From an optimization exercise on the open Yosys and OpenROAD flow, aimed at small area, a short achievable clock period and few clock cycles; shortcuts taken in it are not production practice.
At most, simulation tests tie the RTL to the original design; equivalence was not proved.
The series may have gaps, and a smaller design here may also do less where the tests do not look.
Function not checked in runs 1 to 6: the RTL went through the layout flow alone.

### Port wiring, run 1

Scale: 3 px per um.
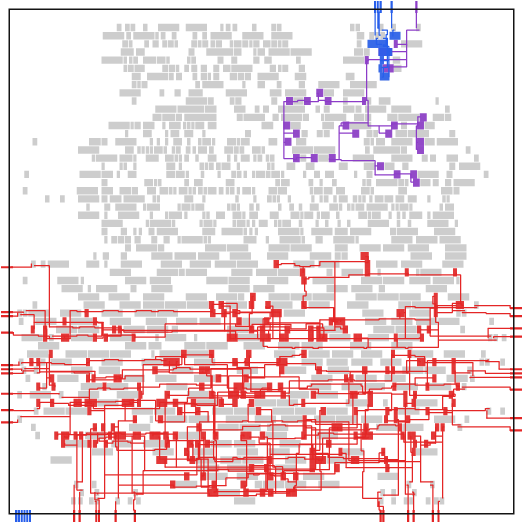
### Track usage over the die, run 1

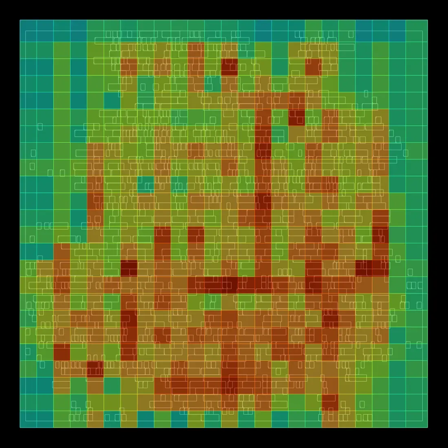
### Met2 routing, run 1

Scale: 3 px per um.
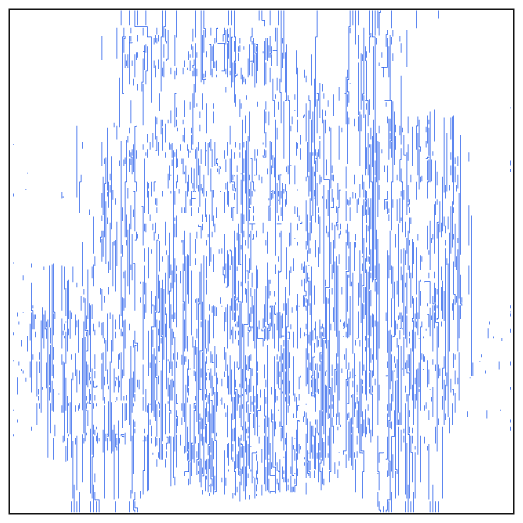
--- flow/design.v: outline only ---
// module FA: 10 lines
// module INV: 3 lines
// module NAND2: 3 lines
// module NOR2: 3 lines
// module XOR2: 3 lines
// module XNOR2: 3 lines
// module A21OI: 3 lines
// module O21AI: 3 lines
// module Bitblade: 1948 lines
// module Cfu: 58 lines
module Cfu (
  input               cmd_valid,
  output              cmd_ready,
  input      [9:0]    cmd_payload_function_id,
  input      [31:0]   cmd_payload_inputs_0,
  input      [31:0]   cmd_payload_inputs_1,
  output              rsp_valid,
  input               rsp_ready,
  output     [31:0]   rsp_payload_outputs_0,
  input               reset,
  input               clk
);
  // ...
==> flow/flow/run.sh <==
#!/bin/bash
# Standard layout, with the port buffers made from sky130_fd_sc_hd__buf_2 cells instead of
# the delay cells the flow picks by default.  make's output goes to
# standard.log; each tool's own log is under orfs/logs/.
set -euo pipefail
export BUFFER_PORTS_ARGS="-buffer_cell sky130_fd_sc_hd__buf_2"
bash standard.sh > standard.log 2>&1
==> flow/standard.sh <==
#!/bin/bash
# synth_recipe.tcl (not shown) runs the flow's synth.tcl, then flattens the netlist and writes it again
# the make line also repeats each setting of config.mk as NAME=value (left out here)
make -C /OpenROAD-flow-scripts/flow DESIGN_CONFIG=/design/flow/config.mk WORK_HOME=/design/flow/orfs CLKGATE_MAP_FILE= SYNTH_SCRIPT=/design/flow/synth_recipe.tcl "${@:-finish}"
==> flow/config.mk <==
export PLATFORM = sky130hd
export DESIGN_NAME = Cfu
export DESIGN_NICKNAME = Cfu
export VERILOG_FILES = /design/flow/design.v
export SDC_FILE = /design/flow/constraint.sdc
export NUM_CORES = 4
export LEC_CHECK = 0
export CAP_MARGIN = 20
export CORE_MARGIN = 2
export CORE_UTILIZATION = 40
export SETUP_SLACK_MARGIN = 1.5
export SLEW_MARGIN = 20
export SYNTH_HIERARCHICAL = 1
export SYNTH_MINIMUM_KEEP_SIZE = 0
==> flow/constraint.sdc <==
create_clock -name core_clock -period 13.5 [get_ports {clk}]
set_input_delay 2.7000 -clock core_clock [delete_from_list [all_inputs] [get_ports {clk}]]
set_output_delay 2.7000 -clock core_clock [all_outputs]
set_load 0.01 [all_outputs]
==> run_results.csv, run 1 <==
group,metric,value,unit
setup_path,worstSetupPathType,"input port to primary output",
timing,worst_pin_slew,1.020,ns
placement,gp_congestion,0.9172,
floorplanning,initial_core_util,40.90,%
setup_path,cp.depth,22,
floorplanning,fp.dieArea,28120,um2
yosys,synth_edf_count,0,
yosys,async_flop_share,0,%
floorplanning,die-width,167.7,um
timing,tns,0,ns
cells_and_area,syn_to_final_growth,6.561,%
yosys,ys_warn_count,7,
cells_and_area,n_fill_cell,2607,
routing,drtPass1Iterations,5,
floorplanning,std_cell_rows,59,
timing,finClkSkew,0.004433,ns
timing,setup_viol,0,
global_route,grt_pass1_vias,8509,
timing,timing.slew.headroom,31.85,%
cells_and_area,drive_above_1_share,16.48,%
setup_path,cp_num_buf_inv,3,
clock_network,clkLatencyLatePin,0.29,ns
setup_path,crit_path_top_delay_cell,"fa_1",
timing,rsz0062_at_grt,"no",
job,cap_violations,0,
yosys,syn_nets,1505,
clock_network,clk_pin_slew,0.07,ns
timing,fmax,86.84,MHz
routing,drtAntennaViolNets,0,
setup_path,crit_fanout,17,
routing,wire_per_inst,20.19,um
floorplanning,dieHeight,167.7,um
yosys,avgSynthCellArea,9.320,um2
setup_path,path_cells,"buf_2, nand2b_2, inv_2, nand2b_1, fa_1, fa_1, fa_1, fa_1, fa_1, fa_1, fa_1, fa_1, nor2_1, a21oi_2, o21ai_1, a21oi_2, o21ai_1, a21oi_2, nor2b_4, nor2_1, a31oi_1, buf_2",
global_route,grt_pass1_wl,48430,um
worst_hold_path,hold_path.class,"register to register",
setup_path,r2r_setup_slack,5.70,ns
yosys,ys_dominant_reg_cell,"dfxtp_1",
setup_path,crit_top_cell,"fa_1",
routing,viasPerCell,5.404,
yosys,synth-compound-area-share,5.639,%
setup_path,startpoint_type,"input port",
cells_and_area,layout.cells.non_filler,1494,
setup_path,slowest_delay,0.51,ns
global_route,antenna_found_initial,0,
yosys,syn_inst,1150,
setup_path,cp.arrival,8.81,ns
cells_and_area,multi_input_area,9090,um2
timing,fin_crit,11.51,ns
cells_and_area,largest_register_ffs,32,
clock_network,cts_hold_buffers,0,
timing,fin_crit_sh,85.30,%
clock_network,ctsRootBufferMaster,"clkbuf_16",
yosys,synth_xor_area_share,3.269,%
setup_path,crit_family,"adder cells",
cells_and_area,n_antenna_cell,0,
status,status,"timing/DRC/antenna clean",
-- 'Port wiring' (at the start) --
Key: cmd_payload_function_id = blue [bits 10, direction input, end cells 7, wire 77.3 um]; reset = purple [bits 1, direction input, end cells 27, wire 239 um]; cmd_payload_inputs_1 = red [bits 32, direction input, end cells 257, wire 4550 um]
IO Port Bufs: 105
IO Pins: 112

-- 'Track usage over the die' (at the start) --
global-route met2 utilization: 36.77%
overall routing resource usage: 22.63%
Final Core Density: 43.58%
M1 GR Usage: 32.03%
M3 GR Usage: 3.569%

-- 'Met2 routing' (at the start) --
The layer carries 14300 um of wire. 1343 nets have wire on it.
detailed-route via count: 8074
Total Wirelength: 30160 um

==> run 1: placed cells by master (no fill, tap or decap), drive strengths merged, types with 5 or more instances in the layout <==
cell,instances
fa,263
xor2,31
a21oi,36
nand3,133
a31oi,9
or2,8
mux2i,12
buf,109
inv,72
xnor2,9
o21ai,36
clkbuf,5
nand2b,49
nand2,186
ha,14
mux2,19
and2,33
and3,11
nor2,52
dfxtp,46
==> run 1: cell type report <==
class / count / area share [%]
Sequential cell: 46 / 8.063
Inverter: 71 / 2.333
Clock inverter: 3 / 0.3834
Multi-Input combinational cell: 925 / 79.59
Timing Repair Buffer: 109 / 4.864
Clock buffer: 5 / 1.096
Tap cell: 335 / 3.670
==> run 1: cells by family (layout without fill, tap and decap cells) <==
| kind of cell | after synthesis | in the layout |
|---|---|---|
| mux | 31 | 31 |
| compound gates | 87 | 87 |
| simple gates | 490 | 490 |
| xor+xnor | 40 | 40 |
| fa+ha+maj | 277 | 277 |
| buf+inv | 179 | 188 |
| flops | 46 | 46 |
==> run 1: what timing repair did <==
action,in CTS,in global routing
gates resized for setup,1,1
pin swaps,0,0
endpoints found under the setup margin,8,8
==> run 1: metrics by stage <==
stage	cell area (um2)	hold WS [ns]
2_1_floorplan	10720	0.4442
3_3_place_gp	11240	0.4546
3_5_place_dp	11240	0.4660
4_1_cts	11420	0.4753
5_1_grt	11420	0.5023
6_report	11420	0.4717
==> run 1: worst register-to-register path, stage by stage (launching register included) <==
cell	delay, ns
dfxtp_1	0.47
nor2_4	0.86
buf_4	0.65
nand3_1	0.22
fa_1	0.61
fa_1	0.47
fa_1	0.52
fa_1	0.56
fa_1	0.47
fa_1	0.41
fa_1	0.51
fa_1	0.46
nor2_1	0.22
a21oi_2	0.07
o21ai_1	0.26
a21oi_2	0.07
o21ai_1	0.17
a21oi_2	0.07
nor2b_4	0.36
nor2_1	0.07
a31oi_1	0.21
==> run 1: synthesized netlist by cell type (2+ instances only) <==
cell      number
or2_2          8
clkbuf_1      86
mux2i_1       12
nor2_1        52
nand4_1        3
buf_4         11
mux2_2        19
nand3_1      132
nand2b_1      48
buf_2          5
fa_1         263
nand2_1      186
xor2_1        31
o31ai_1        4
o21ai_1       28
dfxtp_1       46
o21ai_0        8
or3_1          4
a31oi_1        8
xnor2_1        9
a21oi_2       36
ha_1          14
and2_1        33
inv_2          2
buf_1          5
and3_1        11
or4_1          4
inv_1         69
==> run 1: metal layers <==
metal,share of wire (%),wire (um),vias to the layer above,track usage [%]
met2,47,14290,306,36.77
li1,-,-,3628,-
met5,0,0,-,0
met3,6.6,1994,40,3.569
met4,2.5,746,0,5.369
met1,44,13130,4100,32.03
### Wiring by layer, run 1

Scale: 3 px per um.
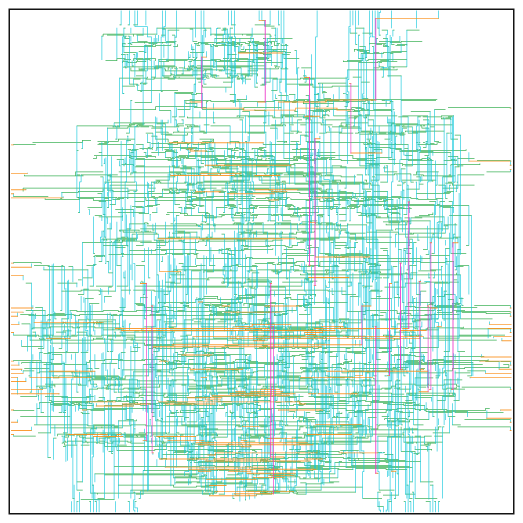

==> run 1 -> run 2 <==
--- a/flow/design.v
+++ b/flow/design.v
@@ -799,6 +799,6 @@
 wire c403;
-FA fa403 (.a(p145), .b(h360), .ci(ag389), .s(s402), .co(c403));
+FA fa403 (.a(p145), .b(h360), .ci(s400), .s(s402), .co(c403));
 wire s404;
 wire c405;
-FA fa405 (.a(~p_g[0]), .b(s400), .ci(h362), .s(s404), .co(c405));
+FA fa405 (.a(h362), .b(ag389), .ci(~p_g[0]), .s(s404), .co(c405));
 wire s406;
@@ -811,16 +811,16 @@
 wire c411;
-FA fa411 (.a(p148), .b(p157), .ci(ag390), .s(s410), .co(c411));
+FA fa411 (.a(p148), .b(p157), .ci(c401), .s(s410), .co(c411));
 wire s412;
 wire c413;
-FA fa413 (.a(~p_g[1]), .b(c401), .ci(s406), .s(s412), .co(c413));
+FA fa413 (.a(s406), .b(s408), .ci(ag390), .s(s412), .co(c413));
 wire s414;
 wire c415;
-FA fa415 (.a(s408), .b(c403), .ci(s410), .s(s414), .co(c415));
+FA fa415 (.a(~p_g[1]), .b(c403), .ci(s410), .s(s414), .co(c415));
 wire s416;
 wire c417;
-FA fa417 (.a(h364), .b(s412), .ci(h366), .s(s416), .co(c417));
+FA fa417 (.a(h364), .b(h366), .ci(c405), .s(s416), .co(c417));
 wire s418;
 wire c419;
-assign s418 = ~(c405 ^ s414);
-assign c419 = c405 | s414;
+assign s418 = ~(s412 ^ s414);
+assign c419 = s412 | s414;
 wire s420;
@@ -839,22 +839,22 @@
 wire c429;
-FA fa429 (.a(ag391), .b(~p_g[2]), .ci(c407), .s(s428), .co(c429));
+FA fa429 (.a(c407), .b(c409), .ci(s420), .s(s428), .co(c429));
 wire s430;
 wire c431;
-FA fa431 (.a(c409), .b(s420), .ci(s422), .s(s430), .co(c431));
+FA fa431 (.a(s422), .b(s424), .ci(s426), .s(s430), .co(c431));
 wire s432;
 wire c433;
-FA fa433 (.a(s424), .b(s426), .ci(c411), .s(s432), .co(c433));
+FA fa433 (.a(ag391), .b(~p_g[2]), .ci(c411), .s(s432), .co(c433));
 wire s434;
 wire c435;
-FA fa435 (.a(c413), .b(s428), .ci(s430), .s(s434), .co(c435));
+FA fa435 (.a(s428), .b(s430), .ci(c413), .s(s434), .co(c435));
 wire s436;
 wire c437;
-FA fa437 (.a(c415), .b(s432), .ci(h368), .s(s436), .co(c437));
+FA fa437 (.a(h368), .b(s432), .ci(c415), .s(s436), .co(c437));
 wire s438;
 wire c439;
-FA fa439 (.a(c419), .b(c417), .ci(s434), .s(s438), .co(c439));
+FA fa439 (.a(c417), .b(h370), .ci(s434), .s(s438), .co(c439));
 wire s440;
 wire c441;
-assign s440 = ~(h370 ^ s436);
-assign c441 = h370 | s436;
+assign s440 = ~(c419 ^ s436);
+assign c441 = c419 | s436;
 wire s442;
@@ -876,27 +876,27 @@
 wire c453;
-FA fa453 (.a(p181), .b(ag392), .ci(~p_g[3]), .s(s452), .co(c453));
+FA fa453 (.a(p181), .b(c421), .ci(c423), .s(s452), .co(c453));
 wire s454;
 wire c455;
-FA fa455 (.a(c421), .b(c423), .ci(c425), .s(s454), .co(c455));
+FA fa455 (.a(c425), .b(c427), .ci(s442), .s(s454), .co(c455));
 wire s456;
 wire c457;
-FA fa457 (.a(c427), .b(s442), .ci(s444), .s(s456), .co(c457));
+FA fa457 (.a(s444), .b(s446), .ci(s448), .s(s456), .co(c457));
 wire s458;
 wire c459;
-FA fa459 (.a(s446), .b(s448), .ci(s450), .s(s458), .co(c459));
+FA fa459 (.a(s450), .b(ag392), .ci(~p_g[3]), .s(s458), .co(c459));
 wire s460;
 wire c461;
-FA fa461 (.a(s452), .b(c429), .ci(c431), .s(s460), .co(c461));
+FA fa461 (.a(c429), .b(c431), .ci(s452), .s(s460), .co(c461));
 wire s462;
 wire c463;
-FA fa463 (.a(s454), .b(c433), .ci(s456), .s(s462), .co(c463));
+FA fa463 (.a(s454), .b(s456), .ci(c433), .s(s462), .co(c463));
 wire s464;
 wire c465;
-FA fa465 (.a(s458), .b(c435), .ci(s460), .s(s464), .co(c465));
+FA fa465 (.a(s458), .b(s460), .ci(c435), .s(s464), .co(c465));
 wire s466;
 wire c467;
-FA fa467 (.a(s462), .b(c437), .ci(c441), .s(s466), .co(c467));
+FA fa467 (.a(s462), .b(c437), .ci(s464), .s(s466), .co(c467));
 wire s468;
 wire c469;
-FA fa469 (.a(c439), .b(s464), .ci(h372), .s(s468), .co(c469));
+FA fa469 (.a(c439), .b(c441), .ci(h372), .s(s468), .co(c469));
 wire s470;
@@ -921,30 +921,30 @@
 wire c483;
-FA fa483 (.a(p146), .b(p147), .ci(ag393), .s(s482), .co(c483));
+FA fa483 (.a(p146), .b(p147), .ci(c443), .s(s482), .co(c483));
 wire s484;
 wire c485;
-FA fa485 (.a(~p_g[4]), .b(c443), .ci(c445), .s(s484), .co(c485));
+FA fa485 (.a(c445), .b(c447), .ci(c449), .s(s484), .co(c485));
 wire s486;
 wire c487;
-FA fa487 (.a(c447), .b(c449), .ci(c451), .s(s486), .co(c487));
+FA fa487 (.a(c451), .b(s470), .ci(s472), .s(s486), .co(c487));
 wire s488;
 wire c489;
-FA fa489 (.a(s470), .b(s472), .ci(s474), .s(s488), .co(c489));
+FA fa489 (.a(s474), .b(s476), .ci(s478), .s(s488), .co(c489));
 wire s490;
 wire c491;
-FA fa491 (.a(s476), .b(s478), .ci(s480), .s(s490), .co(c491));
+FA fa491 (.a(s480), .b(ag393), .ci(~p_g[4]), .s(s490), .co(c491));
 wire s492;
 wire c493;
-FA fa493 (.a(c453), .b(s482), .ci(c455), .s(s492), .co(c493));
+FA fa493 (.a(c453), .b(c455), .ci(s482), .s(s492), .co(c493));
 wire s494;
 wire c495;
-FA fa495 (.a(c457), .b(c459), .ci(s484), .s(s494), .co(c495));
+FA fa495 (.a(c457), .b(s484), .ci(s486), .s(s494), .co(c495));
 wire s496;
 wire c497;
-FA fa497 (.a(s486), .b(s488), .ci(s490), .s(s496), .co(c497));
+FA fa497 (.a(s488), .b(c459), .ci(s490), .s(s496), .co(c497));
 wire s498;
 wire c499;
-FA fa499 (.a(c461), .b(s492), .ci(c463), .s(s498), .co(c499));
+FA fa499 (.a(c461), .b(s492), .ci(s494), .s(s498), .co(c499));
 wire s500;
 wire c501;
-FA fa501 (.a(s494), .b(s496), .ci(c465), .s(s500), .co(c501));
+FA fa501 (.a(c463), .b(s496), .ci(c465), .s(s500), .co(c501));
 wire s502;
@@ -982,27 +982,27 @@
 wire c523;
-FA fa523 (.a(ag394), .b(~p_g[5]), .ci(c471), .s(s522), .co(c523));
+FA fa523 (.a(c471), .b(c473), .ci(c475), .s(s522), .co(c523));
 wire s524;
 wire c525;
-FA fa525 (.a(c473), .b(c475), .ci(c477), .s(s524), .co(c525));
+FA fa525 (.a(c477), .b(c479), .ci(c481), .s(s524), .co(c525));
 wire s526;
 wire c527;
-FA fa527 (.a(c479), .b(c481), .ci(s506), .s(s526), .co(c527));
+FA fa527 (.a(s506), .b(s508), .ci(s510), .s(s526), .co(c527));
 wire s528;
 wire c529;
-FA fa529 (.a(s508), .b(s510), .ci(s512), .s(s528), .co(c529));
+FA fa529 (.a(s512), .b(s514), .ci(s516), .s(s528), .co(c529));
 wire s530;
 wire c531;
-FA fa531 (.a(s514), .b(s516), .ci(s518), .s(s530), .co(c531));
+FA fa531 (.a(s518), .b(s520), .ci(ag394), .s(s530), .co(c531));
 wire s532;
 wire c533;
-FA fa533 (.a(s520), .b(c483), .ci(c485), .s(s532), .co(c533));
+FA fa533 (.a(~p_g[5]), .b(c483), .ci(c485), .s(s532), .co(c533));
 wire s534;
 wire c535;
-FA fa535 (.a(c487), .b(s522), .ci(c489), .s(s534), .co(c535));
+FA fa535 (.a(c487), .b(c489), .ci(s522), .s(s534), .co(c535));
 wire s536;
 wire c537;
-FA fa537 (.a(s524), .b(c491), .ci(s526), .s(s536), .co(c537));
+FA fa537 (.a(s524), .b(s526), .ci(s528), .s(s536), .co(c537));
 wire s538;
 wire c539;
-FA fa539 (.a(s528), .b(s530), .ci(c493), .s(s538), .co(c539));
+FA fa539 (.a(c491), .b(s530), .ci(c493), .s(s538), .co(c539));
 wire s540;
@@ -1012,3 +1012,3 @@
 wire c543;
-FA fa543 (.a(c497), .b(s536), .ci(s538), .s(s542), .co(c543));
+FA fa543 (.a(s536), .b(c497), .ci(s538), .s(s542), .co(c543));
 wire s544;
@@ -1018,7 +1018,7 @@
 wire c547;
-FA fa547 (.a(c501), .b(s544), .ci(c503), .s(s546), .co(c547));
+FA fa547 (.a(c501), .b(s544), .ci(c505), .s(s546), .co(c547));
 wire s548;
 wire c549;
-assign s548 = ~(c505 ^ h376);
-assign c549 = c505 | h376;
+assign s548 = ~(c503 ^ h376);
+assign c549 = c503 | h376;
 wire s550;
@@ -1052,36 +1052,36 @@
 wire c569;
-FA fa569 (.a(p171), .b(ag395), .ci(~p_g[6]), .s(s568), .co(c569));
+FA fa569 (.a(p171), .b(c507), .ci(c509), .s(s568), .co(c569));
 wire s570;
 wire c571;
-FA fa571 (.a(c507), .b(c509), .ci(c511), .s(s570), .co(c571));
+FA fa571 (.a(c511), .b(c513), .ci(c515), .s(s570), .co(c571));
 wire s572;
 wire c573;
-FA fa573 (.a(c513), .b(c515), .ci(c517), .s(s572), .co(c573));
+FA fa573 (.a(c517), .b(c519), .ci(c521), .s(s572), .co(c573));
 wire s574;
 wire c575;
-FA fa575 (.a(c519), .b(c521), .ci(s550), .s(s574), .co(c575));
+FA fa575 (.a(s550), .b(s552), .ci(s554), .s(s574), .co(c575));
 wire s576;
 wire c577;
-FA fa577 (.a(s552), .b(s554), .ci(s556), .s(s576), .co(c577));
+FA fa577 (.a(s556), .b(s558), .ci(s560), .s(s576), .co(c577));
 wire s578;
 wire c579;
-FA fa579 (.a(s558), .b(s560), .ci(s562), .s(s578), .co(c579));
+FA fa579 (.a(s562), .b(s564), .ci(s566), .s(s578), .co(c579));
 wire s580;
 wire c581;
-FA fa581 (.a(s564), .b(s566), .ci(s568), .s(s580), .co(c581));
+FA fa581 (.a(ag395), .b(~p_g[6]), .ci(c523), .s(s580), .co(c581));
 wire s582;
 wire c583;
-FA fa583 (.a(c523), .b(c525), .ci(c527), .s(s582), .co(c583));
+FA fa583 (.a(c525), .b(c527), .ci(s568), .s(s582), .co(c583));
 wire s584;
 wire c585;
-FA fa585 (.a(c529), .b(s570), .ci(c531), .s(s584), .co(c585));
+FA fa585 (.a(c529), .b(s570), .ci(s572), .s(s584), .co(c585));
 wire s586;
 wire c587;
-FA fa587 (.a(s572), .b(s574), .ci(s576), .s(s586), .co(c587));
+FA fa587 (.a(s574), .b(s576), .ci(s578), .s(s586), .co(c587));
 wire s588;
 wire c589;
-FA fa589 (.a(s578), .b(s580), .ci(c533), .s(s588), .co(c589));
+FA fa589 (.a(c531), .b(c533), .ci(s580), .s(s588), .co(c589));
 wire s590;
 wire c591;
-FA fa591 (.a(c535), .b(s582), .ci(c537), .s(s590), .co(c591));
+FA fa591 (.a(c535), .b(c537), .ci(s582), .s(s590), .co(c591));
 wire s592;
@@ -1097,6 +1097,6 @@
 wire c599;
-FA fa599 (.a(c545), .b(h378), .ci(s596), .s(s598), .co(c599));
+FA fa599 (.a(c545), .b(h378), .ci(h380), .s(s598), .co(c599));
 wire s600;
 wire c601;
-FA fa601 (.a(h380), .b(c547), .ci(c549), .s(s600), .co(c601));
+FA fa601 (.a(s596), .b(c547), .ci(c549), .s(s600), .co(c601));
 wire s602;
@@ -1133,24 +1133,24 @@
 wire c623;
-FA fa623 (.a(p182), .b(p183), .ci(ag396), .s(s622), .co(c623));
+FA fa623 (.a(p182), .b(p183), .ci(c551), .s(s622), .co(c623));
 wire s624;
 wire c625;
-FA fa625 (.a(~p_g[7]), .b(c551), .ci(c553), .s(s624), .co(c625));
+FA fa625 (.a(c553), .b(c555), .ci(c557), .s(s624), .co(c625));
 wire s626;
 wire c627;
-FA fa627 (.a(c555), .b(c557), .ci(c559), .s(s626), .co(c627));
+FA fa627 (.a(c559), .b(c561), .ci(c563), .s(s626), .co(c627));
 wire s628;
 wire c629;
-FA fa629 (.a(c561), .b(c563), .ci(c565), .s(s628), .co(c629));
+FA fa629 (.a(c565), .b(c567), .ci(s602), .s(s628), .co(c629));
 wire s630;
 wire c631;
-FA fa631 (.a(c567), .b(s602), .ci(s604), .s(s630), .co(c631));
+FA fa631 (.a(s604), .b(s606), .ci(s608), .s(s630), .co(c631));
 wire s632;
 wire c633;
-FA fa633 (.a(s606), .b(s608), .ci(s610), .s(s632), .co(c633));
+FA fa633 (.a(s610), .b(s612), .ci(s614), .s(s632), .co(c633));
 wire s634;
 wire c635;
-FA fa635 (.a(s612), .b(s614), .ci(s616), .s(s634), .co(c635));
+FA fa635 (.a(s616), .b(s618), .ci(s620), .s(s634), .co(c635));
 wire s636;
 wire c637;
-FA fa637 (.a(s618), .b(s620), .ci(c569), .s(s636), .co(c637));
+FA fa637 (.a(ag396), .b(~p_g[7]), .ci(c569), .s(s636), .co(c637));
 wire s638;
@@ -1160,6 +1160,6 @@
 wire c641;
-FA fa641 (.a(c575), .b(s624), .ci(c577), .s(s640), .co(c641));
+FA fa641 (.a(c575), .b(c577), .ci(c579), .s(s640), .co(c641));
 wire s642;
 wire c643;
-FA fa643 (.a(c579), .b(s626), .ci(s628), .s(s642), .co(c643));
+FA fa643 (.a(s624), .b(s626), .ci(s628), .s(s642), .co(c643));
 wire s644;
@@ -1181,3 +1181,3 @@
 wire c655;
-FA fa655 (.a(s648), .b(c593), .ci(s650), .s(s654), .co(c655));
+FA fa655 (.a(s648), .b(s650), .ci(c593), .s(s654), .co(c655));
 wire s656;
@@ -1187,3 +1187,3 @@
 wire c659;
-FA fa659 (.a(h382), .b(c597), .ci(h384), .s(s658), .co(c659));
+FA fa659 (.a(h382), .b(h384), .ci(c597), .s(s658), .co(c659));
 wire s660;
@@ -1217,30 +1217,30 @@
 wire c679;
-FA fa679 (.a(h359), .b(ag397), .ci(~p_g[8]), .s(s678), .co(c679));
+FA fa679 (.a(h359), .b(c603), .ci(c605), .s(s678), .co(c679));
 wire s680;
 wire c681;
-FA fa681 (.a(c603), .b(c605), .ci(c607), .s(s680), .co(c681));
+FA fa681 (.a(c607), .b(c609), .ci(c611), .s(s680), .co(c681));
 wire s682;
 wire c683;
-FA fa683 (.a(c609), .b(c611), .ci(c613), .s(s682), .co(c683));
+FA fa683 (.a(c613), .b(c615), .ci(c617), .s(s682), .co(c683));
 wire s684;
 wire c685;
-FA fa685 (.a(c615), .b(c617), .ci(c619), .s(s684), .co(c685));
+FA fa685 (.a(c619), .b(c621), .ci(s662), .s(s684), .co(c685));
 wire s686;
 wire c687;
-FA fa687 (.a(c621), .b(s662), .ci(s664), .s(s686), .co(c687));
+FA fa687 (.a(s664), .b(s666), .ci(s668), .s(s686), .co(c687));
 wire s688;
 wire c689;
-FA fa689 (.a(s666), .b(s668), .ci(s670), .s(s688), .co(c689));
+FA fa689 (.a(s670), .b(s672), .ci(s674), .s(s688), .co(c689));
 wire s690;
 wire c691;
-FA fa691 (.a(s672), .b(s674), .ci(s676), .s(s690), .co(c691));
+FA fa691 (.a(s676), .b(h361), .ci(ag397), .s(s690), .co(c691));
 wire s692;
 wire c693;
-FA fa693 (.a(c623), .b(h361), .ci(s678), .s(s692), .co(c693));
+FA fa693 (.a(~p_g[8]), .b(c623), .ci(c625), .s(s692), .co(c693));
 wire s694;
 wire c695;
-FA fa695 (.a(c625), .b(c627), .ci(c629), .s(s694), .co(c695));
+FA fa695 (.a(c627), .b(c629), .ci(c631), .s(s694), .co(c695));
 wire s696;
 wire c697;
-FA fa697 (.a(c631), .b(c633), .ci(c635), .s(s696), .co(c697));
+FA fa697 (.a(c633), .b(c635), .ci(s678), .s(s696), .co(c697));
 wire s698;
@@ -1250,6 +1250,6 @@
 wire c701;
-FA fa701 (.a(c637), .b(s686), .ci(s688), .s(s700), .co(c701));
+FA fa701 (.a(s686), .b(s688), .ci(s690), .s(s700), .co(c701));
 wire s702;
 wire c703;
-FA fa703 (.a(s690), .b(s692), .ci(c639), .s(s702), .co(c703));
+FA fa703 (.a(c637), .b(c639), .ci(s692), .s(s702), .co(c703));
 wire s704;
@@ -1262,3 +1262,3 @@
 wire c709;
-FA fa709 (.a(s700), .b(c647), .ci(h386), .s(s708), .co(c709));
+FA fa709 (.a(s700), .b(h386), .ci(c647), .s(s708), .co(c709));
 wire s710;
@@ -1268,9 +1268,9 @@
 wire c713;
-FA fa713 (.a(c651), .b(s706), .ci(c653), .s(s712), .co(c713));
+FA fa713 (.a(c651), .b(s706), .ci(s708), .s(s712), .co(c713));
 wire s714;
 wire c715;
-FA fa715 (.a(s708), .b(s710), .ci(c655), .s(s714), .co(c715));
+FA fa715 (.a(c653), .b(s710), .ci(c655), .s(s714), .co(c715));
 wire s716;
 wire c717;
-FA fa717 (.a(s712), .b(h388), .ci(c657), .s(s716), .co(c717));
+FA fa717 (.a(h388), .b(s712), .ci(c657), .s(s716), .co(c717));
 wire s718;
@@ -1295,51 +1295,51 @@
 wire c731;
-FA fa731 (.a(p189), .b(ag398), .ci(~p_g[9]), .s(s730), .co(c731));
+FA fa731 (.a(p189), .b(c663), .ci(c665), .s(s730), .co(c731));
 wire s732;
 wire c733;
-FA fa733 (.a(c663), .b(c665), .ci(c667), .s(s732), .co(c733));
+FA fa733 (.a(c667), .b(c669), .ci(c671), .s(s732), .co(c733));
 wire s734;
 wire c735;
-FA fa735 (.a(c669), .b(c671), .ci(c673), .s(s734), .co(c735));
+FA fa735 (.a(c673), .b(c675), .ci(c677), .s(s734), .co(c735));
 wire s736;
 wire c737;
-FA fa737 (.a(c675), .b(c677), .ci(s720), .s(s736), .co(c737));
+FA fa737 (.a(s720), .b(s722), .ci(s724), .s(s736), .co(c737));
 wire s738;
 wire c739;
-FA fa739 (.a(s722), .b(s724), .ci(s726), .s(s738), .co(c739));
+FA fa739 (.a(s726), .b(s728), .ci(ag398), .s(s738), .co(c739));
 wire s740;
 wire c741;
-FA fa741 (.a(s728), .b(c679), .ci(s730), .s(s740), .co(c741));
+FA fa741 (.a(~p_g[9]), .b(c679), .ci(c681), .s(s740), .co(c741));
 wire s742;
 wire c743;
-FA fa743 (.a(c681), .b(c683), .ci(c685), .s(s742), .co(c743));
+FA fa743 (.a(c683), .b(c685), .ci(h363), .s(s742), .co(c743));
 wire s744;
 wire c745;
-FA fa745 (.a(h363), .b(c687), .ci(c689), .s(s744), .co(c745));
+FA fa745 (.a(c687), .b(c689), .ci(s730), .s(s744), .co(c745));
 wire s746;
 wire c747;
-FA fa747 (.a(c691), .b(s732), .ci(s734), .s(s746), .co(c747));
+FA fa747 (.a(s732), .b(s734), .ci(h365), .s(s746), .co(c747));
 wire s748;
 wire c749;
-FA fa749 (.a(h365), .b(s736), .ci(s738), .s(s748), .co(c749));
+FA fa749 (.a(s736), .b(c691), .ci(s738), .s(s748), .co(c749));
 wire s750;
 wire c751;
-FA fa751 (.a(c693), .b(s740), .ci(c695), .s(s750), .co(c751));
+FA fa751 (.a(c693), .b(c695), .ci(c697), .s(s750), .co(c751));
 wire s752;
 wire c753;
-FA fa753 (.a(c697), .b(c699), .ci(s742), .s(s752), .co(c753));
+FA fa753 (.a(c699), .b(s740), .ci(s742), .s(s752), .co(c753));
 wire s754;
 wire c755;
-FA fa755 (.a(c701), .b(s744), .ci(s746), .s(s754), .co(c755));
+FA fa755 (.a(s744), .b(s746), .ci(c701), .s(s754), .co(c755));
 wire s756;
 wire c757;
-FA fa757 (.a(s748), .b(c703), .ci(s750), .s(s756), .co(c757));
+FA fa757 (.a(s748), .b(c703), .ci(c705), .s(s756), .co(c757));
 wire s758;
 wire c759;
-FA fa759 (.a(c705), .b(c707), .ci(s752), .s(s758), .co(c759));
+FA fa759 (.a(s750), .b(c707), .ci(s752), .s(s758), .co(c759));
 wire s760;
 wire c761;
-FA fa761 (.a(s754), .b(c709), .ci(s756), .s(s760), .co(c761));
+FA fa761 (.a(s754), .b(c709), .ci(c711), .s(s760), .co(c761));
 wire s762;
 wire c763;
-FA fa763 (.a(c711), .b(s758), .ci(c713), .s(s762), .co(c763));
+FA fa763 (.a(s756), .b(s758), .ci(c713), .s(s762), .co(c763));
 wire s764;
@@ -1359,42 +1359,42 @@
 wire c773;
-FA fa773 (.a(p191), .b(p192), .ci(ag399), .s(s772), .co(c773));
+FA fa773 (.a(p191), .b(p192), .ci(c721), .s(s772), .co(c773));
 wire s774;
 wire c775;
-FA fa775 (.a(~p_g[10]), .b(c721), .ci(c723), .s(s774), .co(c775));
+FA fa775 (.a(c723), .b(c725), .ci(c727), .s(s774), .co(c775));
 wire s776;
 wire c777;
-FA fa777 (.a(c725), .b(c727), .ci(c729), .s(s776), .co(c777));
+FA fa777 (.a(c729), .b(s768), .ci(s770), .s(s776), .co(c777));
 wire s778;
 wire c779;
-FA fa779 (.a(s768), .b(s770), .ci(c731), .s(s778), .co(c779));
+FA fa779 (.a(ag399), .b(~p_g[10]), .ci(c731), .s(s778), .co(c779));
 wire s780;
 wire c781;
-FA fa781 (.a(s772), .b(c733), .ci(c735), .s(s780), .co(c781));
+FA fa781 (.a(c733), .b(c735), .ci(s772), .s(s780), .co(c781));
 wire s782;
 wire c783;
-FA fa783 (.a(c737), .b(c739), .ci(s774), .s(s782), .co(c783));
+FA fa783 (.a(c737), .b(s774), .ci(s776), .s(s782), .co(c783));
 wire s784;
 wire c785;
-FA fa785 (.a(s776), .b(c741), .ci(s778), .s(s784), .co(c785));
+FA fa785 (.a(c739), .b(h367), .ci(c741), .s(s784), .co(c785));
 wire s786;
 wire c787;
-FA fa787 (.a(h367), .b(c743), .ci(c745), .s(s786), .co(c787));
+FA fa787 (.a(c743), .b(s778), .ci(c745), .s(s786), .co(c787));
 wire s788;
 wire c789;
-FA fa789 (.a(c747), .b(s780), .ci(c749), .s(s788), .co(c789));
+FA fa789 (.a(c747), .b(s780), .ci(s782), .s(s788), .co(c789));
 wire s790;
 wire c791;
-FA fa791 (.a(s782), .b(h369), .ci(s784), .s(s790), .co(c791));
+FA fa791 (.a(c749), .b(h369), .ci(c751), .s(s790), .co(c791));
 wire s792;
 wire c793;
-FA fa793 (.a(c751), .b(c753), .ci(s786), .s(s792), .co(c793));
+FA fa793 (.a(s784), .b(c753), .ci(s786), .s(s792), .co(c793));
 wire s794;
 wire c795;
-FA fa795 (.a(c755), .b(s788), .ci(s790), .s(s794), .co(c795));
+FA fa795 (.a(c755), .b(s788), .ci(c757), .s(s794), .co(c795));
 wire s796;
 wire c797;
-FA fa797 (.a(c757), .b(c759), .ci(s792), .s(s796), .co(c797));
+FA fa797 (.a(s790), .b(c759), .ci(s792), .s(s796), .co(c797));
 wire s798;
 wire c799;
-FA fa799 (.a(s794), .b(c761), .ci(s796), .s(s798), .co(c799));
+FA fa799 (.a(c761), .b(s794), .ci(s796), .s(s798), .co(c799));
 wire s800;
@@ -1416,6 +1416,6 @@
 wire c811;
-FA fa811 (.a(c787), .b(s806), .ci(c789), .s(s810), .co(c811));
+FA fa811 (.a(s806), .b(c787), .ci(c789), .s(s810), .co(c811));
 wire s812;
 wire c813;
-FA fa813 (.a(c791), .b(s808), .ci(h371), .s(s812), .co(c813));
+FA fa813 (.a(h371), .b(c791), .ci(s808), .s(s812), .co(c813));
 wire s814;
@@ -1438,6 +1438,6 @@
 wire c825;
-FA fa825 (.a(c811), .b(s822), .ci(c813), .s(s824), .co(c825));
+FA fa825 (.a(c811), .b(h373), .ci(s822), .s(s824), .co(c825));
 wire s826;
 wire c827;
-FA fa827 (.a(h373), .b(c815), .ci(s824), .s(s826), .co(c827));
+FA fa827 (.a(c813), .b(c815), .ci(s824), .s(s826), .co(c827));
 wire s828;
@@ -1451,3 +1451,3 @@
 wire c833;
-FA fa833 (.a(s830), .b(c825), .ci(h375), .s(s832), .co(c833));
+FA fa833 (.a(s830), .b(h375), .ci(c825), .s(s832), .co(c833));
 wire s834;
@@ -1458,3 +1458,3 @@
 wire c837;
-FA fa837 (.a(~acc[14]), .b(c831), .ci(h377), .s(s836), .co(c837));
+FA fa837 (.a(~acc[14]), .b(h377), .ci(c831), .s(s836), .co(c837));
 wire s838;
@@ -1485,9 +1485,9 @@
 wire g852;
-assign g852 = ~(s418 | s416);
+assign g852 = ~(s416 | s418);
 wire q853;
-assign q853 = s418 ^ s416;
+assign q853 = s416 ^ s418;
 wire g854;
-assign g854 = ~(s440 | s438);
+assign g854 = ~(s438 | s440);
 wire q855;
-assign q855 = s440 ^ s438;
+assign q855 = s438 ^ s440;
 wire g856;
@@ -1497,5 +1497,5 @@
 wire g858;
-assign g858 = ~(s502 | s504);
+assign g858 = ~(s504 | s502);
 wire q859;
-assign q859 = s502 ^ s504;
+assign q859 = s504 ^ s502;
 wire g860;
@@ -1525,5 +1525,5 @@
 wire g872;
-assign g872 = ~(s818 | c801);
+assign g872 = ~(c801 | s818);
 wire q873;
-assign q873 = s818 ^ c801;
+assign q873 = c801 ^ s818;
 wire g874;
@@ -1589,13 +1589,13 @@
 wire k904;
-NOR2 u904 (.a(s418), .b(s416), .y(k904));
+NOR2 u904 (.a(s416), .b(s418), .y(k904));
 wire k905;
-NAND2 u905 (.a(s418), .b(s416), .y(k905));
+NAND2 u905 (.a(s416), .b(s418), .y(k905));
 wire k906;
-XOR2 u906 (.a(s418), .b(s416), .y(k906));
+XOR2 u906 (.a(s416), .b(s418), .y(k906));
 wire k907;
-NOR2 u907 (.a(s440), .b(s438), .y(k907));
+NOR2 u907 (.a(s438), .b(s440), .y(k907));
 wire k908;
-NAND2 u908 (.a(s440), .b(s438), .y(k908));
+NAND2 u908 (.a(s438), .b(s440), .y(k908));
 wire k909;
-XOR2 u909 (.a(s440), .b(s438), .y(k909));
+XOR2 u909 (.a(s438), .b(s440), .y(k909));
 wire k910;
@@ -1607,7 +1607,7 @@
 wire k913;
-NOR2 u913 (.a(s502), .b(s504), .y(k913));
+NOR2 u913 (.a(s504), .b(s502), .y(k913));
 wire k914;
-NAND2 u914 (.a(s502), .b(s504), .y(k914));
+NAND2 u914 (.a(s504), .b(s502), .y(k914));
 wire k915;
-XOR2 u915 (.a(s502), .b(s504), .y(k915));
+XOR2 u915 (.a(s504), .b(s502), .y(k915));
 wire k916;
@@ -1649,7 +1649,7 @@
 wire k934;
-NOR2 u934 (.a(s818), .b(c801), .y(k934));
+NOR2 u934 (.a(c801), .b(s818), .y(k934));
 wire k935;
-NAND2 u935 (.a(s818), .b(c801), .y(k935));
+NAND2 u935 (.a(c801), .b(s818), .y(k935));
 wire k936;
-XOR2 u936 (.a(s818), .b(c801), .y(k936));
+XOR2 u936 (.a(c801), .b(s818), .y(k936));
 wire k937;
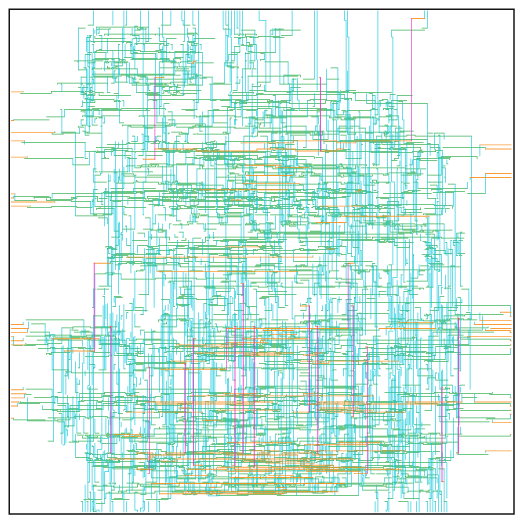
*Wiring by layer, run 2*
Scale: 3 px per um.
Key: M1 = green [wire length 12500 um]; M3 = orange [wire length 2000 um]; M4 = magenta [wire length 689 um]; M2 = cyan [wire length 14300 um]
detailed-route via count: 8090
wire length per cell: 19.69 um

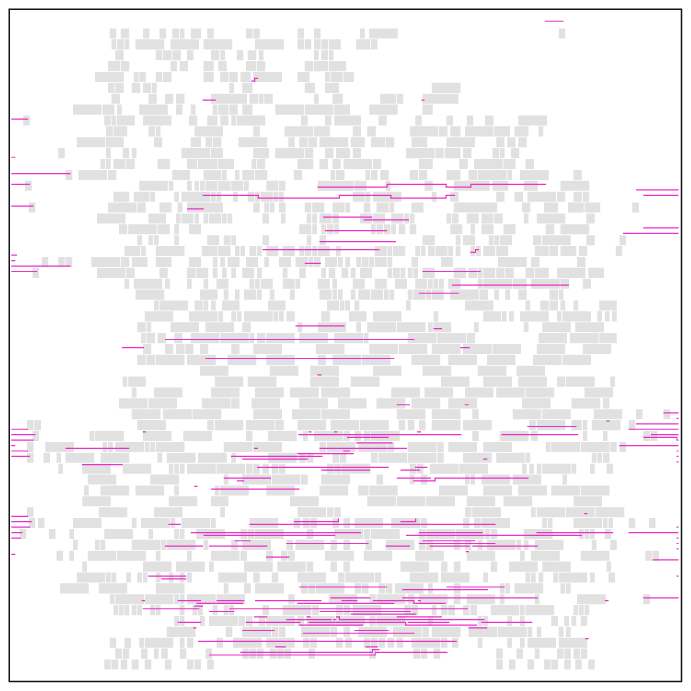
*Metal 3, run 2*
Scale: 4 px per um.
The layer holds 6.8% of the routed length. The wires run mostly horizontal.
Total Wirelength: 29510 um

==> run 2 against run 1 <==
Effect of this change:
- still clean
- utilization up 0.18 points
- fmax is 1.1% lower
- sequential share of layout area about the same
- synthesized cell count did not move
- worst hold slack about the same
- critical endpoint is now rsp_payload_outputs_0[24]
==> run_results.csv, run 2 <==
group,metric,value,unit
floorplanning,std_cell_rows,59,
timing,fmax,85.92,MHz
yosys,synth_xor_area_share,3.268,%
placement,gp_congestion,0.9109,
clock_network,clk_pin_slew,0.06,ns
global_route,antenna_found_initial,0,
global_route,grt_pass1_vias,8626,
timing,finClkSkew,0.007465,ns
routing,viasPerCell,5.397,
yosys,ys_types,41,
setup_path,r2r_setup_slack,5.73,ns
timing,setup_viol,0,
timing,rsz0062_at_grt,"no",
timing,fin_crit,11.64,ns
timing,timing.slew.headroom,42.04,%
cells_and_area,drive_above_1_share,16.85,%
setup_path,startpoint_type,"input port",
setup_path,cp.arrival,8.94,ns
yosys,ys_top_cells_by_count,"263 x fa_1, 186 x nand2_1, 132 x nand3_1",
routing,drtAntennaViolNets,0,
cells_and_area,n_fill_cell,2594,
global_route,grt_usage,22.39,%
yosys,ys_seq_elements,46,
cells_and_area,largest_register_ffs,32,
cells_and_area,syn_to_final_growth,6.979,%
yosys,ys_warn_count,7,
cells_and_area,multi_input_area,9095,um2
timing,fin_crit_sh,86.21,%
timing,tns,0,ns
job,cap_violations,0,
routing,drtPass1Iterations,5,
setup_path,worstSetupPathType,"input port to primary output",
yosys,synth_edf_count,0,
floorplanning,dieHeight,167.7,um
yosys,avgSynthCellArea,9.322,um2
global_route,grt_pass1_wl,47930,um
timing,holdWs,0.4716,ns
yosys,ys_dominant_reg_cell,"dfxtp_1",
timing,worst_pin_slew,0.8694,ns
clock_network,clkLatencyLatePin,0.30,ns
cells_and_area,final_cell_mix,"263 x fa_1, 186 x nand2_1, 132 x nand3_1",
setup_path,crit_fanout,16,
status,status,"timing/DRC/antenna clean",
worst_hold_path,hold_path.class,"register to register",
floorplanning,ioPinCount,112,
yosys,syn_nets,1505,
yosys,syn_inst,1150,
yosys,synth.most_common_cell,"fa_1",
yosys,synth-compound-area-share,5.637,%
yosys,synthMuxAreaShare,3.116,%
floorplanning,die-width,167.7,um
cells_and_area,layout_commonest_cell,"fa_1",
floorplanning,initial_core_util,40.91,%
clock_network,cts_hold_buffers,0,
yosys,async_flop_share,0,%
clock_network,ctsRootBufferMaster,"clkbuf_16",
yosys,synth_top_family_by_area,"adder cells",
placement,io_buffers,105,
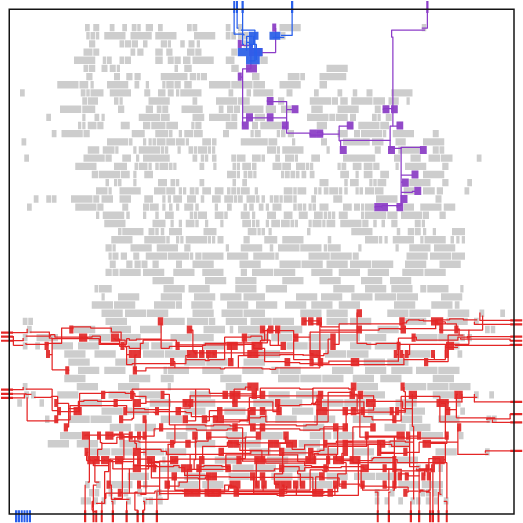
*Port wiring, run 2*
Scale: 3 px per um.
Key: cmd_payload_inputs_1 = red [bits 32, direction input, end cells 257, wire 4070 um]; reset = purple [bits 1, direction input, end cells 27, wire 253 um]; cmd_payload_function_id = blue [bits 10, direction input, end cells 7, wire 79.8 um]

[run 2: cell types whose count changed after synthesis, sizes merged]
cell	change
buf	+1
nor2	-1
inv	+1
or2	+1
clkbuf	-2
[run 2: cells by family after synthesis]
| family | Yosys count |
|---|---|
| AND/OR/NAND/NOR | 490 |
| adder cells (fa/ha/maj) | 277 |
| XOR/XNOR | 40 |
| flip-flops | 46 |
| AO/OA/AOI/OAI | 87 |
| multiplexers | 31 |
| buffers and inverters | 179 |
[run 2: critical path, stage by stage]
cell	delay, ns
buf_2	0.21
nand2_1	0.12
fa_1	0.47
fa_1	0.43
fa_1	0.43
fa_1	0.42
or2_2	0.34
fa_1	0.48
fa_1	0.38
fa_1	0.47
fa_1	0.39
fa_1	0.50
nand2_1	0.14
nand2_1	0.11
nor2_1	0.20
nand2_1	0.12
nor2_1	0.16
a21oi_2	0.10
nor2b_4	0.17
buf_12	0.15
buf_4	0.11
nor2_1	0.03
a31oi_1	0.15
buf_2	0.16
[run 2: what timing repair did]
| action | 4_1_cts | 5_1_grt |
|---|---|---|
| gates resized for setup | 1 | 2 |
| endpoints found under the setup margin | 9 | 10 |
| endpoints found under the hold margin | 0 | 0 |
| setup buffers | 0 | 3 |
[run 2: metal layers]
metal	share of wire, %	vias up	global-route usage [%]
li1	-	3635	-
met1	42	4123	30.74
met2	49	293	37.45
met3	6.8	39	3.569
met4	2.3	0	5.331
met5	0	-	0
[run 2: final cells by class]
type	instances	share of cell area [%]
timing repair buffer	112	5.149
tap	335	3.655
clock inverter	3	0.3928
inverter	72	2.357
clock buffer	5	1.091
antenna	1	0.02182
multi-input combinational	925	79.30
sequential	46	8.030
[run 2: metrics by stage]
stage	area, um2	util (%)	cells
finish	11470	43.76	1499
global route	11470	43.75	1498
CTS	11420	43.59	1495
detailed placement	11250	42.93	1487
global placement	11250	42.93	1487
floorplan	10720	-	1150
### Track usage over the die, run 2

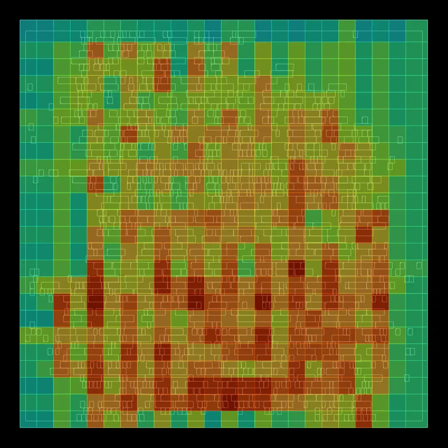

==> run 2 -> run 3 <==
--- a/flow/design.v
+++ b/flow/design.v
@@ -1715,263 +1715,215 @@
 wire k967;
-A21OI u967 (.a(k920), .b(k916), .c(k919), .y(k967));
+INV u967 (.a(k901), .y(k967));
 wire k968;
-NAND2 u968 (.a(k920), .b(k917), .y(k968));
+INV u968 (.a(k902), .y(k968));
 wire k969;
-A21OI u969 (.a(k923), .b(k919), .c(k922), .y(k969));
+O21AI u969 (.a(k960), .b(k967), .c(k959), .y(k969));
 wire k970;
-NAND2 u970 (.a(k923), .b(k920), .y(k970));
+O21AI u970 (.a(k962), .b(k958), .c(k961), .y(k970));
 wire k971;
-A21OI u971 (.a(k926), .b(k922), .c(k925), .y(k971));
+O21AI u971 (.a(k964), .b(k959), .c(k963), .y(k971));
 wire k972;
-NAND2 u972 (.a(k926), .b(k923), .y(k972));
+NOR2 u972 (.a(k964), .b(k960), .y(k972));
 wire k973;
-A21OI u973 (.a(k929), .b(k925), .c(k928), .y(k973));
+O21AI u973 (.a(k966), .b(k961), .c(k965), .y(k973));
 wire k974;
-NAND2 u974 (.a(k929), .b(k926), .y(k974));
+NOR2 u974 (.a(k966), .b(k962), .y(k974));
 wire k975;
-A21OI u975 (.a(k932), .b(k928), .c(k931), .y(k975));
+A21OI u975 (.a(k972), .b(k901), .c(k971), .y(k975));
 wire k976;
-NAND2 u976 (.a(k932), .b(k929), .y(k976));
+INV u976 (.a(k958), .y(k976));
 wire k977;
-A21OI u977 (.a(k935), .b(k931), .c(k934), .y(k977));
+A21OI u977 (.a(k974), .b(k976), .c(k973), .y(k977));
 wire k978;
-NAND2 u978 (.a(k935), .b(k932), .y(k978));
+INV u978 (.a(k977), .y(k978));
 wire k979;
-A21OI u979 (.a(k938), .b(k934), .c(k937), .y(k979));
+A21OI u979 (.a(k920), .b(k978), .c(k919), .y(k979));
 wire k980;
-NAND2 u980 (.a(k938), .b(k935), .y(k980));
+A21OI u980 (.a(k923), .b(k919), .c(k922), .y(k980));
 wire k981;
-A21OI u981 (.a(k941), .b(k937), .c(k940), .y(k981));
+NAND2 u981 (.a(k923), .b(k920), .y(k981));
 wire k982;
-NAND2 u982 (.a(k941), .b(k938), .y(k982));
+A21OI u982 (.a(k926), .b(k922), .c(k925), .y(k982));
 wire k983;
-A21OI u983 (.a(k944), .b(k940), .c(k943), .y(k983));
+NAND2 u983 (.a(k926), .b(k923), .y(k983));
 wire k984;
-NAND2 u984 (.a(k944), .b(k941), .y(k984));
+A21OI u984 (.a(k929), .b(k925), .c(k928), .y(k984));
 wire k985;
-A21OI u985 (.a(k947), .b(k943), .c(k946), .y(k985));
+NAND2 u985 (.a(k929), .b(k926), .y(k985));
 wire k986;
-NAND2 u986 (.a(k947), .b(k944), .y(k986));
+A21OI u986 (.a(k932), .b(k928), .c(k931), .y(k986));
 wire k987;
-A21OI u987 (.a(k950), .b(k946), .c(k949), .y(k987));
+NAND2 u987 (.a(k932), .b(k929), .y(k987));
 wire k988;
-NAND2 u988 (.a(k950), .b(k947), .y(k988));
+A21OI u988 (.a(k935), .b(k931), .c(k934), .y(k988));
 wire k989;
-A21OI u989 (.a(k953), .b(k949), .c(k952), .y(k989));
+NAND2 u989 (.a(k935), .b(k932), .y(k989));
 wire k990;
-NAND2 u990 (.a(k953), .b(k950), .y(k990));
+A21OI u990 (.a(k938), .b(k934), .c(k937), .y(k990));
 wire k991;
-A21OI u991 (.a(k956), .b(k952), .c(k955), .y(k991));
+NAND2 u991 (.a(k938), .b(k935), .y(k991));
 wire k992;
-NAND2 u992 (.a(k956), .b(k953), .y(k992));
+A21OI u992 (.a(k941), .b(k937), .c(k940), .y(k992));
 wire k993;
-INV u993 (.a(k901), .y(k993));
+NAND2 u993 (.a(k941), .b(k938), .y(k993));
 wire k994;
-INV u994 (.a(k902), .y(k994));
+A21OI u994 (.a(k944), .b(k940), .c(k943), .y(k994));
 wire k995;
-O21AI u995 (.a(k960), .b(k993), .c(k959), .y(k995));
+NAND2 u995 (.a(k944), .b(k941), .y(k995));
 wire k996;
-O21AI u996 (.a(k962), .b(k958), .c(k961), .y(k996));
+A21OI u996 (.a(k947), .b(k943), .c(k946), .y(k996));
 wire k997;
-O21AI u997 (.a(k964), .b(k959), .c(k963), .y(k997));
+NAND2 u997 (.a(k947), .b(k944), .y(k997));
 wire k998;
-NOR2 u998 (.a(k964), .b(k960), .y(k998));
+A21OI u998 (.a(k950), .b(k946), .c(k949), .y(k998));
 wire k999;
-O21AI u999 (.a(k966), .b(k961), .c(k965), .y(k999));
+NAND2 u999 (.a(k950), .b(k947), .y(k999));
 wire k1000;
-NOR2 u1000 (.a(k966), .b(k962), .y(k1000));
+A21OI u1000 (.a(k953), .b(k949), .c(k952), .y(k1000));
 wire k1001;
-O21AI u1001 (.a(k968), .b(k963), .c(k967), .y(k1001));
+NAND2 u1001 (.a(k953), .b(k950), .y(k1001));
 wire k1002;
-NOR2 u1002 (.a(k968), .b(k964), .y(k1002));
+A21OI u1002 (.a(k956), .b(k952), .c(k955), .y(k1002));
 wire k1003;
-O21AI u1003 (.a(k970), .b(k965), .c(k969), .y(k1003));
+NAND2 u1003 (.a(k956), .b(k953), .y(k1003));
 wire k1004;
-NOR2 u1004 (.a(k970), .b(k966), .y(k1004));
+O21AI u1004 (.a(k981), .b(k977), .c(k980), .y(k1004));
 wire k1005;
-O21AI u1005 (.a(k972), .b(k967), .c(k971), .y(k1005));
+O21AI u1005 (.a(k983), .b(k979), .c(k982), .y(k1005));
 wire k1006;
-NOR2 u1006 (.a(k972), .b(k968), .y(k1006));
+O21AI u1006 (.a(k985), .b(k980), .c(k984), .y(k1006));
 wire k1007;
-O21AI u1007 (.a(k974), .b(k969), .c(k973), .y(k1007));
+NOR2 u1007 (.a(k985), .b(k981), .y(k1007));
 wire k1008;
-NOR2 u1008 (.a(k974), .b(k970), .y(k1008));
+O21AI u1008 (.a(k987), .b(k982), .c(k986), .y(k1008));
 wire k1009;
-O21AI u1009 (.a(k976), .b(k971), .c(k975), .y(k1009));
+NOR2 u1009 (.a(k987), .b(k983), .y(k1009));
 wire k1010;
-NOR2 u1010 (.a(k976), .b(k972), .y(k1010));
+O21AI u1010 (.a(k989), .b(k984), .c(k988), .y(k1010));
 wire k1011;
-O21AI u1011 (.a(k978), .b(k973), .c(k977), .y(k1011));
+NOR2 u1011 (.a(k989), .b(k985), .y(k1011));
 wire k1012;
-NOR2 u1012 (.a(k978), .b(k974), .y(k1012));
+O21AI u1012 (.a(k991), .b(k986), .c(k990), .y(k1012));
 wire k1013;
-O21AI u1013 (.a(k980), .b(k975), .c(k979), .y(k1013));
+NOR2 u1013 (.a(k991), .b(k987), .y(k1013));
 wire k1014;
-NOR2 u1014 (.a(k980), .b(k976), .y(k1014));
+O21AI u1014 (.a(k993), .b(k988), .c(k992), .y(k1014));
 wire k1015;
-O21AI u1015 (.a(k982), .b(k977), .c(k981), .y(k1015));
+NOR2 u1015 (.a(k993), .b(k989), .y(k1015));
 wire k1016;
-NOR2 u1016 (.a(k982), .b(k978), .y(k1016));
+O21AI u1016 (.a(k995), .b(k990), .c(k994), .y(k1016));
 wire k1017;
-O21AI u1017 (.a(k984), .b(k979), .c(k983), .y(k1017));
+NOR2 u1017 (.a(k995), .b(k991), .y(k1017));
 wire k1018;
-NOR2 u1018 (.a(k984), .b(k980), .y(k1018));
+O21AI u1018 (.a(k997), .b(k992), .c(k996), .y(k1018));
 wire k1019;
-O21AI u1019 (.a(k986), .b(k981), .c(k985), .y(k1019));
+NOR2 u1019 (.a(k997), .b(k993), .y(k1019));
 wire k1020;
-NOR2 u1020 (.a(k986), .b(k982), .y(k1020));
+O21AI u1020 (.a(k999), .b(k994), .c(k998), .y(k1020));
 wire k1021;
-O21AI u1021 (.a(k988), .b(k983), .c(k987), .y(k1021));
+NOR2 u1021 (.a(k999), .b(k995), .y(k1021));
 wire k1022;
-NOR2 u1022 (.a(k988), .b(k984), .y(k1022));
+O21AI u1022 (.a(k1001), .b(k996), .c(k1000), .y(k1022));
 wire k1023;
-O21AI u1023 (.a(k990), .b(k985), .c(k989), .y(k1023));
+NOR2 u1023 (.a(k1001), .b(k997), .y(k1023));
 wire k1024;
-NOR2 u1024 (.a(k990), .b(k986), .y(k1024));
+O21AI u1024 (.a(k1003), .b(k998), .c(k1002), .y(k1024));
 wire k1025;
-O21AI u1025 (.a(k992), .b(k987), .c(k991), .y(k1025));
+NOR2 u1025 (.a(k1003), .b(k999), .y(k1025));
 wire k1026;
-NOR2 u1026 (.a(k992), .b(k988), .y(k1026));
+INV u1026 (.a(k977), .y(k1026));
 wire k1027;
-A21OI u1027 (.a(k998), .b(k901), .c(k997), .y(k1027));
+A21OI u1027 (.a(k1007), .b(k1026), .c(k1006), .y(k1027));
 wire k1028;
-INV u1028 (.a(k958), .y(k1028));
+INV u1028 (.a(k979), .y(k1028));
 wire k1029;
-A21OI u1029 (.a(k1000), .b(k1028), .c(k999), .y(k1029));
+A21OI u1029 (.a(k1009), .b(k1028), .c(k1008), .y(k1029));
 wire k1030;
-A21OI u1030 (.a(k1002), .b(k995), .c(k1001), .y(k1030));
+A21OI u1030 (.a(k1011), .b(k1004), .c(k1010), .y(k1030));
 wire k1031;
-A21OI u1031 (.a(k1004), .b(k996), .c(k1003), .y(k1031));
+A21OI u1031 (.a(k1013), .b(k1005), .c(k1012), .y(k1031));
 wire k1032;
-A21OI u1032 (.a(k1006), .b(k997), .c(k1005), .y(k1032));
+A21OI u1032 (.a(k1015), .b(k1006), .c(k1014), .y(k1032));
 wire k1033;
-NAND2 u1033 (.a(k1006), .b(k998), .y(k1033));
+NAND2 u1033 (.a(k1015), .b(k1007), .y(k1033));
 wire k1034;
-A21OI u1034 (.a(k1008), .b(k999), .c(k1007), .y(k1034));
+A21OI u1034 (.a(k1017), .b(k1008), .c(k1016), .y(k1034));
 wire k1035;
-NAND2 u1035 (.a(k1008), .b(k1000), .y(k1035));
+NAND2 u1035 (.a(k1017), .b(k1009), .y(k1035));
 wire k1036;
-A21OI u1036 (.a(k1010), .b(k1001), .c(k1009), .y(k1036));
+A21OI u1036 (.a(k1019), .b(k1010), .c(k1018), .y(k1036));
 wire k1037;
-NAND2 u1037 (.a(k1010), .b(k1002), .y(k1037));
+NAND2 u1037 (.a(k1019), .b(k1011), .y(k1037));
 wire k1038;
-A21OI u1038 (.a(k1012), .b(k1003), .c(k1011), .y(k1038));
+A21OI u1038 (.a(k1021), .b(k1012), .c(k1020), .y(k1038));
 wire k1039;
-NAND2 u1039 (.a(k1012), .b(k1004), .y(k1039));
+NAND2 u1039 (.a(k1021), .b(k1013), .y(k1039));
 wire k1040;
-A21OI u1040 (.a(k1014), .b(k1005), .c(k1013), .y(k1040));
+A21OI u1040 (.a(k1023), .b(k1014), .c(k1022), .y(k1040));
 wire k1041;
-NAND2 u1041 (.a(k1014), .b(k1006), .y(k1041));
+NAND2 u1041 (.a(k1023), .b(k1015), .y(k1041));
 wire k1042;
-A21OI u1042 (.a(k1016), .b(k1007), .c(k1015), .y(k1042));
+A21OI u1042 (.a(k1025), .b(k1016), .c(k1024), .y(k1042));
 wire k1043;
-NAND2 u1043 (.a(k1016), .b(k1008), .y(k1043));
+NAND2 u1043 (.a(k1025), .b(k1017), .y(k1043));
 wire k1044;
-A21OI u1044 (.a(k1018), .b(k1009), .c(k1017), .y(k1044));
+O21AI u1044 (.a(k1033), .b(k977), .c(k1032), .y(k1044));
 wire k1045;
-NAND2 u1045 (.a(k1018), .b(k1010), .y(k1045));
+O21AI u1045 (.a(k1035), .b(k979), .c(k1034), .y(k1045));
 wire k1046;
-A21OI u1046 (.a(k1020), .b(k1011), .c(k1019), .y(k1046));
+INV u1046 (.a(k1004), .y(k1046));
 wire k1047;
-NAND2 u1047 (.a(k1020), .b(k1012), .y(k1047));
+O21AI u1047 (.a(k1037), .b(k1046), .c(k1036), .y(k1047));
 wire k1048;
-A21OI u1048 (.a(k1022), .b(k1013), .c(k1021), .y(k1048));
+INV u1048 (.a(k1005), .y(k1048));
 wire k1049;
-NAND2 u1049 (.a(k1022), .b(k1014), .y(k1049));
+O21AI u1049 (.a(k1039), .b(k1048), .c(k1038), .y(k1049));
 wire k1050;
-A21OI u1050 (.a(k1024), .b(k1015), .c(k1023), .y(k1050));
+O21AI u1050 (.a(k1041), .b(k1027), .c(k1040), .y(k1050));
 wire k1051;
-NAND2 u1051 (.a(k1024), .b(k1016), .y(k1051));
-wire k1052;
-A21OI u1052 (.a(k1026), .b(k1017), .c(k1025), .y(k1052));
+O21AI u1051 (.a(k1043), .b(k1029), .c(k1042), .y(k1051));
+wire S1052;
+assign S1052 = k903;
 wire k1053;
-NAND2 u1053 (.a(k1026), .b(k1018), .y(k1053));
+XOR2 u1053 (.a(k906), .b(k901), .y(k1053));
 wire k1054;
-INV u1054 (.a(k901), .y(k1054));
+XNOR2 u1054 (.a(k909), .b(k958), .y(k1054));
 wire k1055;
-INV u1055 (.a(k902), .y(k1055));
+XOR2 u1055 (.a(k912), .b(k969), .y(k1055));
 wire k1056;
-O21AI u1056 (.a(k1033), .b(k1054), .c(k1032), .y(k1056));
+XOR2 u1056 (.a(k915), .b(k970), .y(k1056));
 wire k1057;
-O21AI u1057 (.a(k1035), .b(k958), .c(k1034), .y(k1057));
+XNOR2 u1057 (.a(k918), .b(k975), .y(k1057));
 wire k1058;
-INV u1058 (.a(k995), .y(k1058));
+XNOR2 u1058 (.a(k921), .b(k977), .y(k1058));
 wire k1059;
-O21AI u1059 (.a(k1037), .b(k1058), .c(k1036), .y(k1059));
+XNOR2 u1059 (.a(k924), .b(k979), .y(k1059));
 wire k1060;
-INV u1060 (.a(k996), .y(k1060));
+XOR2 u1060 (.a(k927), .b(k1004), .y(k1060));
 wire k1061;
-O21AI u1061 (.a(k1039), .b(k1060), .c(k1038), .y(k1061));
+XOR2 u1061 (.a(k930), .b(k1005), .y(k1061));
 wire k1062;
-O21AI u1062 (.a(k1041), .b(k1027), .c(k1040), .y(k1062));
+XNOR2 u1062 (.a(k933), .b(k1027), .y(k1062));
 wire k1063;
-O21AI u1063 (.a(k1043), .b(k1029), .c(k1042), .y(k1063));
+XNOR2 u1063 (.a(k936), .b(k1029), .y(k1063));
 wire k1064;
-O21AI u1064 (.a(k1045), .b(k1030), .c(k1044), .y(k1064));
+XNOR2 u1064 (.a(k939), .b(k1030), .y(k1064));
 wire k1065;
-O21AI u1065 (.a(k1047), .b(k1031), .c(k1046), .y(k1065));
+XNOR2 u1065 (.a(k942), .b(k1031), .y(k1065));
 wire k1066;
-O21AI u1066 (.a(k1049), .b(k1032), .c(k1048), .y(k1066));
+XOR2 u1066 (.a(k945), .b(k1044), .y(k1066));
 wire k1067;
-NOR2 u1067 (.a(k1049), .b(k1033), .y(k1067));
+XOR2 u1067 (.a(k948), .b(k1045), .y(k1067));
 wire k1068;
-O21AI u1068 (.a(k1051), .b(k1034), .c(k1050), .y(k1068));
+XOR2 u1068 (.a(k951), .b(k1047), .y(k1068));
 wire k1069;
-NOR2 u1069 (.a(k1051), .b(k1035), .y(k1069));
+XOR2 u1069 (.a(k954), .b(k1049), .y(k1069));
 wire k1070;
-O21AI u1070 (.a(k1053), .b(k1036), .c(k1052), .y(k1070));
-wire k1071;
-NOR2 u1071 (.a(k1053), .b(k1037), .y(k1071));
-wire k1072;
-A21OI u1072 (.a(k1067), .b(k901), .c(k1066), .y(k1072));
-wire k1073;
-INV u1073 (.a(k958), .y(k1073));
-wire k1074;
-A21OI u1074 (.a(k1069), .b(k1073), .c(k1068), .y(k1074));
-wire k1075;
-A21OI u1075 (.a(k1071), .b(k995), .c(k1070), .y(k1075));
-wire S1076;
-assign S1076 = k903;
-wire k1077;
-XOR2 u1077 (.a(k906), .b(k901), .y(k1077));
-wire k1078;
-XNOR2 u1078 (.a(k909), .b(k958), .y(k1078));
-wire k1079;
-XOR2 u1079 (.a(k912), .b(k995), .y(k1079));
-wire k1080;
-XOR2 u1080 (.a(k915), .b(k996), .y(k1080));
-wire k1081;
-XNOR2 u1081 (.a(k918), .b(k1027), .y(k1081));
-wire k1082;
-XNOR2 u1082 (.a(k921), .b(k1029), .y(k1082));
-wire k1083;
-XNOR2 u1083 (.a(k924), .b(k1030), .y(k1083));
-wire k1084;
-XNOR2 u1084 (.a(k927), .b(k1031), .y(k1084));
-wire k1085;
-XOR2 u1085 (.a(k930), .b(k1056), .y(k1085));
-wire k1086;
-XOR2 u1086 (.a(k933), .b(k1057), .y(k1086));
-wire k1087;
-XOR2 u1087 (.a(k936), .b(k1059), .y(k1087));
-wire k1088;
-XOR2 u1088 (.a(k939), .b(k1061), .y(k1088));
-wire k1089;
-XOR2 u1089 (.a(k942), .b(k1062), .y(k1089));
-wire k1090;
-XOR2 u1090 (.a(k945), .b(k1063), .y(k1090));
-wire k1091;
-XOR2 u1091 (.a(k948), .b(k1064), .y(k1091));
-wire k1092;
-XOR2 u1092 (.a(k951), .b(k1065), .y(k1092));
-wire k1093;
-XNOR2 u1093 (.a(k954), .b(k1072), .y(k1093));
-wire k1094;
-XNOR2 u1094 (.a(k957), .b(k1074), .y(k1094));
-wire ck1095;
-assign ck1095 = ~k1075;
-wire [18:0] lo = {k1094, k1093, k1092, k1091, k1090, k1089, k1088, k1087, k1086, k1085, k1084, k1083, k1082, k1081, k1080, k1079, k1078, k1077, S1076};
+XOR2 u1070 (.a(k957), .b(k1050), .y(k1070));
+wire ck1071;
+assign ck1071 = k1051;
+wire [18:0] lo = {k1070, k1069, k1068, k1067, k1066, k1065, k1064, k1063, k1062, k1061, k1060, k1059, k1058, k1057, k1056, k1055, k1054, k1053, S1052};
 wire [12:0] inc = acc[31:19] + 1'b1;
-wire [31:0] sum = {ck1095 ? inc : acc[31:19], lo};
-wire [31:0] rspv = {(op3 & ck1095) ? inc : acc_m[31:19], op3 ? lo : acc_m[18:0]};
+wire [31:0] sum = {ck1071 ? inc : acc[31:19], lo};
+wire [31:0] rspv = {(op3 & ck1071) ? inc : acc_m[31:19], op3 ? lo : acc_m[18:0]};
 assign psum = sum[10:0];
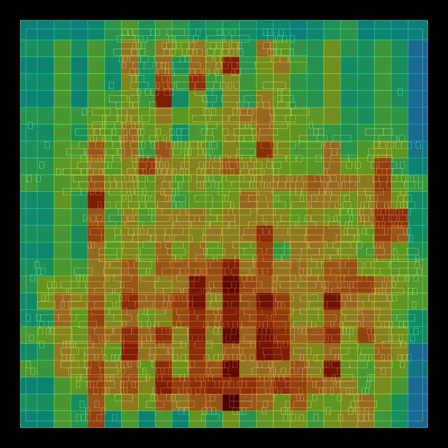
*Track usage over the die, run 3*
M1 GR Usage: 29.26%
global-route met2 utilization: 34.73%
M3 GR Usage: 3.683%
GR peak layer: met2
Final Core Density: 43.37%

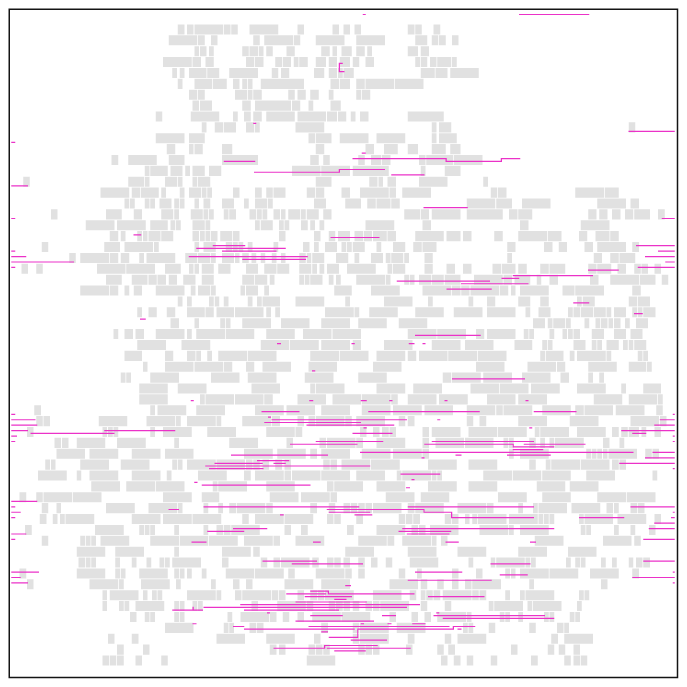
*Metal 3, run 3*
Scale: 4 px per um.
The layer holds 6.7% of the routed length. The layer carries 1870 um of wire. 130 nets have wire on it. The longest straight run is 68.1 um. The wires run mostly horizontal.
detailed-route via count: 7891
Total Wirelength: 27830 um

==> run 3 against run 2 <==
Effect of this change:
- worst setup slack better by 0.044 ns
- utilization down 0.39 points
- area after synthesis down 1.2%
- cell count down 1.9%
- worst hold slack worse by 0.0021 ns
- critical path depth down 3
- synthesized cell count down 2.1%
- die area down 1.2%
- wire length down 5.7%
==> run_results.csv, run 3 <==
group,metric,value,unit
cells_and_area,nets,1490,
cells_and_area,syn_to_final_growth,6.735,%
yosys,synth_top_family_by_area,"adder cells",
clock_network,postCtsSetupBuffers,0,
setup_path,crit_top_cell,"fa_1",
placement,io_buffers,105,
clock_network,cts_resized,0,
yosys,synth_xor_area_share,3.309,%
status,status,"timing/DRC/antenna clean",
timing,slew_viol_final,0,
global_route,grt_pass1_vias,8614,
yosys,ys_dominant_reg_cell,"dfxtp_1",
yosys,synth-compound-area-share,4.927,%
floorplanning,std_cell_rows,59,
placement,placed_area,11130,um2
global_route,grt_usage,21.34,%
setup_path,worstSetupPathType,"input port to primary output",
clock_network,clk_pin_slew,0.07,ns
clock_network,ctsRootBufferMaster,"clkbuf_16",
timing,setup_viol,0,
yosys,syn_inst,1126,
clock_network,cts_hold_buffers,0,
floorplanning,ioPinCount,112,
clock_network,cts_max_level,2,
global_route,antenna_found_initial,2,
timing,fin_crit_sh,85.89,%
placement,dp.final_hpwl,24160,um
floorplanning,die-width,166.7,um
floorplanning,fp.dieArea,27790,um2
clock_network,cts_tree,"built",
clock_network,clock-sinks,46,
floorplanning,initial_core_util,40.63,%
worst_hold_path,min_path_cells,2,
yosys,synth.most_common_cell,"fa_1",
cells_and_area,final_cell_mix,"263 x fa_1, 181 x nand2_1, 132 x nand3_1",
clock_network,clkLatencyLatePin,0.30,ns
yosys,syn_nets,1481,
floorplanning,dieHeight,166.7,um
global_route,grt_overflow,0,
yosys,ys_top_cells_by_count,"263 x fa_1, 181 x nand2_1, 132 x nand3_1",
setup_path,cp.required,10.80,ns
yosys,avgSynthCellArea,9.404,um2
yosys,yosysTopAreaCell,"fa_1",
timing,worst_slack,1.905,ns
routing,drtPass1Iterations,5,
cells_and_area,largest_register_ffs,32,
timing,holdWs,0.4695,ns
routing,drt_iter0_drc,536,
timing,finClkSkew,0.01152,ns
setup_path,r2r_setup_slack,6.49,ns
cells_and_area,final_area,11300,um2
timing,fin_crit,11.59,ns
timing,fmax,86.25,MHz
yosys,yosys.area.top_type_share,49.72,%
yosys,synth_edf_count,0,
timing,worst_pin_slew,0.7739,ns
worst_hold_path,hold_path.class,"register to register",
setup_path,slowest_delay,0.49,ns
yosys,synth-simple-area-share,21.68,%
cells_and_area,layout_commonest_cell,"fa_1",
cells_and_area,drive_above_1_share,16.29,%
timing,rsz0062_at_grt,"no",
timing,hold_viol,0,
routing,drc,0,
yosys,netlist_top_cells_area,"fa_1 50%, dfxtp_1 8.7%, nand2_1 6.4%",
yosys,ys_seq_elements,46,
clock_network,numCtsBuffers,5,
yosys,synthMuxAreaShare,3.155,%
job,cap_violations,0,
floorplanning,core,26060,um2
yosys,ys_seq_area_share,8.697,%
setup_path,crit_path_top_delay_cell,"fa_1",
routing,wire_per_inst,18.92,um
setup_path,r2r_cells,19,
yosys,synth.cell_area,10590,um2
yosys,async_flop_share,0,%
yosys,synth-adder-area-share,51.38,%
setup_path,cp.arrival,8.89,ns
cells_and_area,n_antenna_cell,0,
placement,gp_congestion,0.9132,
global_route,grt_max_degree,161,
placement,dp_slack,1.643,ns
setup_path,crit_fanout,17,
setup_path,startpoint_type,"input port",
clock_network,clockBufferDepth,2,
setup_path,path_cells,"buf_2, nand2_1, fa_1, fa_1, fa_1, fa_1, or2_2, fa_1, fa_1, fa_1, fa_1, fa_1, nand2_1, nand2_1, o21ai_1, a21oi_2, o21ai_1, and2_4, nor2_1, a31oi_1, buf_2",
routing,drtAntennaViolNets,0,
routing,viasPerCell,5.364,
yosys,ys_warn_count,7,
setup_path,cp-end-kind,"primary output",
timing,tns,0,ns
yosys,ys_types,40,
global_route,grt_pass1_wl,46290,um
timing,timing.slew.headroom,48.35,%
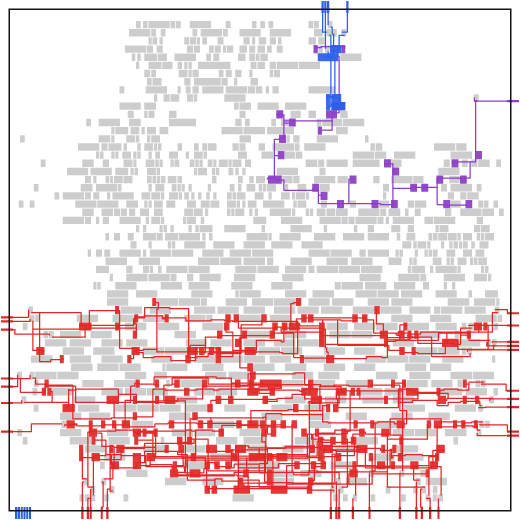
*Port wiring, run 3*
Scale: 3 px per um.
Key: cmd_payload_function_id = blue [bits 10, direction input, end cells 7, wire 106 um]; cmd_payload_inputs_1 = red [bits 32, direction input, end cells 257, wire 4150 um]; reset = purple [bits 1, direction input, end cells 27, wire 266 um]

-- run 3: cell types whose count changed in the layout (fill, tap and decap cells not counted), sizes merged, moves of 4 or more --
cell	delta
a21oi	-6
buf	-4
nand2	-5
nor2	-6
o21ai	-6
-- run 3: metal layers --
layer / track usage, % / vias up / share of wire, %
met5: 0 / - / 0.11
met4: 6.709 / 4 / 3.4
met3: 3.683 / 59 / 6.7
met2: 34.73 / 276 / 47
met1: 29.26 / 4018 / 42
li1: - / 3534 / -
-- run 3: cells by family (layout without fill, tap and decap cells) --
group / Yosys count / after routing
AND/OR/NAND/NOR: 478 / 478
adder cells (fa/ha/maj): 277 / 277
buffers and inverters: 179 / 189
AO/OA/AOI/OAI: 75 / 75
flip-flops: 46 / 46
XOR/XNOR: 40 / 40
multiplexers: 31 / 31
-- run 3: worst max-delay path, delay by kind of cell --
family,cells,cell delay [ns]
adders and majority gates,9,3.95
and+or+nand+nor,6,1.05
AOI/OAI and AO/OA,4,0.79
buffers and inverters,2,0.39
-- run 3: layout make-up --
class,instances,area [um2]
clock buffers,5,125.1
clock inverters,3,45.04
fillers,2574,14760
inverters,73,274.0
multi-input cells,901,8957
flip-flops and latches,46,920.9
well taps,335,419.2
repair buffers,108,560.5
-- run 3: stage by stage --
stage,cells,util [%]
after floorplan,1126,-
after global placement,1463,42.71
after detailed placement,1463,42.71
after CTS,1471,43.36
after global routing,1471,43.37
final,1471,43.37
### Wiring by layer, run 3

Scale: 3 px per um.
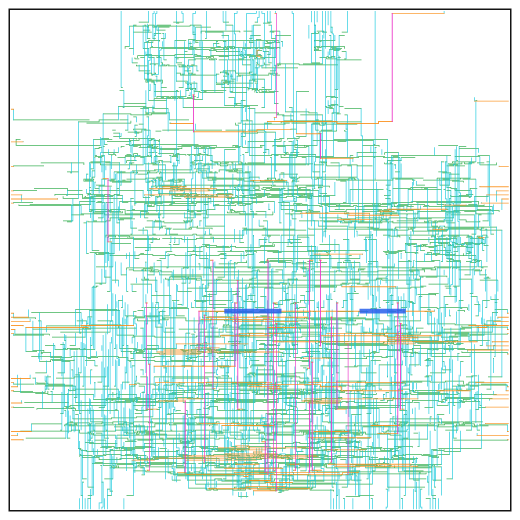

--- run 4: outline of the changes from run 3 ---
flow/design.v: 1989 -> 1921 lines; modules unchanged: 8
  OR2: new, 3 lines
  HAP: new, 9 lines
  Bitblade: edited, 1900 -> 1820 lines
  Cfu: edited, 58 -> 58 lines
==> module HAP as of run 4 <==
module HAP (
  input  a,
  input  b,
  output s,
  output co
);
assign s  = a ^ b;
assign co = a & b;
endmodule
==> module OR2 as of run 4 <==
module OR2 (input a, input b, output y);
assign y = a | b;
endmodule
==> module Cfu as of run 4 <==
module Cfu (
  input               cmd_valid,
  output              cmd_ready,
  input      [9:0]    cmd_payload_function_id,
  input      [31:0]   cmd_payload_inputs_0,
  input      [31:0]   cmd_payload_inputs_1,
  output              rsp_valid,
  input               rsp_ready,
  output     [31:0]   rsp_payload_outputs_0,
  input               reset,
  input               clk
);
wire [2:0] opcode = cmd_payload_function_id[2:0];
wire ld_upper = opcode[1] & ~opcode[0];
reg         mode;
reg  [31:0] acc;
reg  [10:0] ups;       
reg         pending;   
reg         nib;       
wire hold = cmd_valid && opcode == 3'd2 && !mode && !nib;
wire go   = cmd_valid && !hold;
wire op0  = go && opcode == 3'd0;
wire op1  = go && opcode == 3'd1;
wire op2  = go && opcode == 3'd2;
wire op3  = go && opcode == 3'd3;
wire use_sum = op3 && !reset;
wire clr     = op1 || reset;
wire [10:0] psum;
Bitblade bitblade (
  .sel8(~mode & ~nib),
  .op3(use_sum),
  .in_a(cmd_payload_inputs_0),
  .in_b(cmd_payload_inputs_1),
  .acc(acc),
  .ldu(ld_upper),
  .p_g(ups & {11{mode & ~ld_upper}}),
  .keep(~use_sum & ~clr),
  .psum(psum),
  .rsp(rsp_payload_outputs_0)
);
assign cmd_ready = !hold;
assign rsp_valid = go | pending;
always @(posedge clk)
  acc <= rsp_payload_outputs_0;
always @(posedge clk) begin
  if (reset) begin
    mode    <= 1'b0;
    ups     <= 11'd0;
    pending <= 1'b0;
    nib     <= 1'b0;
  end else begin
    if (op0) mode <= cmd_payload_function_id[3];
    if (op2) ups <= psum;
    pending <= rsp_valid & ~rsp_ready;
    nib <= hold;
  end
end
endmodule
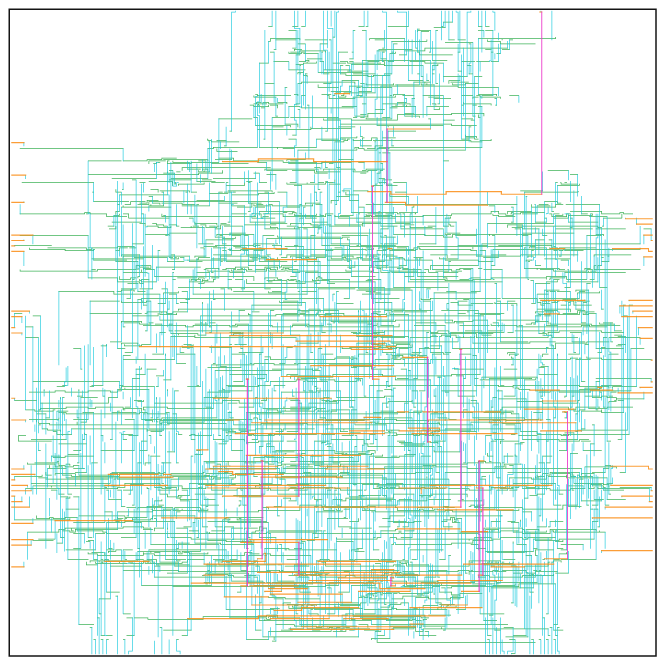
*Wiring by layer, run 4*
Scale: 4 px per um.
Key: M4 = magenta [wire length 379 um]; M2 = cyan [wire length 13400 um]; M1 = green [wire length 11800 um]; M3 = orange [wire length 2030 um]
detailed-route via count: 7450
wire length per cell: 20.36 um

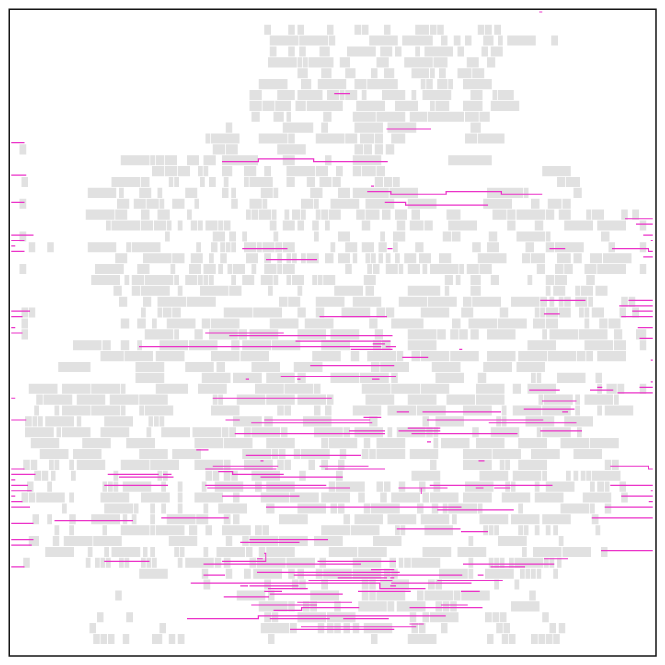
*Metal 3, run 4*
Scale: 4 px per um.
The longest straight run is 60.3 um. 125 nets have wire on it. The layer carries 2030 um of wire.
Total Wirelength: 27610 um
M3 GR Usage: 3.518%

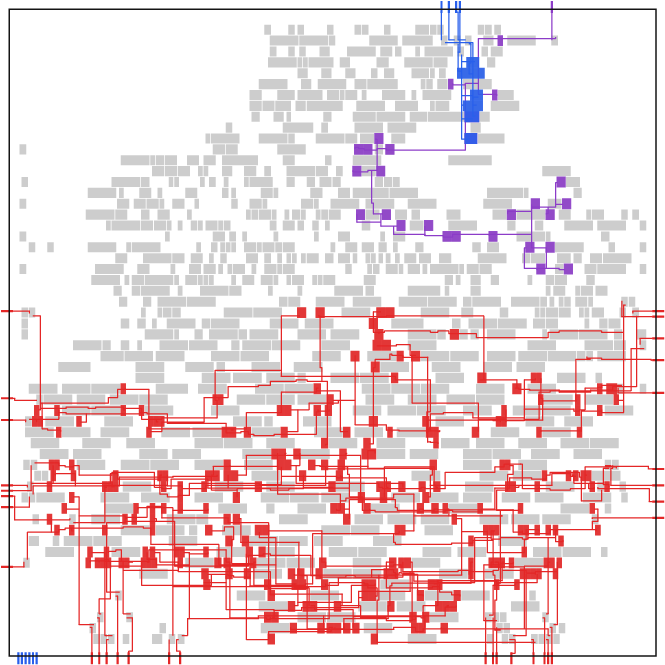
*Port wiring, run 4*
Scale: 4 px per um.
Key: cmd_payload_function_id = blue [bits 10, direction input, end cells 7, wire 114 um]; cmd_payload_inputs_1 = red [bits 32, direction input, end cells 257, wire 4390 um]; reset = purple [bits 1, direction input, end cells 27, wire 246 um]

==> run 4 against run 3 <==
Effect of this change:
- clock skew shrank 0.0072 ns
- still clean on timing, DRC and antenna
- area after synthesis shrank 6.5%
- global-route usage grew 1.1 points
- cell count shrank 7.8%
- worst hold slack gained 0.0026 ns
==> run_results.csv, run 4 <==
group,metric,value,unit
yosys,syn_inst,1015,
setup_path,cp.required,10.80,ns
timing,timing.slew.headroom,35.88,%
setup_path,crit_path_top_delay_cell,"fa_1",
setup_path,crit_fanout,8,
cells_and_area,layout_commonest_cell,"fa_1",
timing,tns,0,ns
clock_network,numCtsBuffers,5,
clock_network,cts_tree,"built",
yosys,syn_nets,1345,
placement,dp.cells,1343,
clock_network,clockBufferDepth,2,
status,status,"timing/DRC/antenna clean",
timing,fin_crit_sh,87.16,%
setup_path,startpoint_type,"input port",
yosys,ys_dominant_reg_cell,"dfxtp_1",
cells_and_area,drive_above_1_share,17.36,%
clock_network,clock-sinks,46,
yosys,synth.most_common_cell,"fa_1",
yosys,avgSynthCellArea,9.754,um2
yosys,ys_top_cells_by_count,"251 x fa_1, 174 x nand2_1, 117 x nand3_1",
timing,worst_slack,1.734,ns
timing,fmax,84.99,MHz
global_route,grt_overflow,0,
timing,slew_viol_final,0,
setup_path,slowest_delay,0.53,ns
floorplanning,initial_core_util,40.71,%
routing,drtPass1Iterations,5,
placement,gp_congestion,0.9330,
yosys,synth.cell_area,9901,um2
clock_network,cts_max_level,2,
setup_path,path_cells,"buf_2, nand2_1, fa_1, fa_1, fa_1, fa_1, fa_1, fa_1, fa_1, fa_1, fa_2, inv_1, nand2_1, nor2_2, a21oi_2, o21ai_4, nand4_4, o311ai_1, o41ai_2, buf_2",
setup_path,r2r_cells,20,
cells_and_area,n_fill_cell,2352,
yosys,ys_types,46,
routing,drt_iter0_drc,557,
placement,io_buffers,105,
timing,fin_crit,11.77,ns
job,cap_violations,0,
yosys,netlist_top_cells_area,"fa_1 51%, dfxtp_1 9.3%, nand2_1 6.6%",
clock_network,clk_pin_slew,0.06,ns
global_route,grt_pass1_wl,44590,um
yosys,async_flop_share,0,%
worst_hold_path,min_path_cells,2,
yosys,yosys.area.top_type_share,50.75,%
floorplanning,dieHeight,161.3,um
yosys,ys_seq_elements,46,
setup_path,cp.arrival,9.07,ns
yosys,yosysTopAreaCell,"fa_1",
clock_network,ctsRootBufferMaster,"clkbuf_16",
floorplanning,std_cell_rows,57,
setup_path,worstSetupPathType,"input port to primary output",
timing,hold_viol,0,
cells_and_area,layout.cells.non_filler,1356,
floorplanning,fp.dieArea,26030,um2
placement,dp_slack,1.265,ns
routing,drc,0,
global_route,grt_usage,22.47,%
setup_path,crit_top_cell,"fa_1",
setup_path,r2r_setup_slack,5.99,ns
cells_and_area,largest_register_ffs,32,
clock_network,clkLatencyLatePin,0.29,ns
yosys,synth_edf_count,0,
global_route,grt_pass1_vias,7829,
placement,dp.final_hpwl,23450,um
yosys,ys_warn_count,7,
clock_network,cts_hold_buffers,0,
routing,drtAntennaViolNets,0,
floorplanning,ioPinCount,112,
global_route,antenna_found_initial,0,
floorplanning,die-width,161.3,um
floorplanning,core,24320,um2
==> run 4: changes by cell type after synthesis, sizes merged, moves of 13 or more <==
cell and delta:
inv -46, ha -13, a22o +21, nand3 -14, and2 -33, clkbuf -13, mux2 -18
==> run 4: cells by family (layout without fill, tap and decap cells) <==
group / after synthesis / after routing / synth area share, %
compound gates: 101 / 101 / 7.557
xor+xnor: 45 / 45 / 3.981
fa+ha+maj: 252 / 252 / 50.88
buf+inv: 132 / 148 / 5.750
flops: 46 / 46 / 9.301
mux: 16 / 16 / 1.630
other cells: 0 / 1 / 0
simple gates: 423 / 423 / 20.90
==> run 4: stage by stage <==
step	cell area, um2	hold WS, ns	utilization, %
final	10680	0.4721	43.93
after global placement	10400	0.4455	42.77
after detailed placement	10400	0.4612	42.77
after floorplan	9901	0.4442	-
after CTS	10580	0.4735	43.50
after global routing	10680	0.4882	43.92
==> run 4: cell type report <==
class / instances / area [um2] / share of cell area, %
multi-input combinational: 837 / 8494 / 79.51
sequential: 46 / 920.9 / 8.619
antenna: 1 / 2.502 / 0.02342
clock buffer: 6 / 128.9 / 1.206
inverter: 27 / 101.3 / 0.9486
timing repair buffer: 113 / 593.1 / 5.551
tap: 324 / 405.4 / 3.794
clock inverter: 2 / 37.54 / 0.3513
==> run 4: repair_timing <==
action / CTS / global route
endpoints found under the setup margin: 8 / 12
pin swaps: 0 / 3
hold endpoints to repair: 0 / 0
buffers inserted: 0 / 4
gates resized for setup: 2 / 18
gates cloned: 0 / 0
==> run 4: critical path: cells and delay by family <==
family / cells / cell delay, ns
compound gates: 4 / 0.91
buf+inv: 3 / 0.54
fa+ha+maj: 9 / 4.24
simple gates: 4 / 0.66
==> run 4: metal layers <==
layer  wire [um]  up-vias  GRT usage, %
met5           0        -             0
met4         379        0         3.571
met3        2028       28         3.518
met2       13370      293         36.81
met1       11830     3832         32.34
li1            -     3297             -
### Track usage over the die, run 4

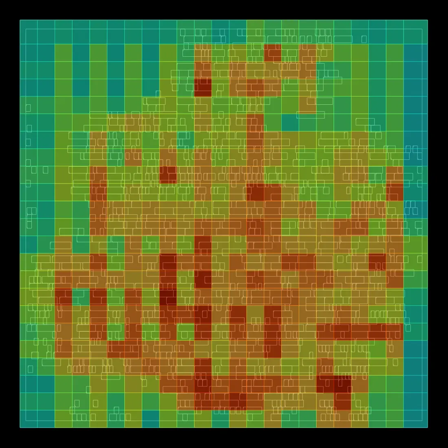

--- run 5: outline of the changes from run 4 ---
flow/design.v: 1921 -> 1978 lines; modules unchanged: 8
  Bitblade: edited, 1820 -> 1889 lines
  Cfu: edited, 58 -> 58 lines
  removed: OR2, HAP
==> module Cfu as of run 5 <==
module Cfu (
  input               cmd_valid,
  output              cmd_ready,
  input      [9:0]    cmd_payload_function_id,
  input      [31:0]   cmd_payload_inputs_0,
  input      [31:0]   cmd_payload_inputs_1,
  output              rsp_valid,
  input               rsp_ready,
  output     [31:0]   rsp_payload_outputs_0,
  input               reset,
  input               clk
);
wire [2:0] opcode = cmd_payload_function_id[2:0];
wire ld_upper = opcode[1] & ~opcode[0];
reg         mode;
reg  [31:0] acc;
reg  [10:0] ups;       
reg         pending;   
reg         nib;       
wire hold = cmd_valid && opcode == 3'd2 && !mode && !nib;
wire go   = cmd_valid && !hold;
wire op0  = go && opcode == 3'd0;
wire op1  = go && opcode == 3'd1;
wire op2  = go && opcode == 3'd2;
wire op3  = go && opcode == 3'd3;
wire use_sum = op3 && !reset;
wire clr     = op1 || reset;
wire [10:0] psum;
Bitblade bitblade (
  .sel8(~mode & ~nib),
  .op3(use_sum),
  .in_a(cmd_payload_inputs_0),
  .in_b(cmd_payload_inputs_1),
  .acc(acc),
  .ldu(ld_upper),
  .p_g(ups & {11{mode & ~ld_upper}}),
  .acc_m(acc & {32{~clr}}),
  .psum(psum),
  .rsp(rsp_payload_outputs_0)
);
assign cmd_ready = !hold;
assign rsp_valid = go | pending;
always @(posedge clk)
  acc <= rsp_payload_outputs_0;
always @(posedge clk) begin
  if (reset) begin
    mode    <= 1'b0;
    ups     <= 11'd0;
    pending <= 1'b0;
    nib     <= 1'b0;
  end else begin
    if (op0) mode <= cmd_payload_function_id[3];
    if (op2) ups <= psum;
    pending <= rsp_valid & ~rsp_ready;
    nib <= hold;
  end
end
endmodule
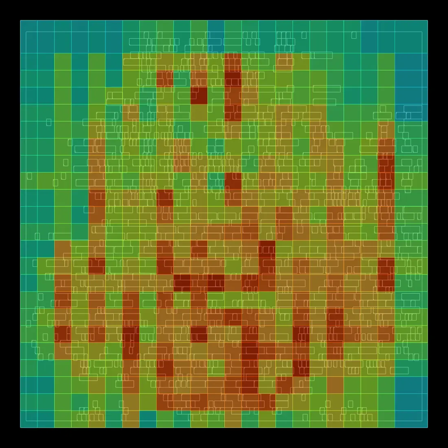
*Track usage over the die, run 5*
wire length per cell: 19.41 um
overall routing resource usage: 21.93%
M3 GR Usage: 3.871%
M1 GR Usage: 30.80%

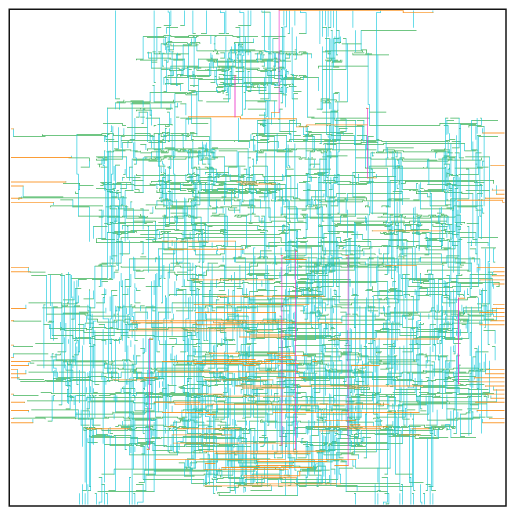
*Wiring by layer, run 5*
Scale: 3 px per um.
Key: M4 = magenta [wire length 335 um]; M1 = green [wire length 12100 um]; M3 = orange [wire length 1940 um]; M2 = cyan [wire length 13600 um]
detailed-route via count: 7674
Total Wirelength: 28020 um

==> run 5 against run 4 <==
Effect of this change:
- still clean
- via count increased by 3.0%
- area after synthesis increased by 4.9%
- global-route usage decreased by 0.54 points
- first-iteration DRC count decreased by 18%
==> run_results.csv, run 5 <==
group,metric,value,unit
timing,fin_crit_sh,85.95,%
setup_path,worstSetupPathType,"input port to primary output",
clock_network,clk_pin_slew,0.06,ns
clock_network,ctsRootBufferMaster,"clkbuf_16",
timing,worst_pin_slew,0.7514,ns
floorplanning,dieHeight,165.1,um
cells_and_area,syn_to_final_growth,6.785,%
floorplanning,ioPinCount,112,
floorplanning,core,25330,um2
cells_and_area,final_cell_mix,"258 x fa_1, 178 x nand2_1, 125 x nand3_1",
job,cap_violations,0,
yosys,synth.cell_area,10380,um2
yosys,ys_types,40,
timing,fmax,86.18,MHz
yosys,ys_dominant_reg_cell,"dfxtp_1",
setup_path,cp.arrival,8.90,ns
setup_path,crit_top_cell,"fa_1",
yosys,synth_edf_count,0,
clock_network,cts_tree,"built",
clock_network,clock-sinks,46,
cells_and_area,nets,1459,
timing,rsz0062_at_grt,"no",
timing,fin_crit,11.60,ns
routing,viasPerCell,5.314,
cells_and_area,largest_register_ffs,32,
clock_network,clkLatencyLatePin,0.29,ns
yosys,yosysTopAreaCell,"fa_1",
global_route,antenna_found_initial,0,
worst_hold_path,min_path_cells,2,
setup_path,startpoint_type,"input port",
routing,drt_iter0_drc,454,
cells_and_area,layout_commonest_cell,"fa_1",
clock_network,cts_hold_buffers,0,
setup_path,r2r_setup_slack,6.50,ns
setup_path,cp.required,10.80,ns
cells_and_area,n_antenna_cell,0,
yosys,async_flop_share,0,%
yosys,ys_warn_count,7,
global_route,grt_pass1_wl,45020,um
worst_hold_path,hold_path.class,"register to register",
timing,timing.slew.headroom,49.85,%
yosys,synth.most_common_cell,"fa_1",
yosys,avgSynthCellArea,9.395,um2
timing,slew_viol_final,0,
routing,drtPass1Iterations,5,
global_route,grt-busiest-layer,"met2",
yosys,yosys.area.top_type_share,49.75,%
yosys,ys_seq_elements,46,
setup_path,cp_num_buf_inv,3,
timing,finClkSkew,0.005243,ns
status,status,"timing/DRC/antenna clean",
setup_path,slowest_delay,0.57,ns
cells_and_area,layout.cells.non_filler,1444,
yosys,syn_inst,1105,
placement,gp_congestion,0.8714,
setup_path,cp-end-kind,"primary output",
timing,setup_viol,0,
placement,dp.final_hpwl,23890,um
yosys,syn_nets,1450,
floorplanning,fp.dieArea,27260,um2
setup_path,path_cells,"buf_2, nand2_1, fa_1, fa_1, fa_1, fa_1, or2_2, fa_1, fa_1, fa_1, nor2_1, nand2_1, o21ai_1, a21oi_2, o21ai_1, inv_1, o21ai_1, xor2_1, mux2_2, buf_2",
setup_path,crit_path_top_delay_cell,"fa_1",
clock_network,clockBufferDepth,2,
floorplanning,initial_core_util,40.99,%
setup_path,cp.depth,20,
floorplanning,std_cell_rows,58,
timing,hold_viol,0,
placement,io_buffers,105,
placement,dp.cells,1437,
routing,drtAntennaViolNets,0,
floorplanning,die-width,165.1,um
setup_path,crit_family,"adder cells",
global_route,grt_max_degree,161,
clock_network,numCtsBuffers,5,
cells_and_area,n_fill_cell,2436,
global_route,grt_overflow,0,
yosys,ys_seq_area_share,8.871,%
clock_network,cts_max_level,2,
timing,tns,0,ns
setup_path,r2r_cells,19,
global_route,met2_usage,36.59,%
global_route,grt_pass1_vias,8135,
setup_path,crit_fanout,8,
routing,drc,0,
cells_and_area,drive_above_1_share,16.61,%
yosys,ys_top_cells_by_count,"258 x fa_1, 178 x nand2_1, 125 x nand3_1",
yosys,netlist_top_cells_area,"fa_1 50%, dfxtp_1 8.9%, nand2_1 6.4%",
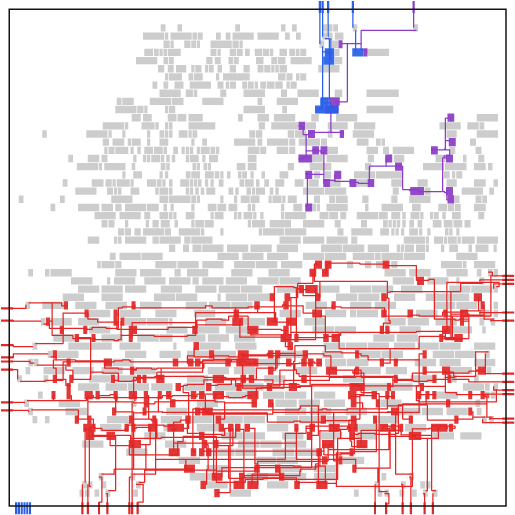
*Port wiring, run 5*
Scale: 3 px per um.
Key: reset = purple [bits 1, direction input, end cells 27, wire 245 um]; cmd_payload_inputs_1 = red [bits 32, direction input, end cells 257, wire 4440 um]; cmd_payload_function_id = blue [bits 10, direction input, end cells 7, wire 108 um]

## run 5: changes by cell type in the layout (fill, tap and decap cells not counted), sizes merged, moves of 5 or more
cell	previous run	this run
mux2	1	19
fa	251	258
o21ai	23	28
nand3	119	126
or2	17	11
inv	27	69
a22o	22	1
and2	1	34
ha	1	9
xnor2	16	11
## run 5: kinds of logic (layout without fill, tap and decap cells)
logic type               after synthesis  in the layout  share of synthesized area [%]
buffers and inverters                175            184                          6.846
XOR/XNOR                              38             38                          3.206
flip-flops                            46             46                          8.871
adder cells (fa/ha/maj)              267            267                          50.84
AO/OA/AOI/OAI                         79             79                          5.267
multiplexers                          31             31                          3.218
AND/OR/NAND/NOR                      469            469                          21.75
## run 5: repair_timing
action / 4_1_cts / 5_1_grt
gates resized for setup: 0 / 1
setup endpoints to repair: 0 / 9
setup buffers: 0 / 0
## run 5: cell type report
| class | instances | area, um2 | area share, % |
|---|---|---|---|
| multi-input combinational | 884 | 8763 | 79.05 |
| sequential | 46 | 920.9 | 8.307 |
| timing repair buffer | 108 | 560.5 | 5.056 |
| tap | 330 | 412.9 | 3.725 |
| inverter | 69 | 259.0 | 2.336 |
| clock buffer | 6 | 138.9 | 1.253 |
| clock inverter | 1 | 30.03 | 0.2709 |
## run 5: stage by stage
step / area [um2] / utilization [%] / setup WS (ns) / hold slack (ns)
2_1_floorplan: 10380 / - / 2.315 / 0.4442
3_3_place_gp: 10920 / 43.10 / 1.794 / 0.4542
3_5_place_dp: 10920 / 43.10 / 1.746 / 0.4638
4_1_cts: 11080 / 43.77 / 1.735 / 0.4720
5_1_grt: 11090 / 43.77 / 1.541 / 0.4851
6_report: 11090 / 43.77 / 1.897 / 0.4712
## run 5: routing by layer
layer	vias up	wire length, um	part of all wire (%)
met5	-	0	0
met4	0	335	1.2
met3	17	1939	6.9
met2	239	13650	49
met1	3938	12100	43
li1	3480	-	-
## run 5: tightest hold or removal path: cells and delay by family (launching register included)
family / cells / cell delay, ns
DFF: 1 / 0.31
muxes: 1 / 0.05
and+or+nand+nor: 1 / 0.06
### Metal 3, run 5

Scale: 4 px per um.
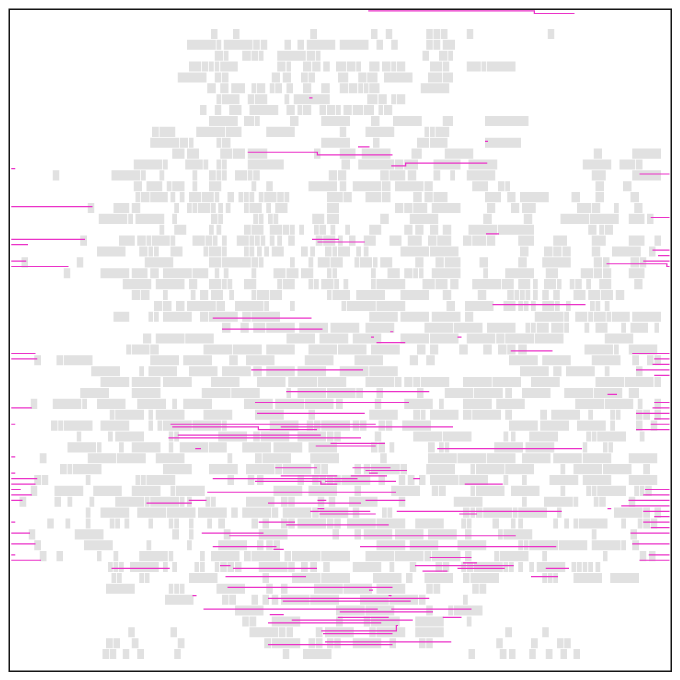

==> run 5 -> run 6 <==
--- a/flow/config.mk
+++ b/flow/config.mk
@@ -10,2 +10,3 @@
 export CORE_UTILIZATION = 40
+export PLACE_DENSITY = 0.75
 export SETUP_SLACK_MARGIN = 1.5
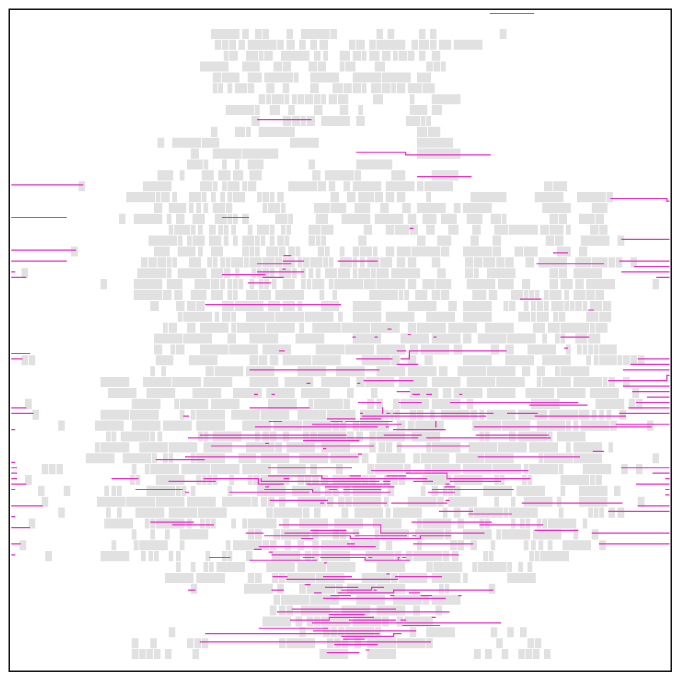
*Metal 3, run 6*
Scale: 4 px per um.
The layer holds 9.4% of the routed length. The longest straight run is 57.5 um. 154 nets have wire on it. The layer carries 2600 um of wire.
detailed-route via count: 7940
Total Wirelength: 27760 um
M3 GR Usage: 5.270%

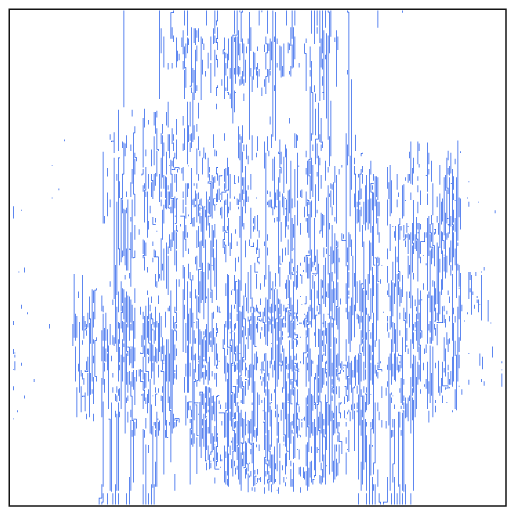
*Met2 routing, run 6*
Scale: 3 px per um.
The layer holds 48% of the routed length. The layer carries 13400 um of wire.
global-route met2 utilization: 36.38%

==> run 6 against run 5 <==
Effect of this change:
- critical path depth increased by 1
- still clean
- register-to-register slack got worse by 0.32 ns
- global-route usage shrank 0.061 points
- cell area about the same
- die area unchanged
- first-iteration DRC count rose by 52%
- cell count is 0.21% higher
- wire length decreased by 0.94%
- utilization about the same
==> run_results.csv, run 6 <==
group,metric,value,unit
setup_path,startpoint_type,"input port",
cells_and_area,nets,1460,
placement,gp_congestion,0.9214,
setup_path,cp.required,10.80,ns
cells_and_area,largest_register_ffs,32,
clock_network,ctsRootBufferMaster,"clkbuf_16",
routing,viasPerCell,5.487,
yosys,ys_dominant_reg_cell,"dfxtp_1",
yosys,ys_top_cells_by_count,"258 x fa_1, 178 x nand2_1, 125 x nand3_1",
yosys,avgSynthCellArea,9.395,um2
cells_and_area,final_core_util,43.77,%
cells_and_area,final_area,11080,um2
yosys,yosys.area.top_type_share,49.75,%
yosys,ys_types,40,
clock_network,cts_tree,"built",
timing,setup_viol,0,
routing,drt_iter0_drc,689,
floorplanning,ioPinCount,112,
global_route,grt_overflow,0,
floorplanning,fp.dieArea,27260,um2
cells_and_area,final_cell_mix,"258 x fa_1, 178 x nand2_1, 125 x nand3_1",
yosys,synth.cell_area,10380,um2
floorplanning,dieHeight,165.1,um
routing,highest_layer,"met4",
floorplanning,core,25330,um2
timing,fin_crit_sh,86.23,%
timing,worst_slack,1.859,ns
setup_path,r2r_cells,19,
yosys,ys_seq_area_share,8.871,%
cells_and_area,syn_to_final_growth,6.774,%
routing,drc,0,
routing,wl_met3,2602,um
setup_path,cp.arrival,8.94,ns
setup_path,path_cells,"buf_2, nand2_1, fa_1, fa_1, fa_1, fa_1, or2_2, fa_1, fa_1, fa_1, nor2_1, nand2_1, o21ai_1, a21oi_2, inv_1, a21oi_2, o21ai_1, and2_2, nor2_1, a31oi_1, buf_2",
setup_path,crit_top_cell,"fa_1",
clock_network,clock-sinks,46,
clock_network,postCtsSetupBuffers,0,
global_route,antenna_found_initial,0,
worst_hold_path,min_path_cells,2,
timing,fmax,85.91,MHz
yosys,ys_warn_count,7,
clock_network,cts_hold_buffers,0,
setup_path,cp-end-kind,"primary output",
cells_and_area,drive_above_1_share,16.76,%
global_route,grt_pass1_wl,45370,um
setup_path,r2r_setup_slack,6.18,ns
cells_and_area,layout_commonest_cell,"fa_1",
floorplanning,initial_core_util,40.99,%
timing,slew_viol_final,0,
global_route,grt_max_degree,115,
status,status,"timing/DRC/antenna clean",
routing,drtPass1Iterations,9,
clock_network,numCtsBuffers,5,
yosys,netlist_top_cells_area,"fa_1 50%, dfxtp_1 8.9%, nand2_1 6.4%",
clock_network,clk_pin_slew,0.07,ns
global_route,grt_pass1_vias,8620,
clock_network,clkLatencyLatePin,0.29,ns
setup_path,crit_fanout,17,
yosys,syn_nets,1450,
timing,hold_viol,0,
yosys,async_flop_share,0,%
job,cap_violations,0,
timing,tns,0,ns
setup_path,worstSetupPathType,"input port to primary output",
worst_hold_path,hold_path.class,"register to register",
yosys,synth_edf_count,0,
yosys,ys_seq_elements,46,
timing,timing.slew.headroom,29.74,%
timing,worst_pin_slew,1.054,ns
placement,placed_area,10910,um2
placement,io_buffers,105,
placement,dp.final_hpwl,23520,um
floorplanning,std_cell_rows,58,
routing,met2_length,13420,um
yosys,yosysTopAreaCell,"fa_1",
timing,fin_crit,11.64,ns
yosys,syn_inst,1105,
setup_path,crit_path_top_delay_cell,"fa_1",
timing,rsz0062_at_grt,"no",
clock_network,cts_max_level,2,
setup_path,slowest_delay,0.59,ns
yosys,synth.most_common_cell,"fa_1",
routing,drtAntennaViolNets,0,
placement,dp_slack,1.731,ns
floorplanning,die-width,165.1,um
timing,finClkSkew,0.009863,ns
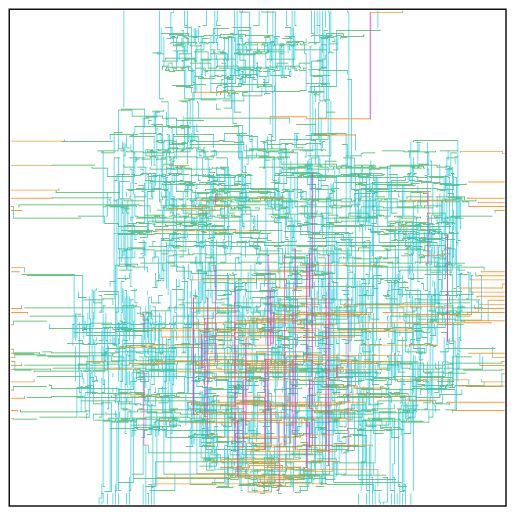
*Wiring by layer, run 6*
Scale: 3 px per um.
Key: M4 = magenta [wire length 1080 um]; M2 = cyan [wire length 13400 um]; M3 = orange [wire length 2600 um]; M1 = green [wire length 10700 um]
wire length per cell: 19.18 um
overall routing resource usage: 21.87%

[run 6: worst max-delay path, delay by kind of cell]
family | cells | cell delay [ns]
fa+ha+maj | 7 | 3.44
compound gates | 5 | 1.16
simple gates | 6 | 1.13
buf+inv | 3 | 0.51
[run 6: cell type report]
cell class                 count  area, um2
fill                        2443      14240
multi-input combinational    884       8763
sequential                    46      920.9
timing repair buffer         109      555.5
tap                          330      412.9
inverter                      69      259.0
clock buffer                   5      125.1
clock inverter                 3      45.04
antenna                        1      2.502
[run 6: per-stage QoR]
| stage | cells | hold slack, ns |
|---|---|---|
| after floorplan | 1105 | 0.4442 |
| after global placement | 1438 | 0.4545 |
| after detailed placement | 1438 | 0.4672 |
| after CTS | 1446 | 0.4784 |
| after global routing | 1446 | 0.4970 |
| final | 1447 | 0.4758 |
[run 6: cell families (layout without fill, tap and decap cells)]
logic type / count (synthesis) / after routing / share of synthesized area [%]
DFF: 46 / 46 / 8.871
adders and majority gates: 267 / 267 / 50.84
xor gates and xnor gates: 38 / 38 / 3.206
muxes: 31 / 31 / 3.218
buffers and inverters: 175 / 186 / 6.846
AOI/OAI and AO/OA: 79 / 79 / 5.267
other: 0 / 1 / 0
and+or+nand+nor: 469 / 469 / 21.75
[run 6: per-layer routing]
metal	vias up	global-route usage (%)
met5	-	0
met3	75	5.270
met4	0	7.115
met2	383	36.38
li1	3481	-
met1	4001	28.19
[run 6: what timing repair did]
item | CTS | global route
hold endpoints to repair | 0 | 0
setup endpoints to repair | 0 | 9
gates resized for setup | 0 | 1
### Track usage over the die, run 6

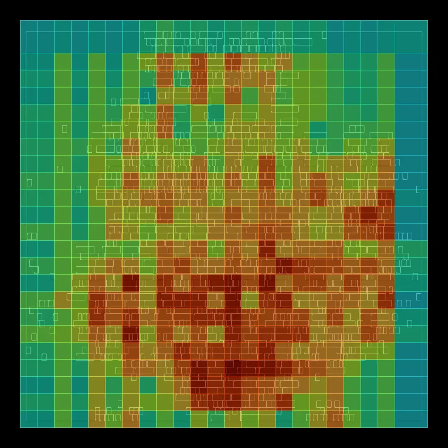

==> run 6 -> run 7 <==
--- a/flow/design.v
+++ b/flow/design.v
@@ -31,2 +31,11 @@
 endmodule
+module HAN (
+  input  a,
+  input  b,
+  output s,
+  output co
+);
+assign s  = ~(a ^ b);
+assign co = a | b;
+endmodule
 module Bitblade (
@@ -39,3 +48,3 @@
   input  [10:0] p_g,     
-  input  [31:0] acc_m,   
+  input         keep,    
   output [10:0] psum,    
@@ -315,4 +324,3 @@
 wire c138;
-assign s137 = ~(s131 ^ s133);
-assign c138 = s131 | s133;
+HAN ha138 (.a(s131), .b(s133), .s(s137), .co(c138));
 wire s139;
@@ -448,4 +456,3 @@
 wire c226;
-assign s225 = ~(c212 ^ s223);
-assign c226 = c212 | s223;
+HAN ha226 (.a(c212), .b(s223), .s(s225), .co(c226));
 wire s227;
@@ -823,4 +830,3 @@
 wire c419;
-assign s418 = ~(s412 ^ s414);
-assign c419 = s412 | s414;
+HAN ha419 (.a(s412), .b(s414), .s(s418), .co(c419));
 wire s420;
@@ -857,4 +863,3 @@
 wire c441;
-assign s440 = ~(c419 ^ s436);
-assign c441 = c419 | s436;
+HAN ha441 (.a(c419), .b(s436), .s(s440), .co(c441));
 wire s442;
@@ -1329,4 +1334,3 @@
 wire c755;
-assign s754 = ~(c707 ^ s752);
-assign c755 = c707 | s752;
+HAN ha755 (.a(c707), .b(s752), .s(s754), .co(c755));
 wire s756;
@@ -1432,4 +1436,3 @@
 wire c823;
-assign s822 = ~(c817 ^ s820);
-assign c823 = c817 | s820;
+HAN ha823 (.a(c817), .b(s820), .s(s822), .co(c823));
 wire s824;
@@ -1439,8 +1442,6 @@
 wire c827;
-assign s826 = ~(c821 ^ s824);
-assign c827 = c821 | s824;
+HAN ha827 (.a(c821), .b(s824), .s(s826), .co(c827));
 wire s828;
 wire c829;
-assign s828 = ~(~acc[17] ^ c825);
-assign c829 = ~acc[17] | c825;
+HAN ha829 (.a(~acc[17]), .b(c825), .s(s828), .co(c829));
 wire g830;
@@ -1916,3 +1917,3 @@
 wire [31:0] sum = {ck1063 ? inc : acc[31:19], lo};
-wire [31:0] rspv = {(op3 & ck1063) ? inc : acc_m[31:19], op3 ? lo : acc_m[18:0]};
+wire [31:0] rspv = {(op3 & ck1063) ? inc : acc[31:19] & {13{keep | op3}}, lo & {19{op3}} | acc[18:0] & {19{keep}}};
 assign psum = sum[10:0];
@@ -1956,3 +1957,3 @@
   .p_g(ups & {11{mode & ~ld_upper}}),
-  .acc_m(acc & {32{~clr}}),
+  .keep(~use_sum & ~clr),
   .psum(psum),
--- a/flow/config.mk
+++ b/flow/config.mk
@@ -10,4 +10,3 @@
 export CORE_UTILIZATION = 40
-export PLACE_DENSITY = 0.75
-export SETUP_SLACK_MARGIN = 1.5
+export SETUP_SLACK_MARGIN = 2.0
 export SLEW_MARGIN = 20
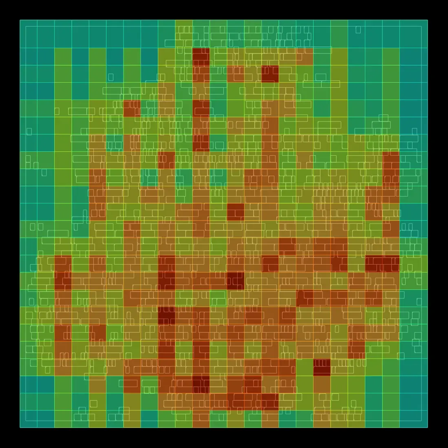
*Track usage over the die, run 7*
global-route met2 utilization: 37.08%
overall routing resource usage: 22.27%
wire length per cell: 19.46 um
M1 GR Usage: 31.10%
M3 GR Usage: 3.591%

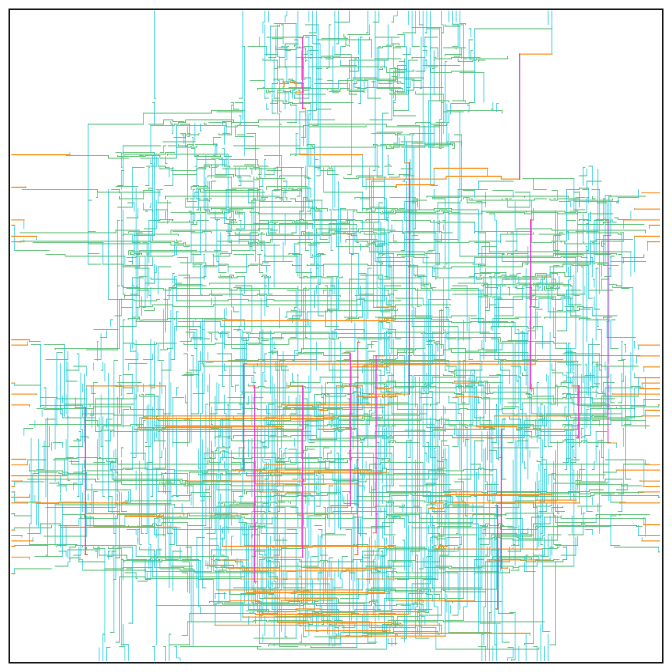
*Wiring by layer, run 7*
Scale: 4 px per um.
Key: M2 = cyan [wire length 13300 um]; M4 = magenta [wire length 569 um]; M3 = orange [wire length 1980 um]; M1 = green [wire length 11700 um]
detailed-route via count: 7462
Total Wirelength: 27530 um

==> run 7 against run 6 <==
Effect of this change:
- sequential share of layout area is 0.11 points lower
- first-iteration DRC count is 25% lower
- count of clock-buffer cells in the layout stayed put
- clock skew is 0.0038 ns lower
- die area is 2.5% lower
- register-to-register slack better by 0.17 ns
- wire length is 0.82% lower
- critical path depth stayed put
- still clean on timing, DRC and antenna
- cell count is 2.2% lower
==> run_results.csv, run 7 <==
group,metric,value,unit
timing,tns,0,ns
cells_and_area,final_cell_mix,"229 x fa_1, 172 x nand2_1, 125 x nand3_1",
timing,slew_viol_final,0,
timing,timing.slew.headroom,47.09,%
setup_path,slowest_delay,0.59,ns
cells_and_area,final_core_util,45.01,%
worst_hold_path,hold_path.class,"register to register",
cells_and_area,drive_above_1_share,21.57,%
clock_network,numCtsBuffers,5,
yosys,ys_warn_count,7,
routing,drc,0,
global_route,grt_pass1_wl,44970,um
routing,drt_iter0_drc,518,
clock_network,clk_pin_slew,0.06,ns
global_route,grt_pass1_vias,8174,
yosys,synth.cell_area,10110,um2
placement,dp.final_hpwl,23550,um
yosys,ys_top_cells_by_count,"258 x fa_1, 178 x nand2_1, 130 x nand3_1",
setup_path,cp.depth,21,
routing,drtPass1Iterations,6,
setup_path,r2r_setup_slack,6.35,ns
yosys,yosys.area.top_type_share,51.08,%
setup_path,crit_path_top_delay_cell,"fa_2",
floorplanning,fp.dieArea,26570,um2
global_route,antenna_found_initial,0,
global_route,grt_overflow,0,
cells_and_area,n_fill_cell,2444,
job,cap_violations,0,
yosys,syn_nets,1406,
timing,finClkSkew,0.006047,ns
floorplanning,std_cell_rows,58,
setup_path,cp-end-kind,"primary output",
cells_and_area,nets,1429,
placement,placed_area,10630,um2
timing,fin_crit,11.33,ns
setup_path,cp_num_buf_inv,2,
timing,setup_viol,0,
worst_hold_path,min_path_cells,1,
clock_network,clkLatencyLatePin,0.29,ns
timing,hold_viol,0,
cells_and_area,n_antenna_cell,0,
timing,holdWs,0.4605,ns
timing,worst_slack,2.170,ns
status,status,"timing/DRC/antenna clean",
placement,dp_slack,1.480,ns
clock_network,ctsRootBufferMaster,"clkbuf_16",
timing,worst_pin_slew,0.7928,ns
Testbench counts for the RTL of run 7, summed over its fixed seeds: cycles 2,112.
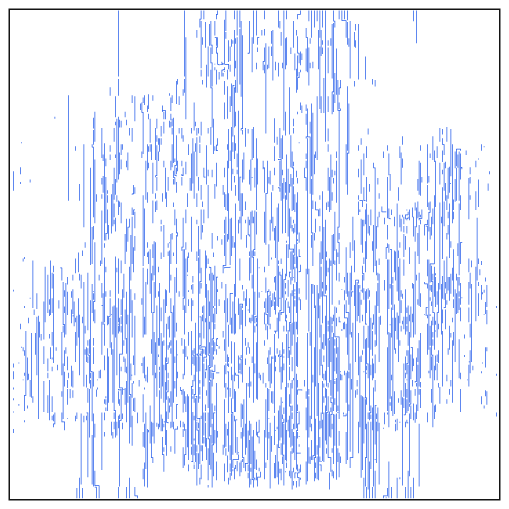
*Met2 routing, run 7*
Scale: 3 px per um.
The longest straight run is 49.3 um. The layer carries 13300 um of wire. The layer holds 48% of the routed length. The wires run mostly vertical. 1293 nets have wire on it.

## run 7: cell types whose count changed after synthesis, moves of 9 or more
cell,change
and2_1,-33
a22o_1,+19
mux2_2,-19
buf_2,+10
clkbuf_1,-10
nor2_1,-9
## run 7: cell families after synthesis
family                     synth area share, %
and+or+nand+nor                          20.33
DFF                                      9.108
AOI/OAI and AO/OA                        6.163
muxes                                    1.980
adders and majority gates                52.20
xor gates and xnor gates                 3.032
buffers and inverters                    7.190
## run 7: what timing repair did
action / 4_1_cts / 5_1_grt
setup buffers: 4 / 7
gates resized for setup: 31 / 95
hold endpoints to repair: 0 / 0
setup endpoints to repair: 11 / 13
pin swaps: 4 / 18
## run 7: worst register-to-register path: stages, from the launching register on
cell	delay, ns
dfxtp_1	0.47
nor2_4	0.19
buf_12	0.43
nand3_1	0.39
fa_1	0.55
fa_1	0.57
fa_1	0.45
fa_1	0.58
fa_1	0.46
fa_2	0.37
fa_1	0.53
fa_2	0.51
nand2_4	0.11
nand2_1	0.09
nor2_2	0.15
a21oi_2	0.09
o21ai_2	0.21
and4_1	0.25
and2b_2	0.20
nand4_1	0.13
mux2i_2	0.18
buf_4	0.14
## run 7: cell type report
class,count,share of cell area (%)
repair buffers,119,7.026
multi-input cells,839,77.33
clock buffers,5,1.113
well taps,330,3.674
flip-flops and latches,46,8.195
clock inverters,3,0.2227
inverters,73,2.438
## run 7: metal layers
layer,track usage [%],wire length (um),vias up,share of wire [%]
li1,-,-,3368,-
met1,31.10,11710,3783,43
met2,37.08,13280,281,48
met3,3.591,1976,30,7.2
met4,4.224,568,0,2.1
met5,0,0,-,0
### Port wiring, run 7

Scale: 4 px per um.
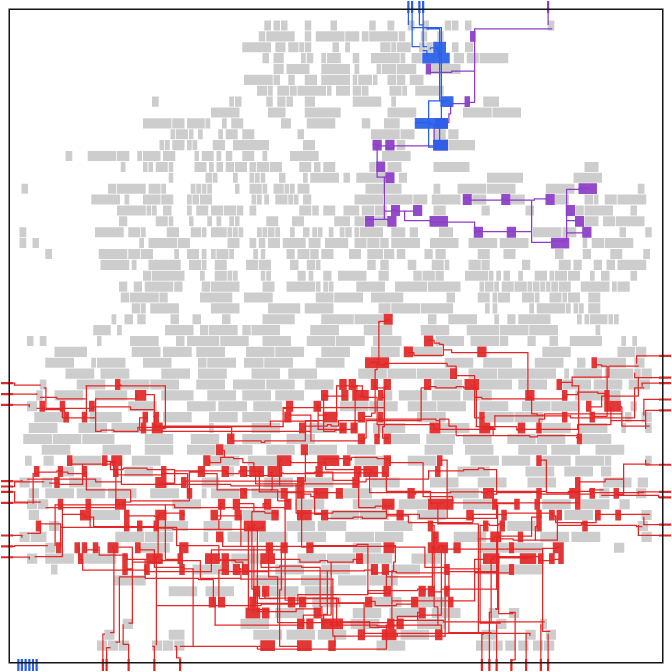

==> run 7 -> run 8 <==
--- a/flow/config.mk
+++ b/flow/config.mk
@@ -10,3 +10,3 @@
 export CORE_UTILIZATION = 40
-export SETUP_SLACK_MARGIN = 2.0
+export SETUP_SLACK_MARGIN = 1.5
 export SLEW_MARGIN = 20
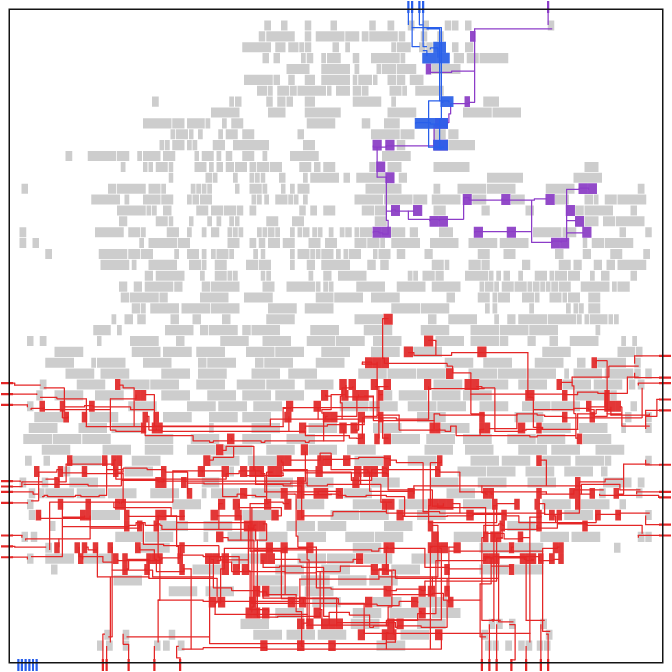
*Port wiring, run 8*
Scale: 4 px per um.
Key: cmd_payload_function_id = blue [bits 10, direction input, end cells 7, wire 123 um]; reset = purple [bits 1, direction input, end cells 27, wire 232 um]; cmd_payload_inputs_1 = red [bits 32, direction input, end cells 257, wire 4440 um]

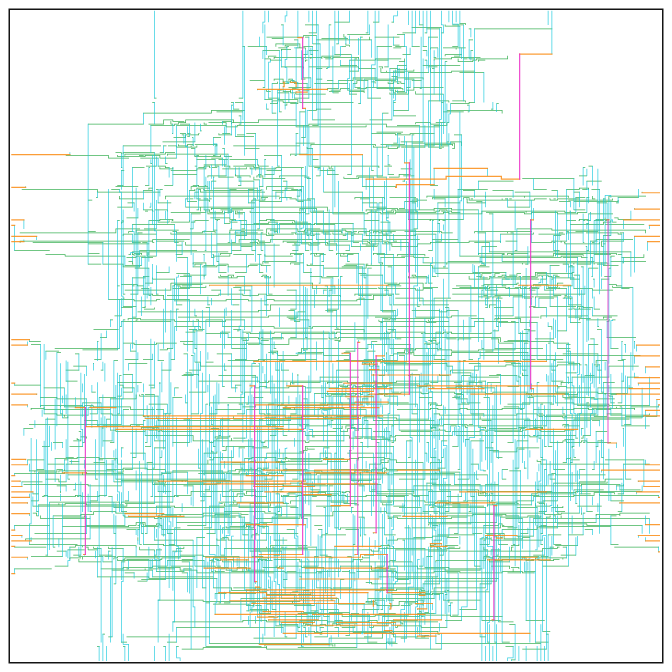
*Wiring by layer, run 8*
Scale: 4 px per um.
Key: M1 = green [wire length 11900 um]; M2 = cyan [wire length 13100 um]; M4 = magenta [wire length 506 um]; M3 = orange [wire length 1820 um]
Total Wirelength: 27260 um
wire length per cell: 19.39 um
detailed-route via count: 7432
overall routing resource usage: 22.19%

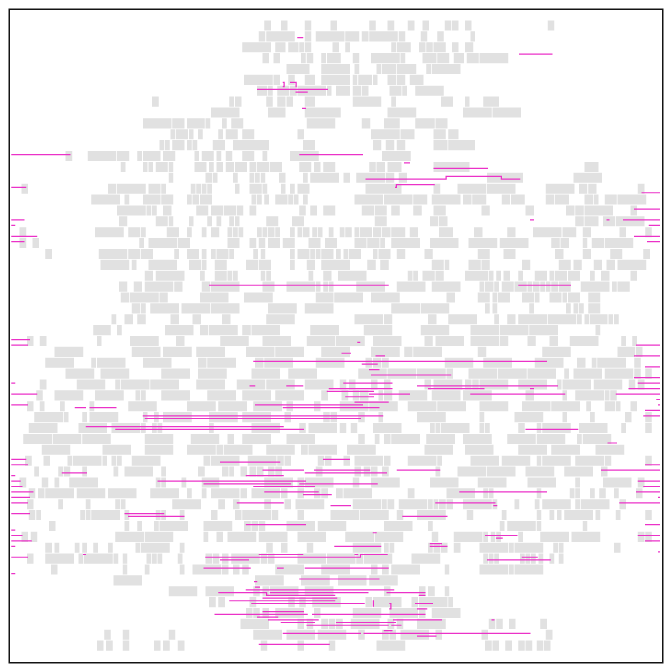
*Metal 3, run 8*
Scale: 4 px per um.
129 nets have wire on it. The layer carries 1820 um of wire. The layer holds 6.7% of the routed length. The longest straight run is 73.1 um.
M3 GR Usage: 3.158%

==> run 8 against run 7 <==
Effect of this change:
- die area is the same
- cell count fell by 0.64%
- highest routed layer unchanged
- via count shrank 0.40%
- critical endpoint unchanged
- worst setup slack worse by 0.28 ns
- first-iteration DRC count is 11% higher
- still clean on timing, DRC and antenna
- utilization decreased by 1.6 points
- clock skew increased by 0.00086 ns
==> run_results.csv, run 8 <==
group,metric,value,unit
status,status,"timing/DRC/antenna clean",
worst_hold_path,min_path_cells,1,
clock_network,clk_pin_slew,0.06,ns
routing,drtPass1Iterations,5,
worst_hold_path,hold_path.class,"register to register",
routing,drc,0,
setup_path,crit_family,"adder cells",
setup_path,startpoint_type,"input port",
global_route,grt_pass1_wl,44800,um
cells_and_area,nets,1418,
yosys,ys_warn_count,7,
floorplanning,fp.dieArea,26570,um2
yosys,syn_nets,1406,
setup_path,r2r_setup_slack,6.33,ns
timing,finClkSkew,0.006906,ns
timing,fin_crit_sh,86.03,%
yosys,yosysTopAreaCell,"fa_1",
clock_network,ctsRootBufferMaster,"clkbuf_16",
setup_path,crit_fanout,8,
yosys,ys_top_cells_by_count,"258 x fa_1, 178 x nand2_1, 130 x nand3_1",
job,cap_violations,0,
cells_and_area,drive_above_1_share,16.11,%
yosys,yosys.area.top_type_share,51.08,%
timing,tns,0,ns
timing,setup_viol,0,
placement,io_buffers,105,
placement,dp.final_hpwl,23550,um
timing,holdWs,0.4604,ns
timing,fin_crit,11.61,ns
cells_and_area,n_fill_cell,2490,
setup_path,crit_top_cell,"fa_1",
timing,hold_viol,0,
global_route,antenna_found_initial,1,
setup_path,cp.depth,21,
timing,worst_pin_slew,0.7902,ns
setup_path,cp-end-kind,"primary output",
global_route,grt_pass1_vias,8136,
yosys,synth.cell_area,10110,um2
setup_path,worstSetupPathType,"input port to primary output",
setup_path,crit_path_top_delay_cell,"fa_1",
setup_path,cp_num_buf_inv,2,
timing,slew_viol_final,0,
floorplanning,std_cell_rows,58,
clock_network,numCtsBuffers,5,
global_route,grt_overflow,0,
setup_path,slowest_delay,0.51,ns
routing,drt_iter0_drc,576,
clock_network,clkLatencyLatePin,0.29,ns
-- run 8: metal layers --
metal / track usage (%) / vias to the layer above / part of all wire, %
met2: 36.96 / 281 / 48
met5: 0 / - / 0
met3: 3.158 / 26 / 6.7
met1: 31.24 / 3774 / 44
li1: - / 3351 / -
met4: 4.224 / 0 / 1.9
-- run 8: area by class of cell --
cell class              count  area share [%]
clock buffers               5           1.155
multi-input cells         839           78.52
inverters                  73           2.529
diodes                      2         0.04619
flip-flops and latches     46           8.500
clock inverters             3          0.2310
well taps                 330           3.811
repair buffers            108           5.208
-- run 8: repair_timing --
action | in CTS | in global routing
hold endpoints to repair | 0 | 0
resized for setup | 1 | 8
pin swaps | 0 | 1
buffers inserted | 0 | 0
endpoints found under the setup margin | 1 | 8
-- run 8: kinds of logic after synthesis --
family	synth area share, %
and+or+nand+nor	20.33
xor gates and xnor gates	3.032
buffers and inverters	7.190
DFF	9.108
AOI/OAI and AO/OA	6.163
muxes	1.980
adders and majority gates	52.20
-- run 8: stage by stage --
step | area, um2 | instances | util [%] | setup WS [ns]
after floorplan | 10110 | 1061 | - | 2.298
after global placement | 10630 | 1395 | 42.59 | 1.577
after detailed placement | 10630 | 1395 | 42.59 | 1.480
after CTS | 10790 | 1403 | 43.21 | 1.621
after global routing | 10830 | 1404 | 43.38 | 1.507
final | 10830 | 1406 | 43.40 | 1.886

re-timing with driven ports:
How much do the figures lean on ideal ports? The routed layouts below were timed once more, with nothing changed but the port constraints.
Step 1: set_driving_cell puts a clkbuf_16 on clk and a buf_2 on each other input, an assumption about the parent block.
Step 2 moves the port delays by t, midway between the first and last clock arrival at a register: inputs arrive t later, outputs are due t later. That takes back most of the time a late clock gives input paths.
Three values: ideal ports, drivers, drivers and shift; two values: the first two.
| run | t, ns | setup slack, ns | worst register clock-pin slew, ns |
|---|---|---|---|
| run 1 | 0.328 | 1.985 / 1.964 / 1.964 | 0.07 / 0.07 |
| run 2 | 0.335 | 1.861 / 1.841 / 1.841 | 0.07 / 0.07 |
| run 3 | 0.327 | 1.905 / 1.876 / 1.876 | 0.07 / 0.07 |
| run 4 | 0.325 | 1.734 / 1.707 / 1.707 | 0.07 / 0.07 |
| run 5 | 0.325 | 1.897 / 1.861 / 1.861 | 0.07 / 0.07 |
| run 6 | 0.316 | 1.859 / 1.829 / 1.829 | 0.07 / 0.07 |
| run 7 | 0.321 | 2.170 / 2.145 / 2.145 | 0.07 / 0.07 |
| run 8 | 0.321 | 1.886 / 1.864 / 1.864 | 0.07 / 0.07 |
After both steps setup and hold are still met in every run listed. For run 5, which loses most, drivers alone change the setup slack by -0.036 ns; drivers and shift together by -0.036 ns.
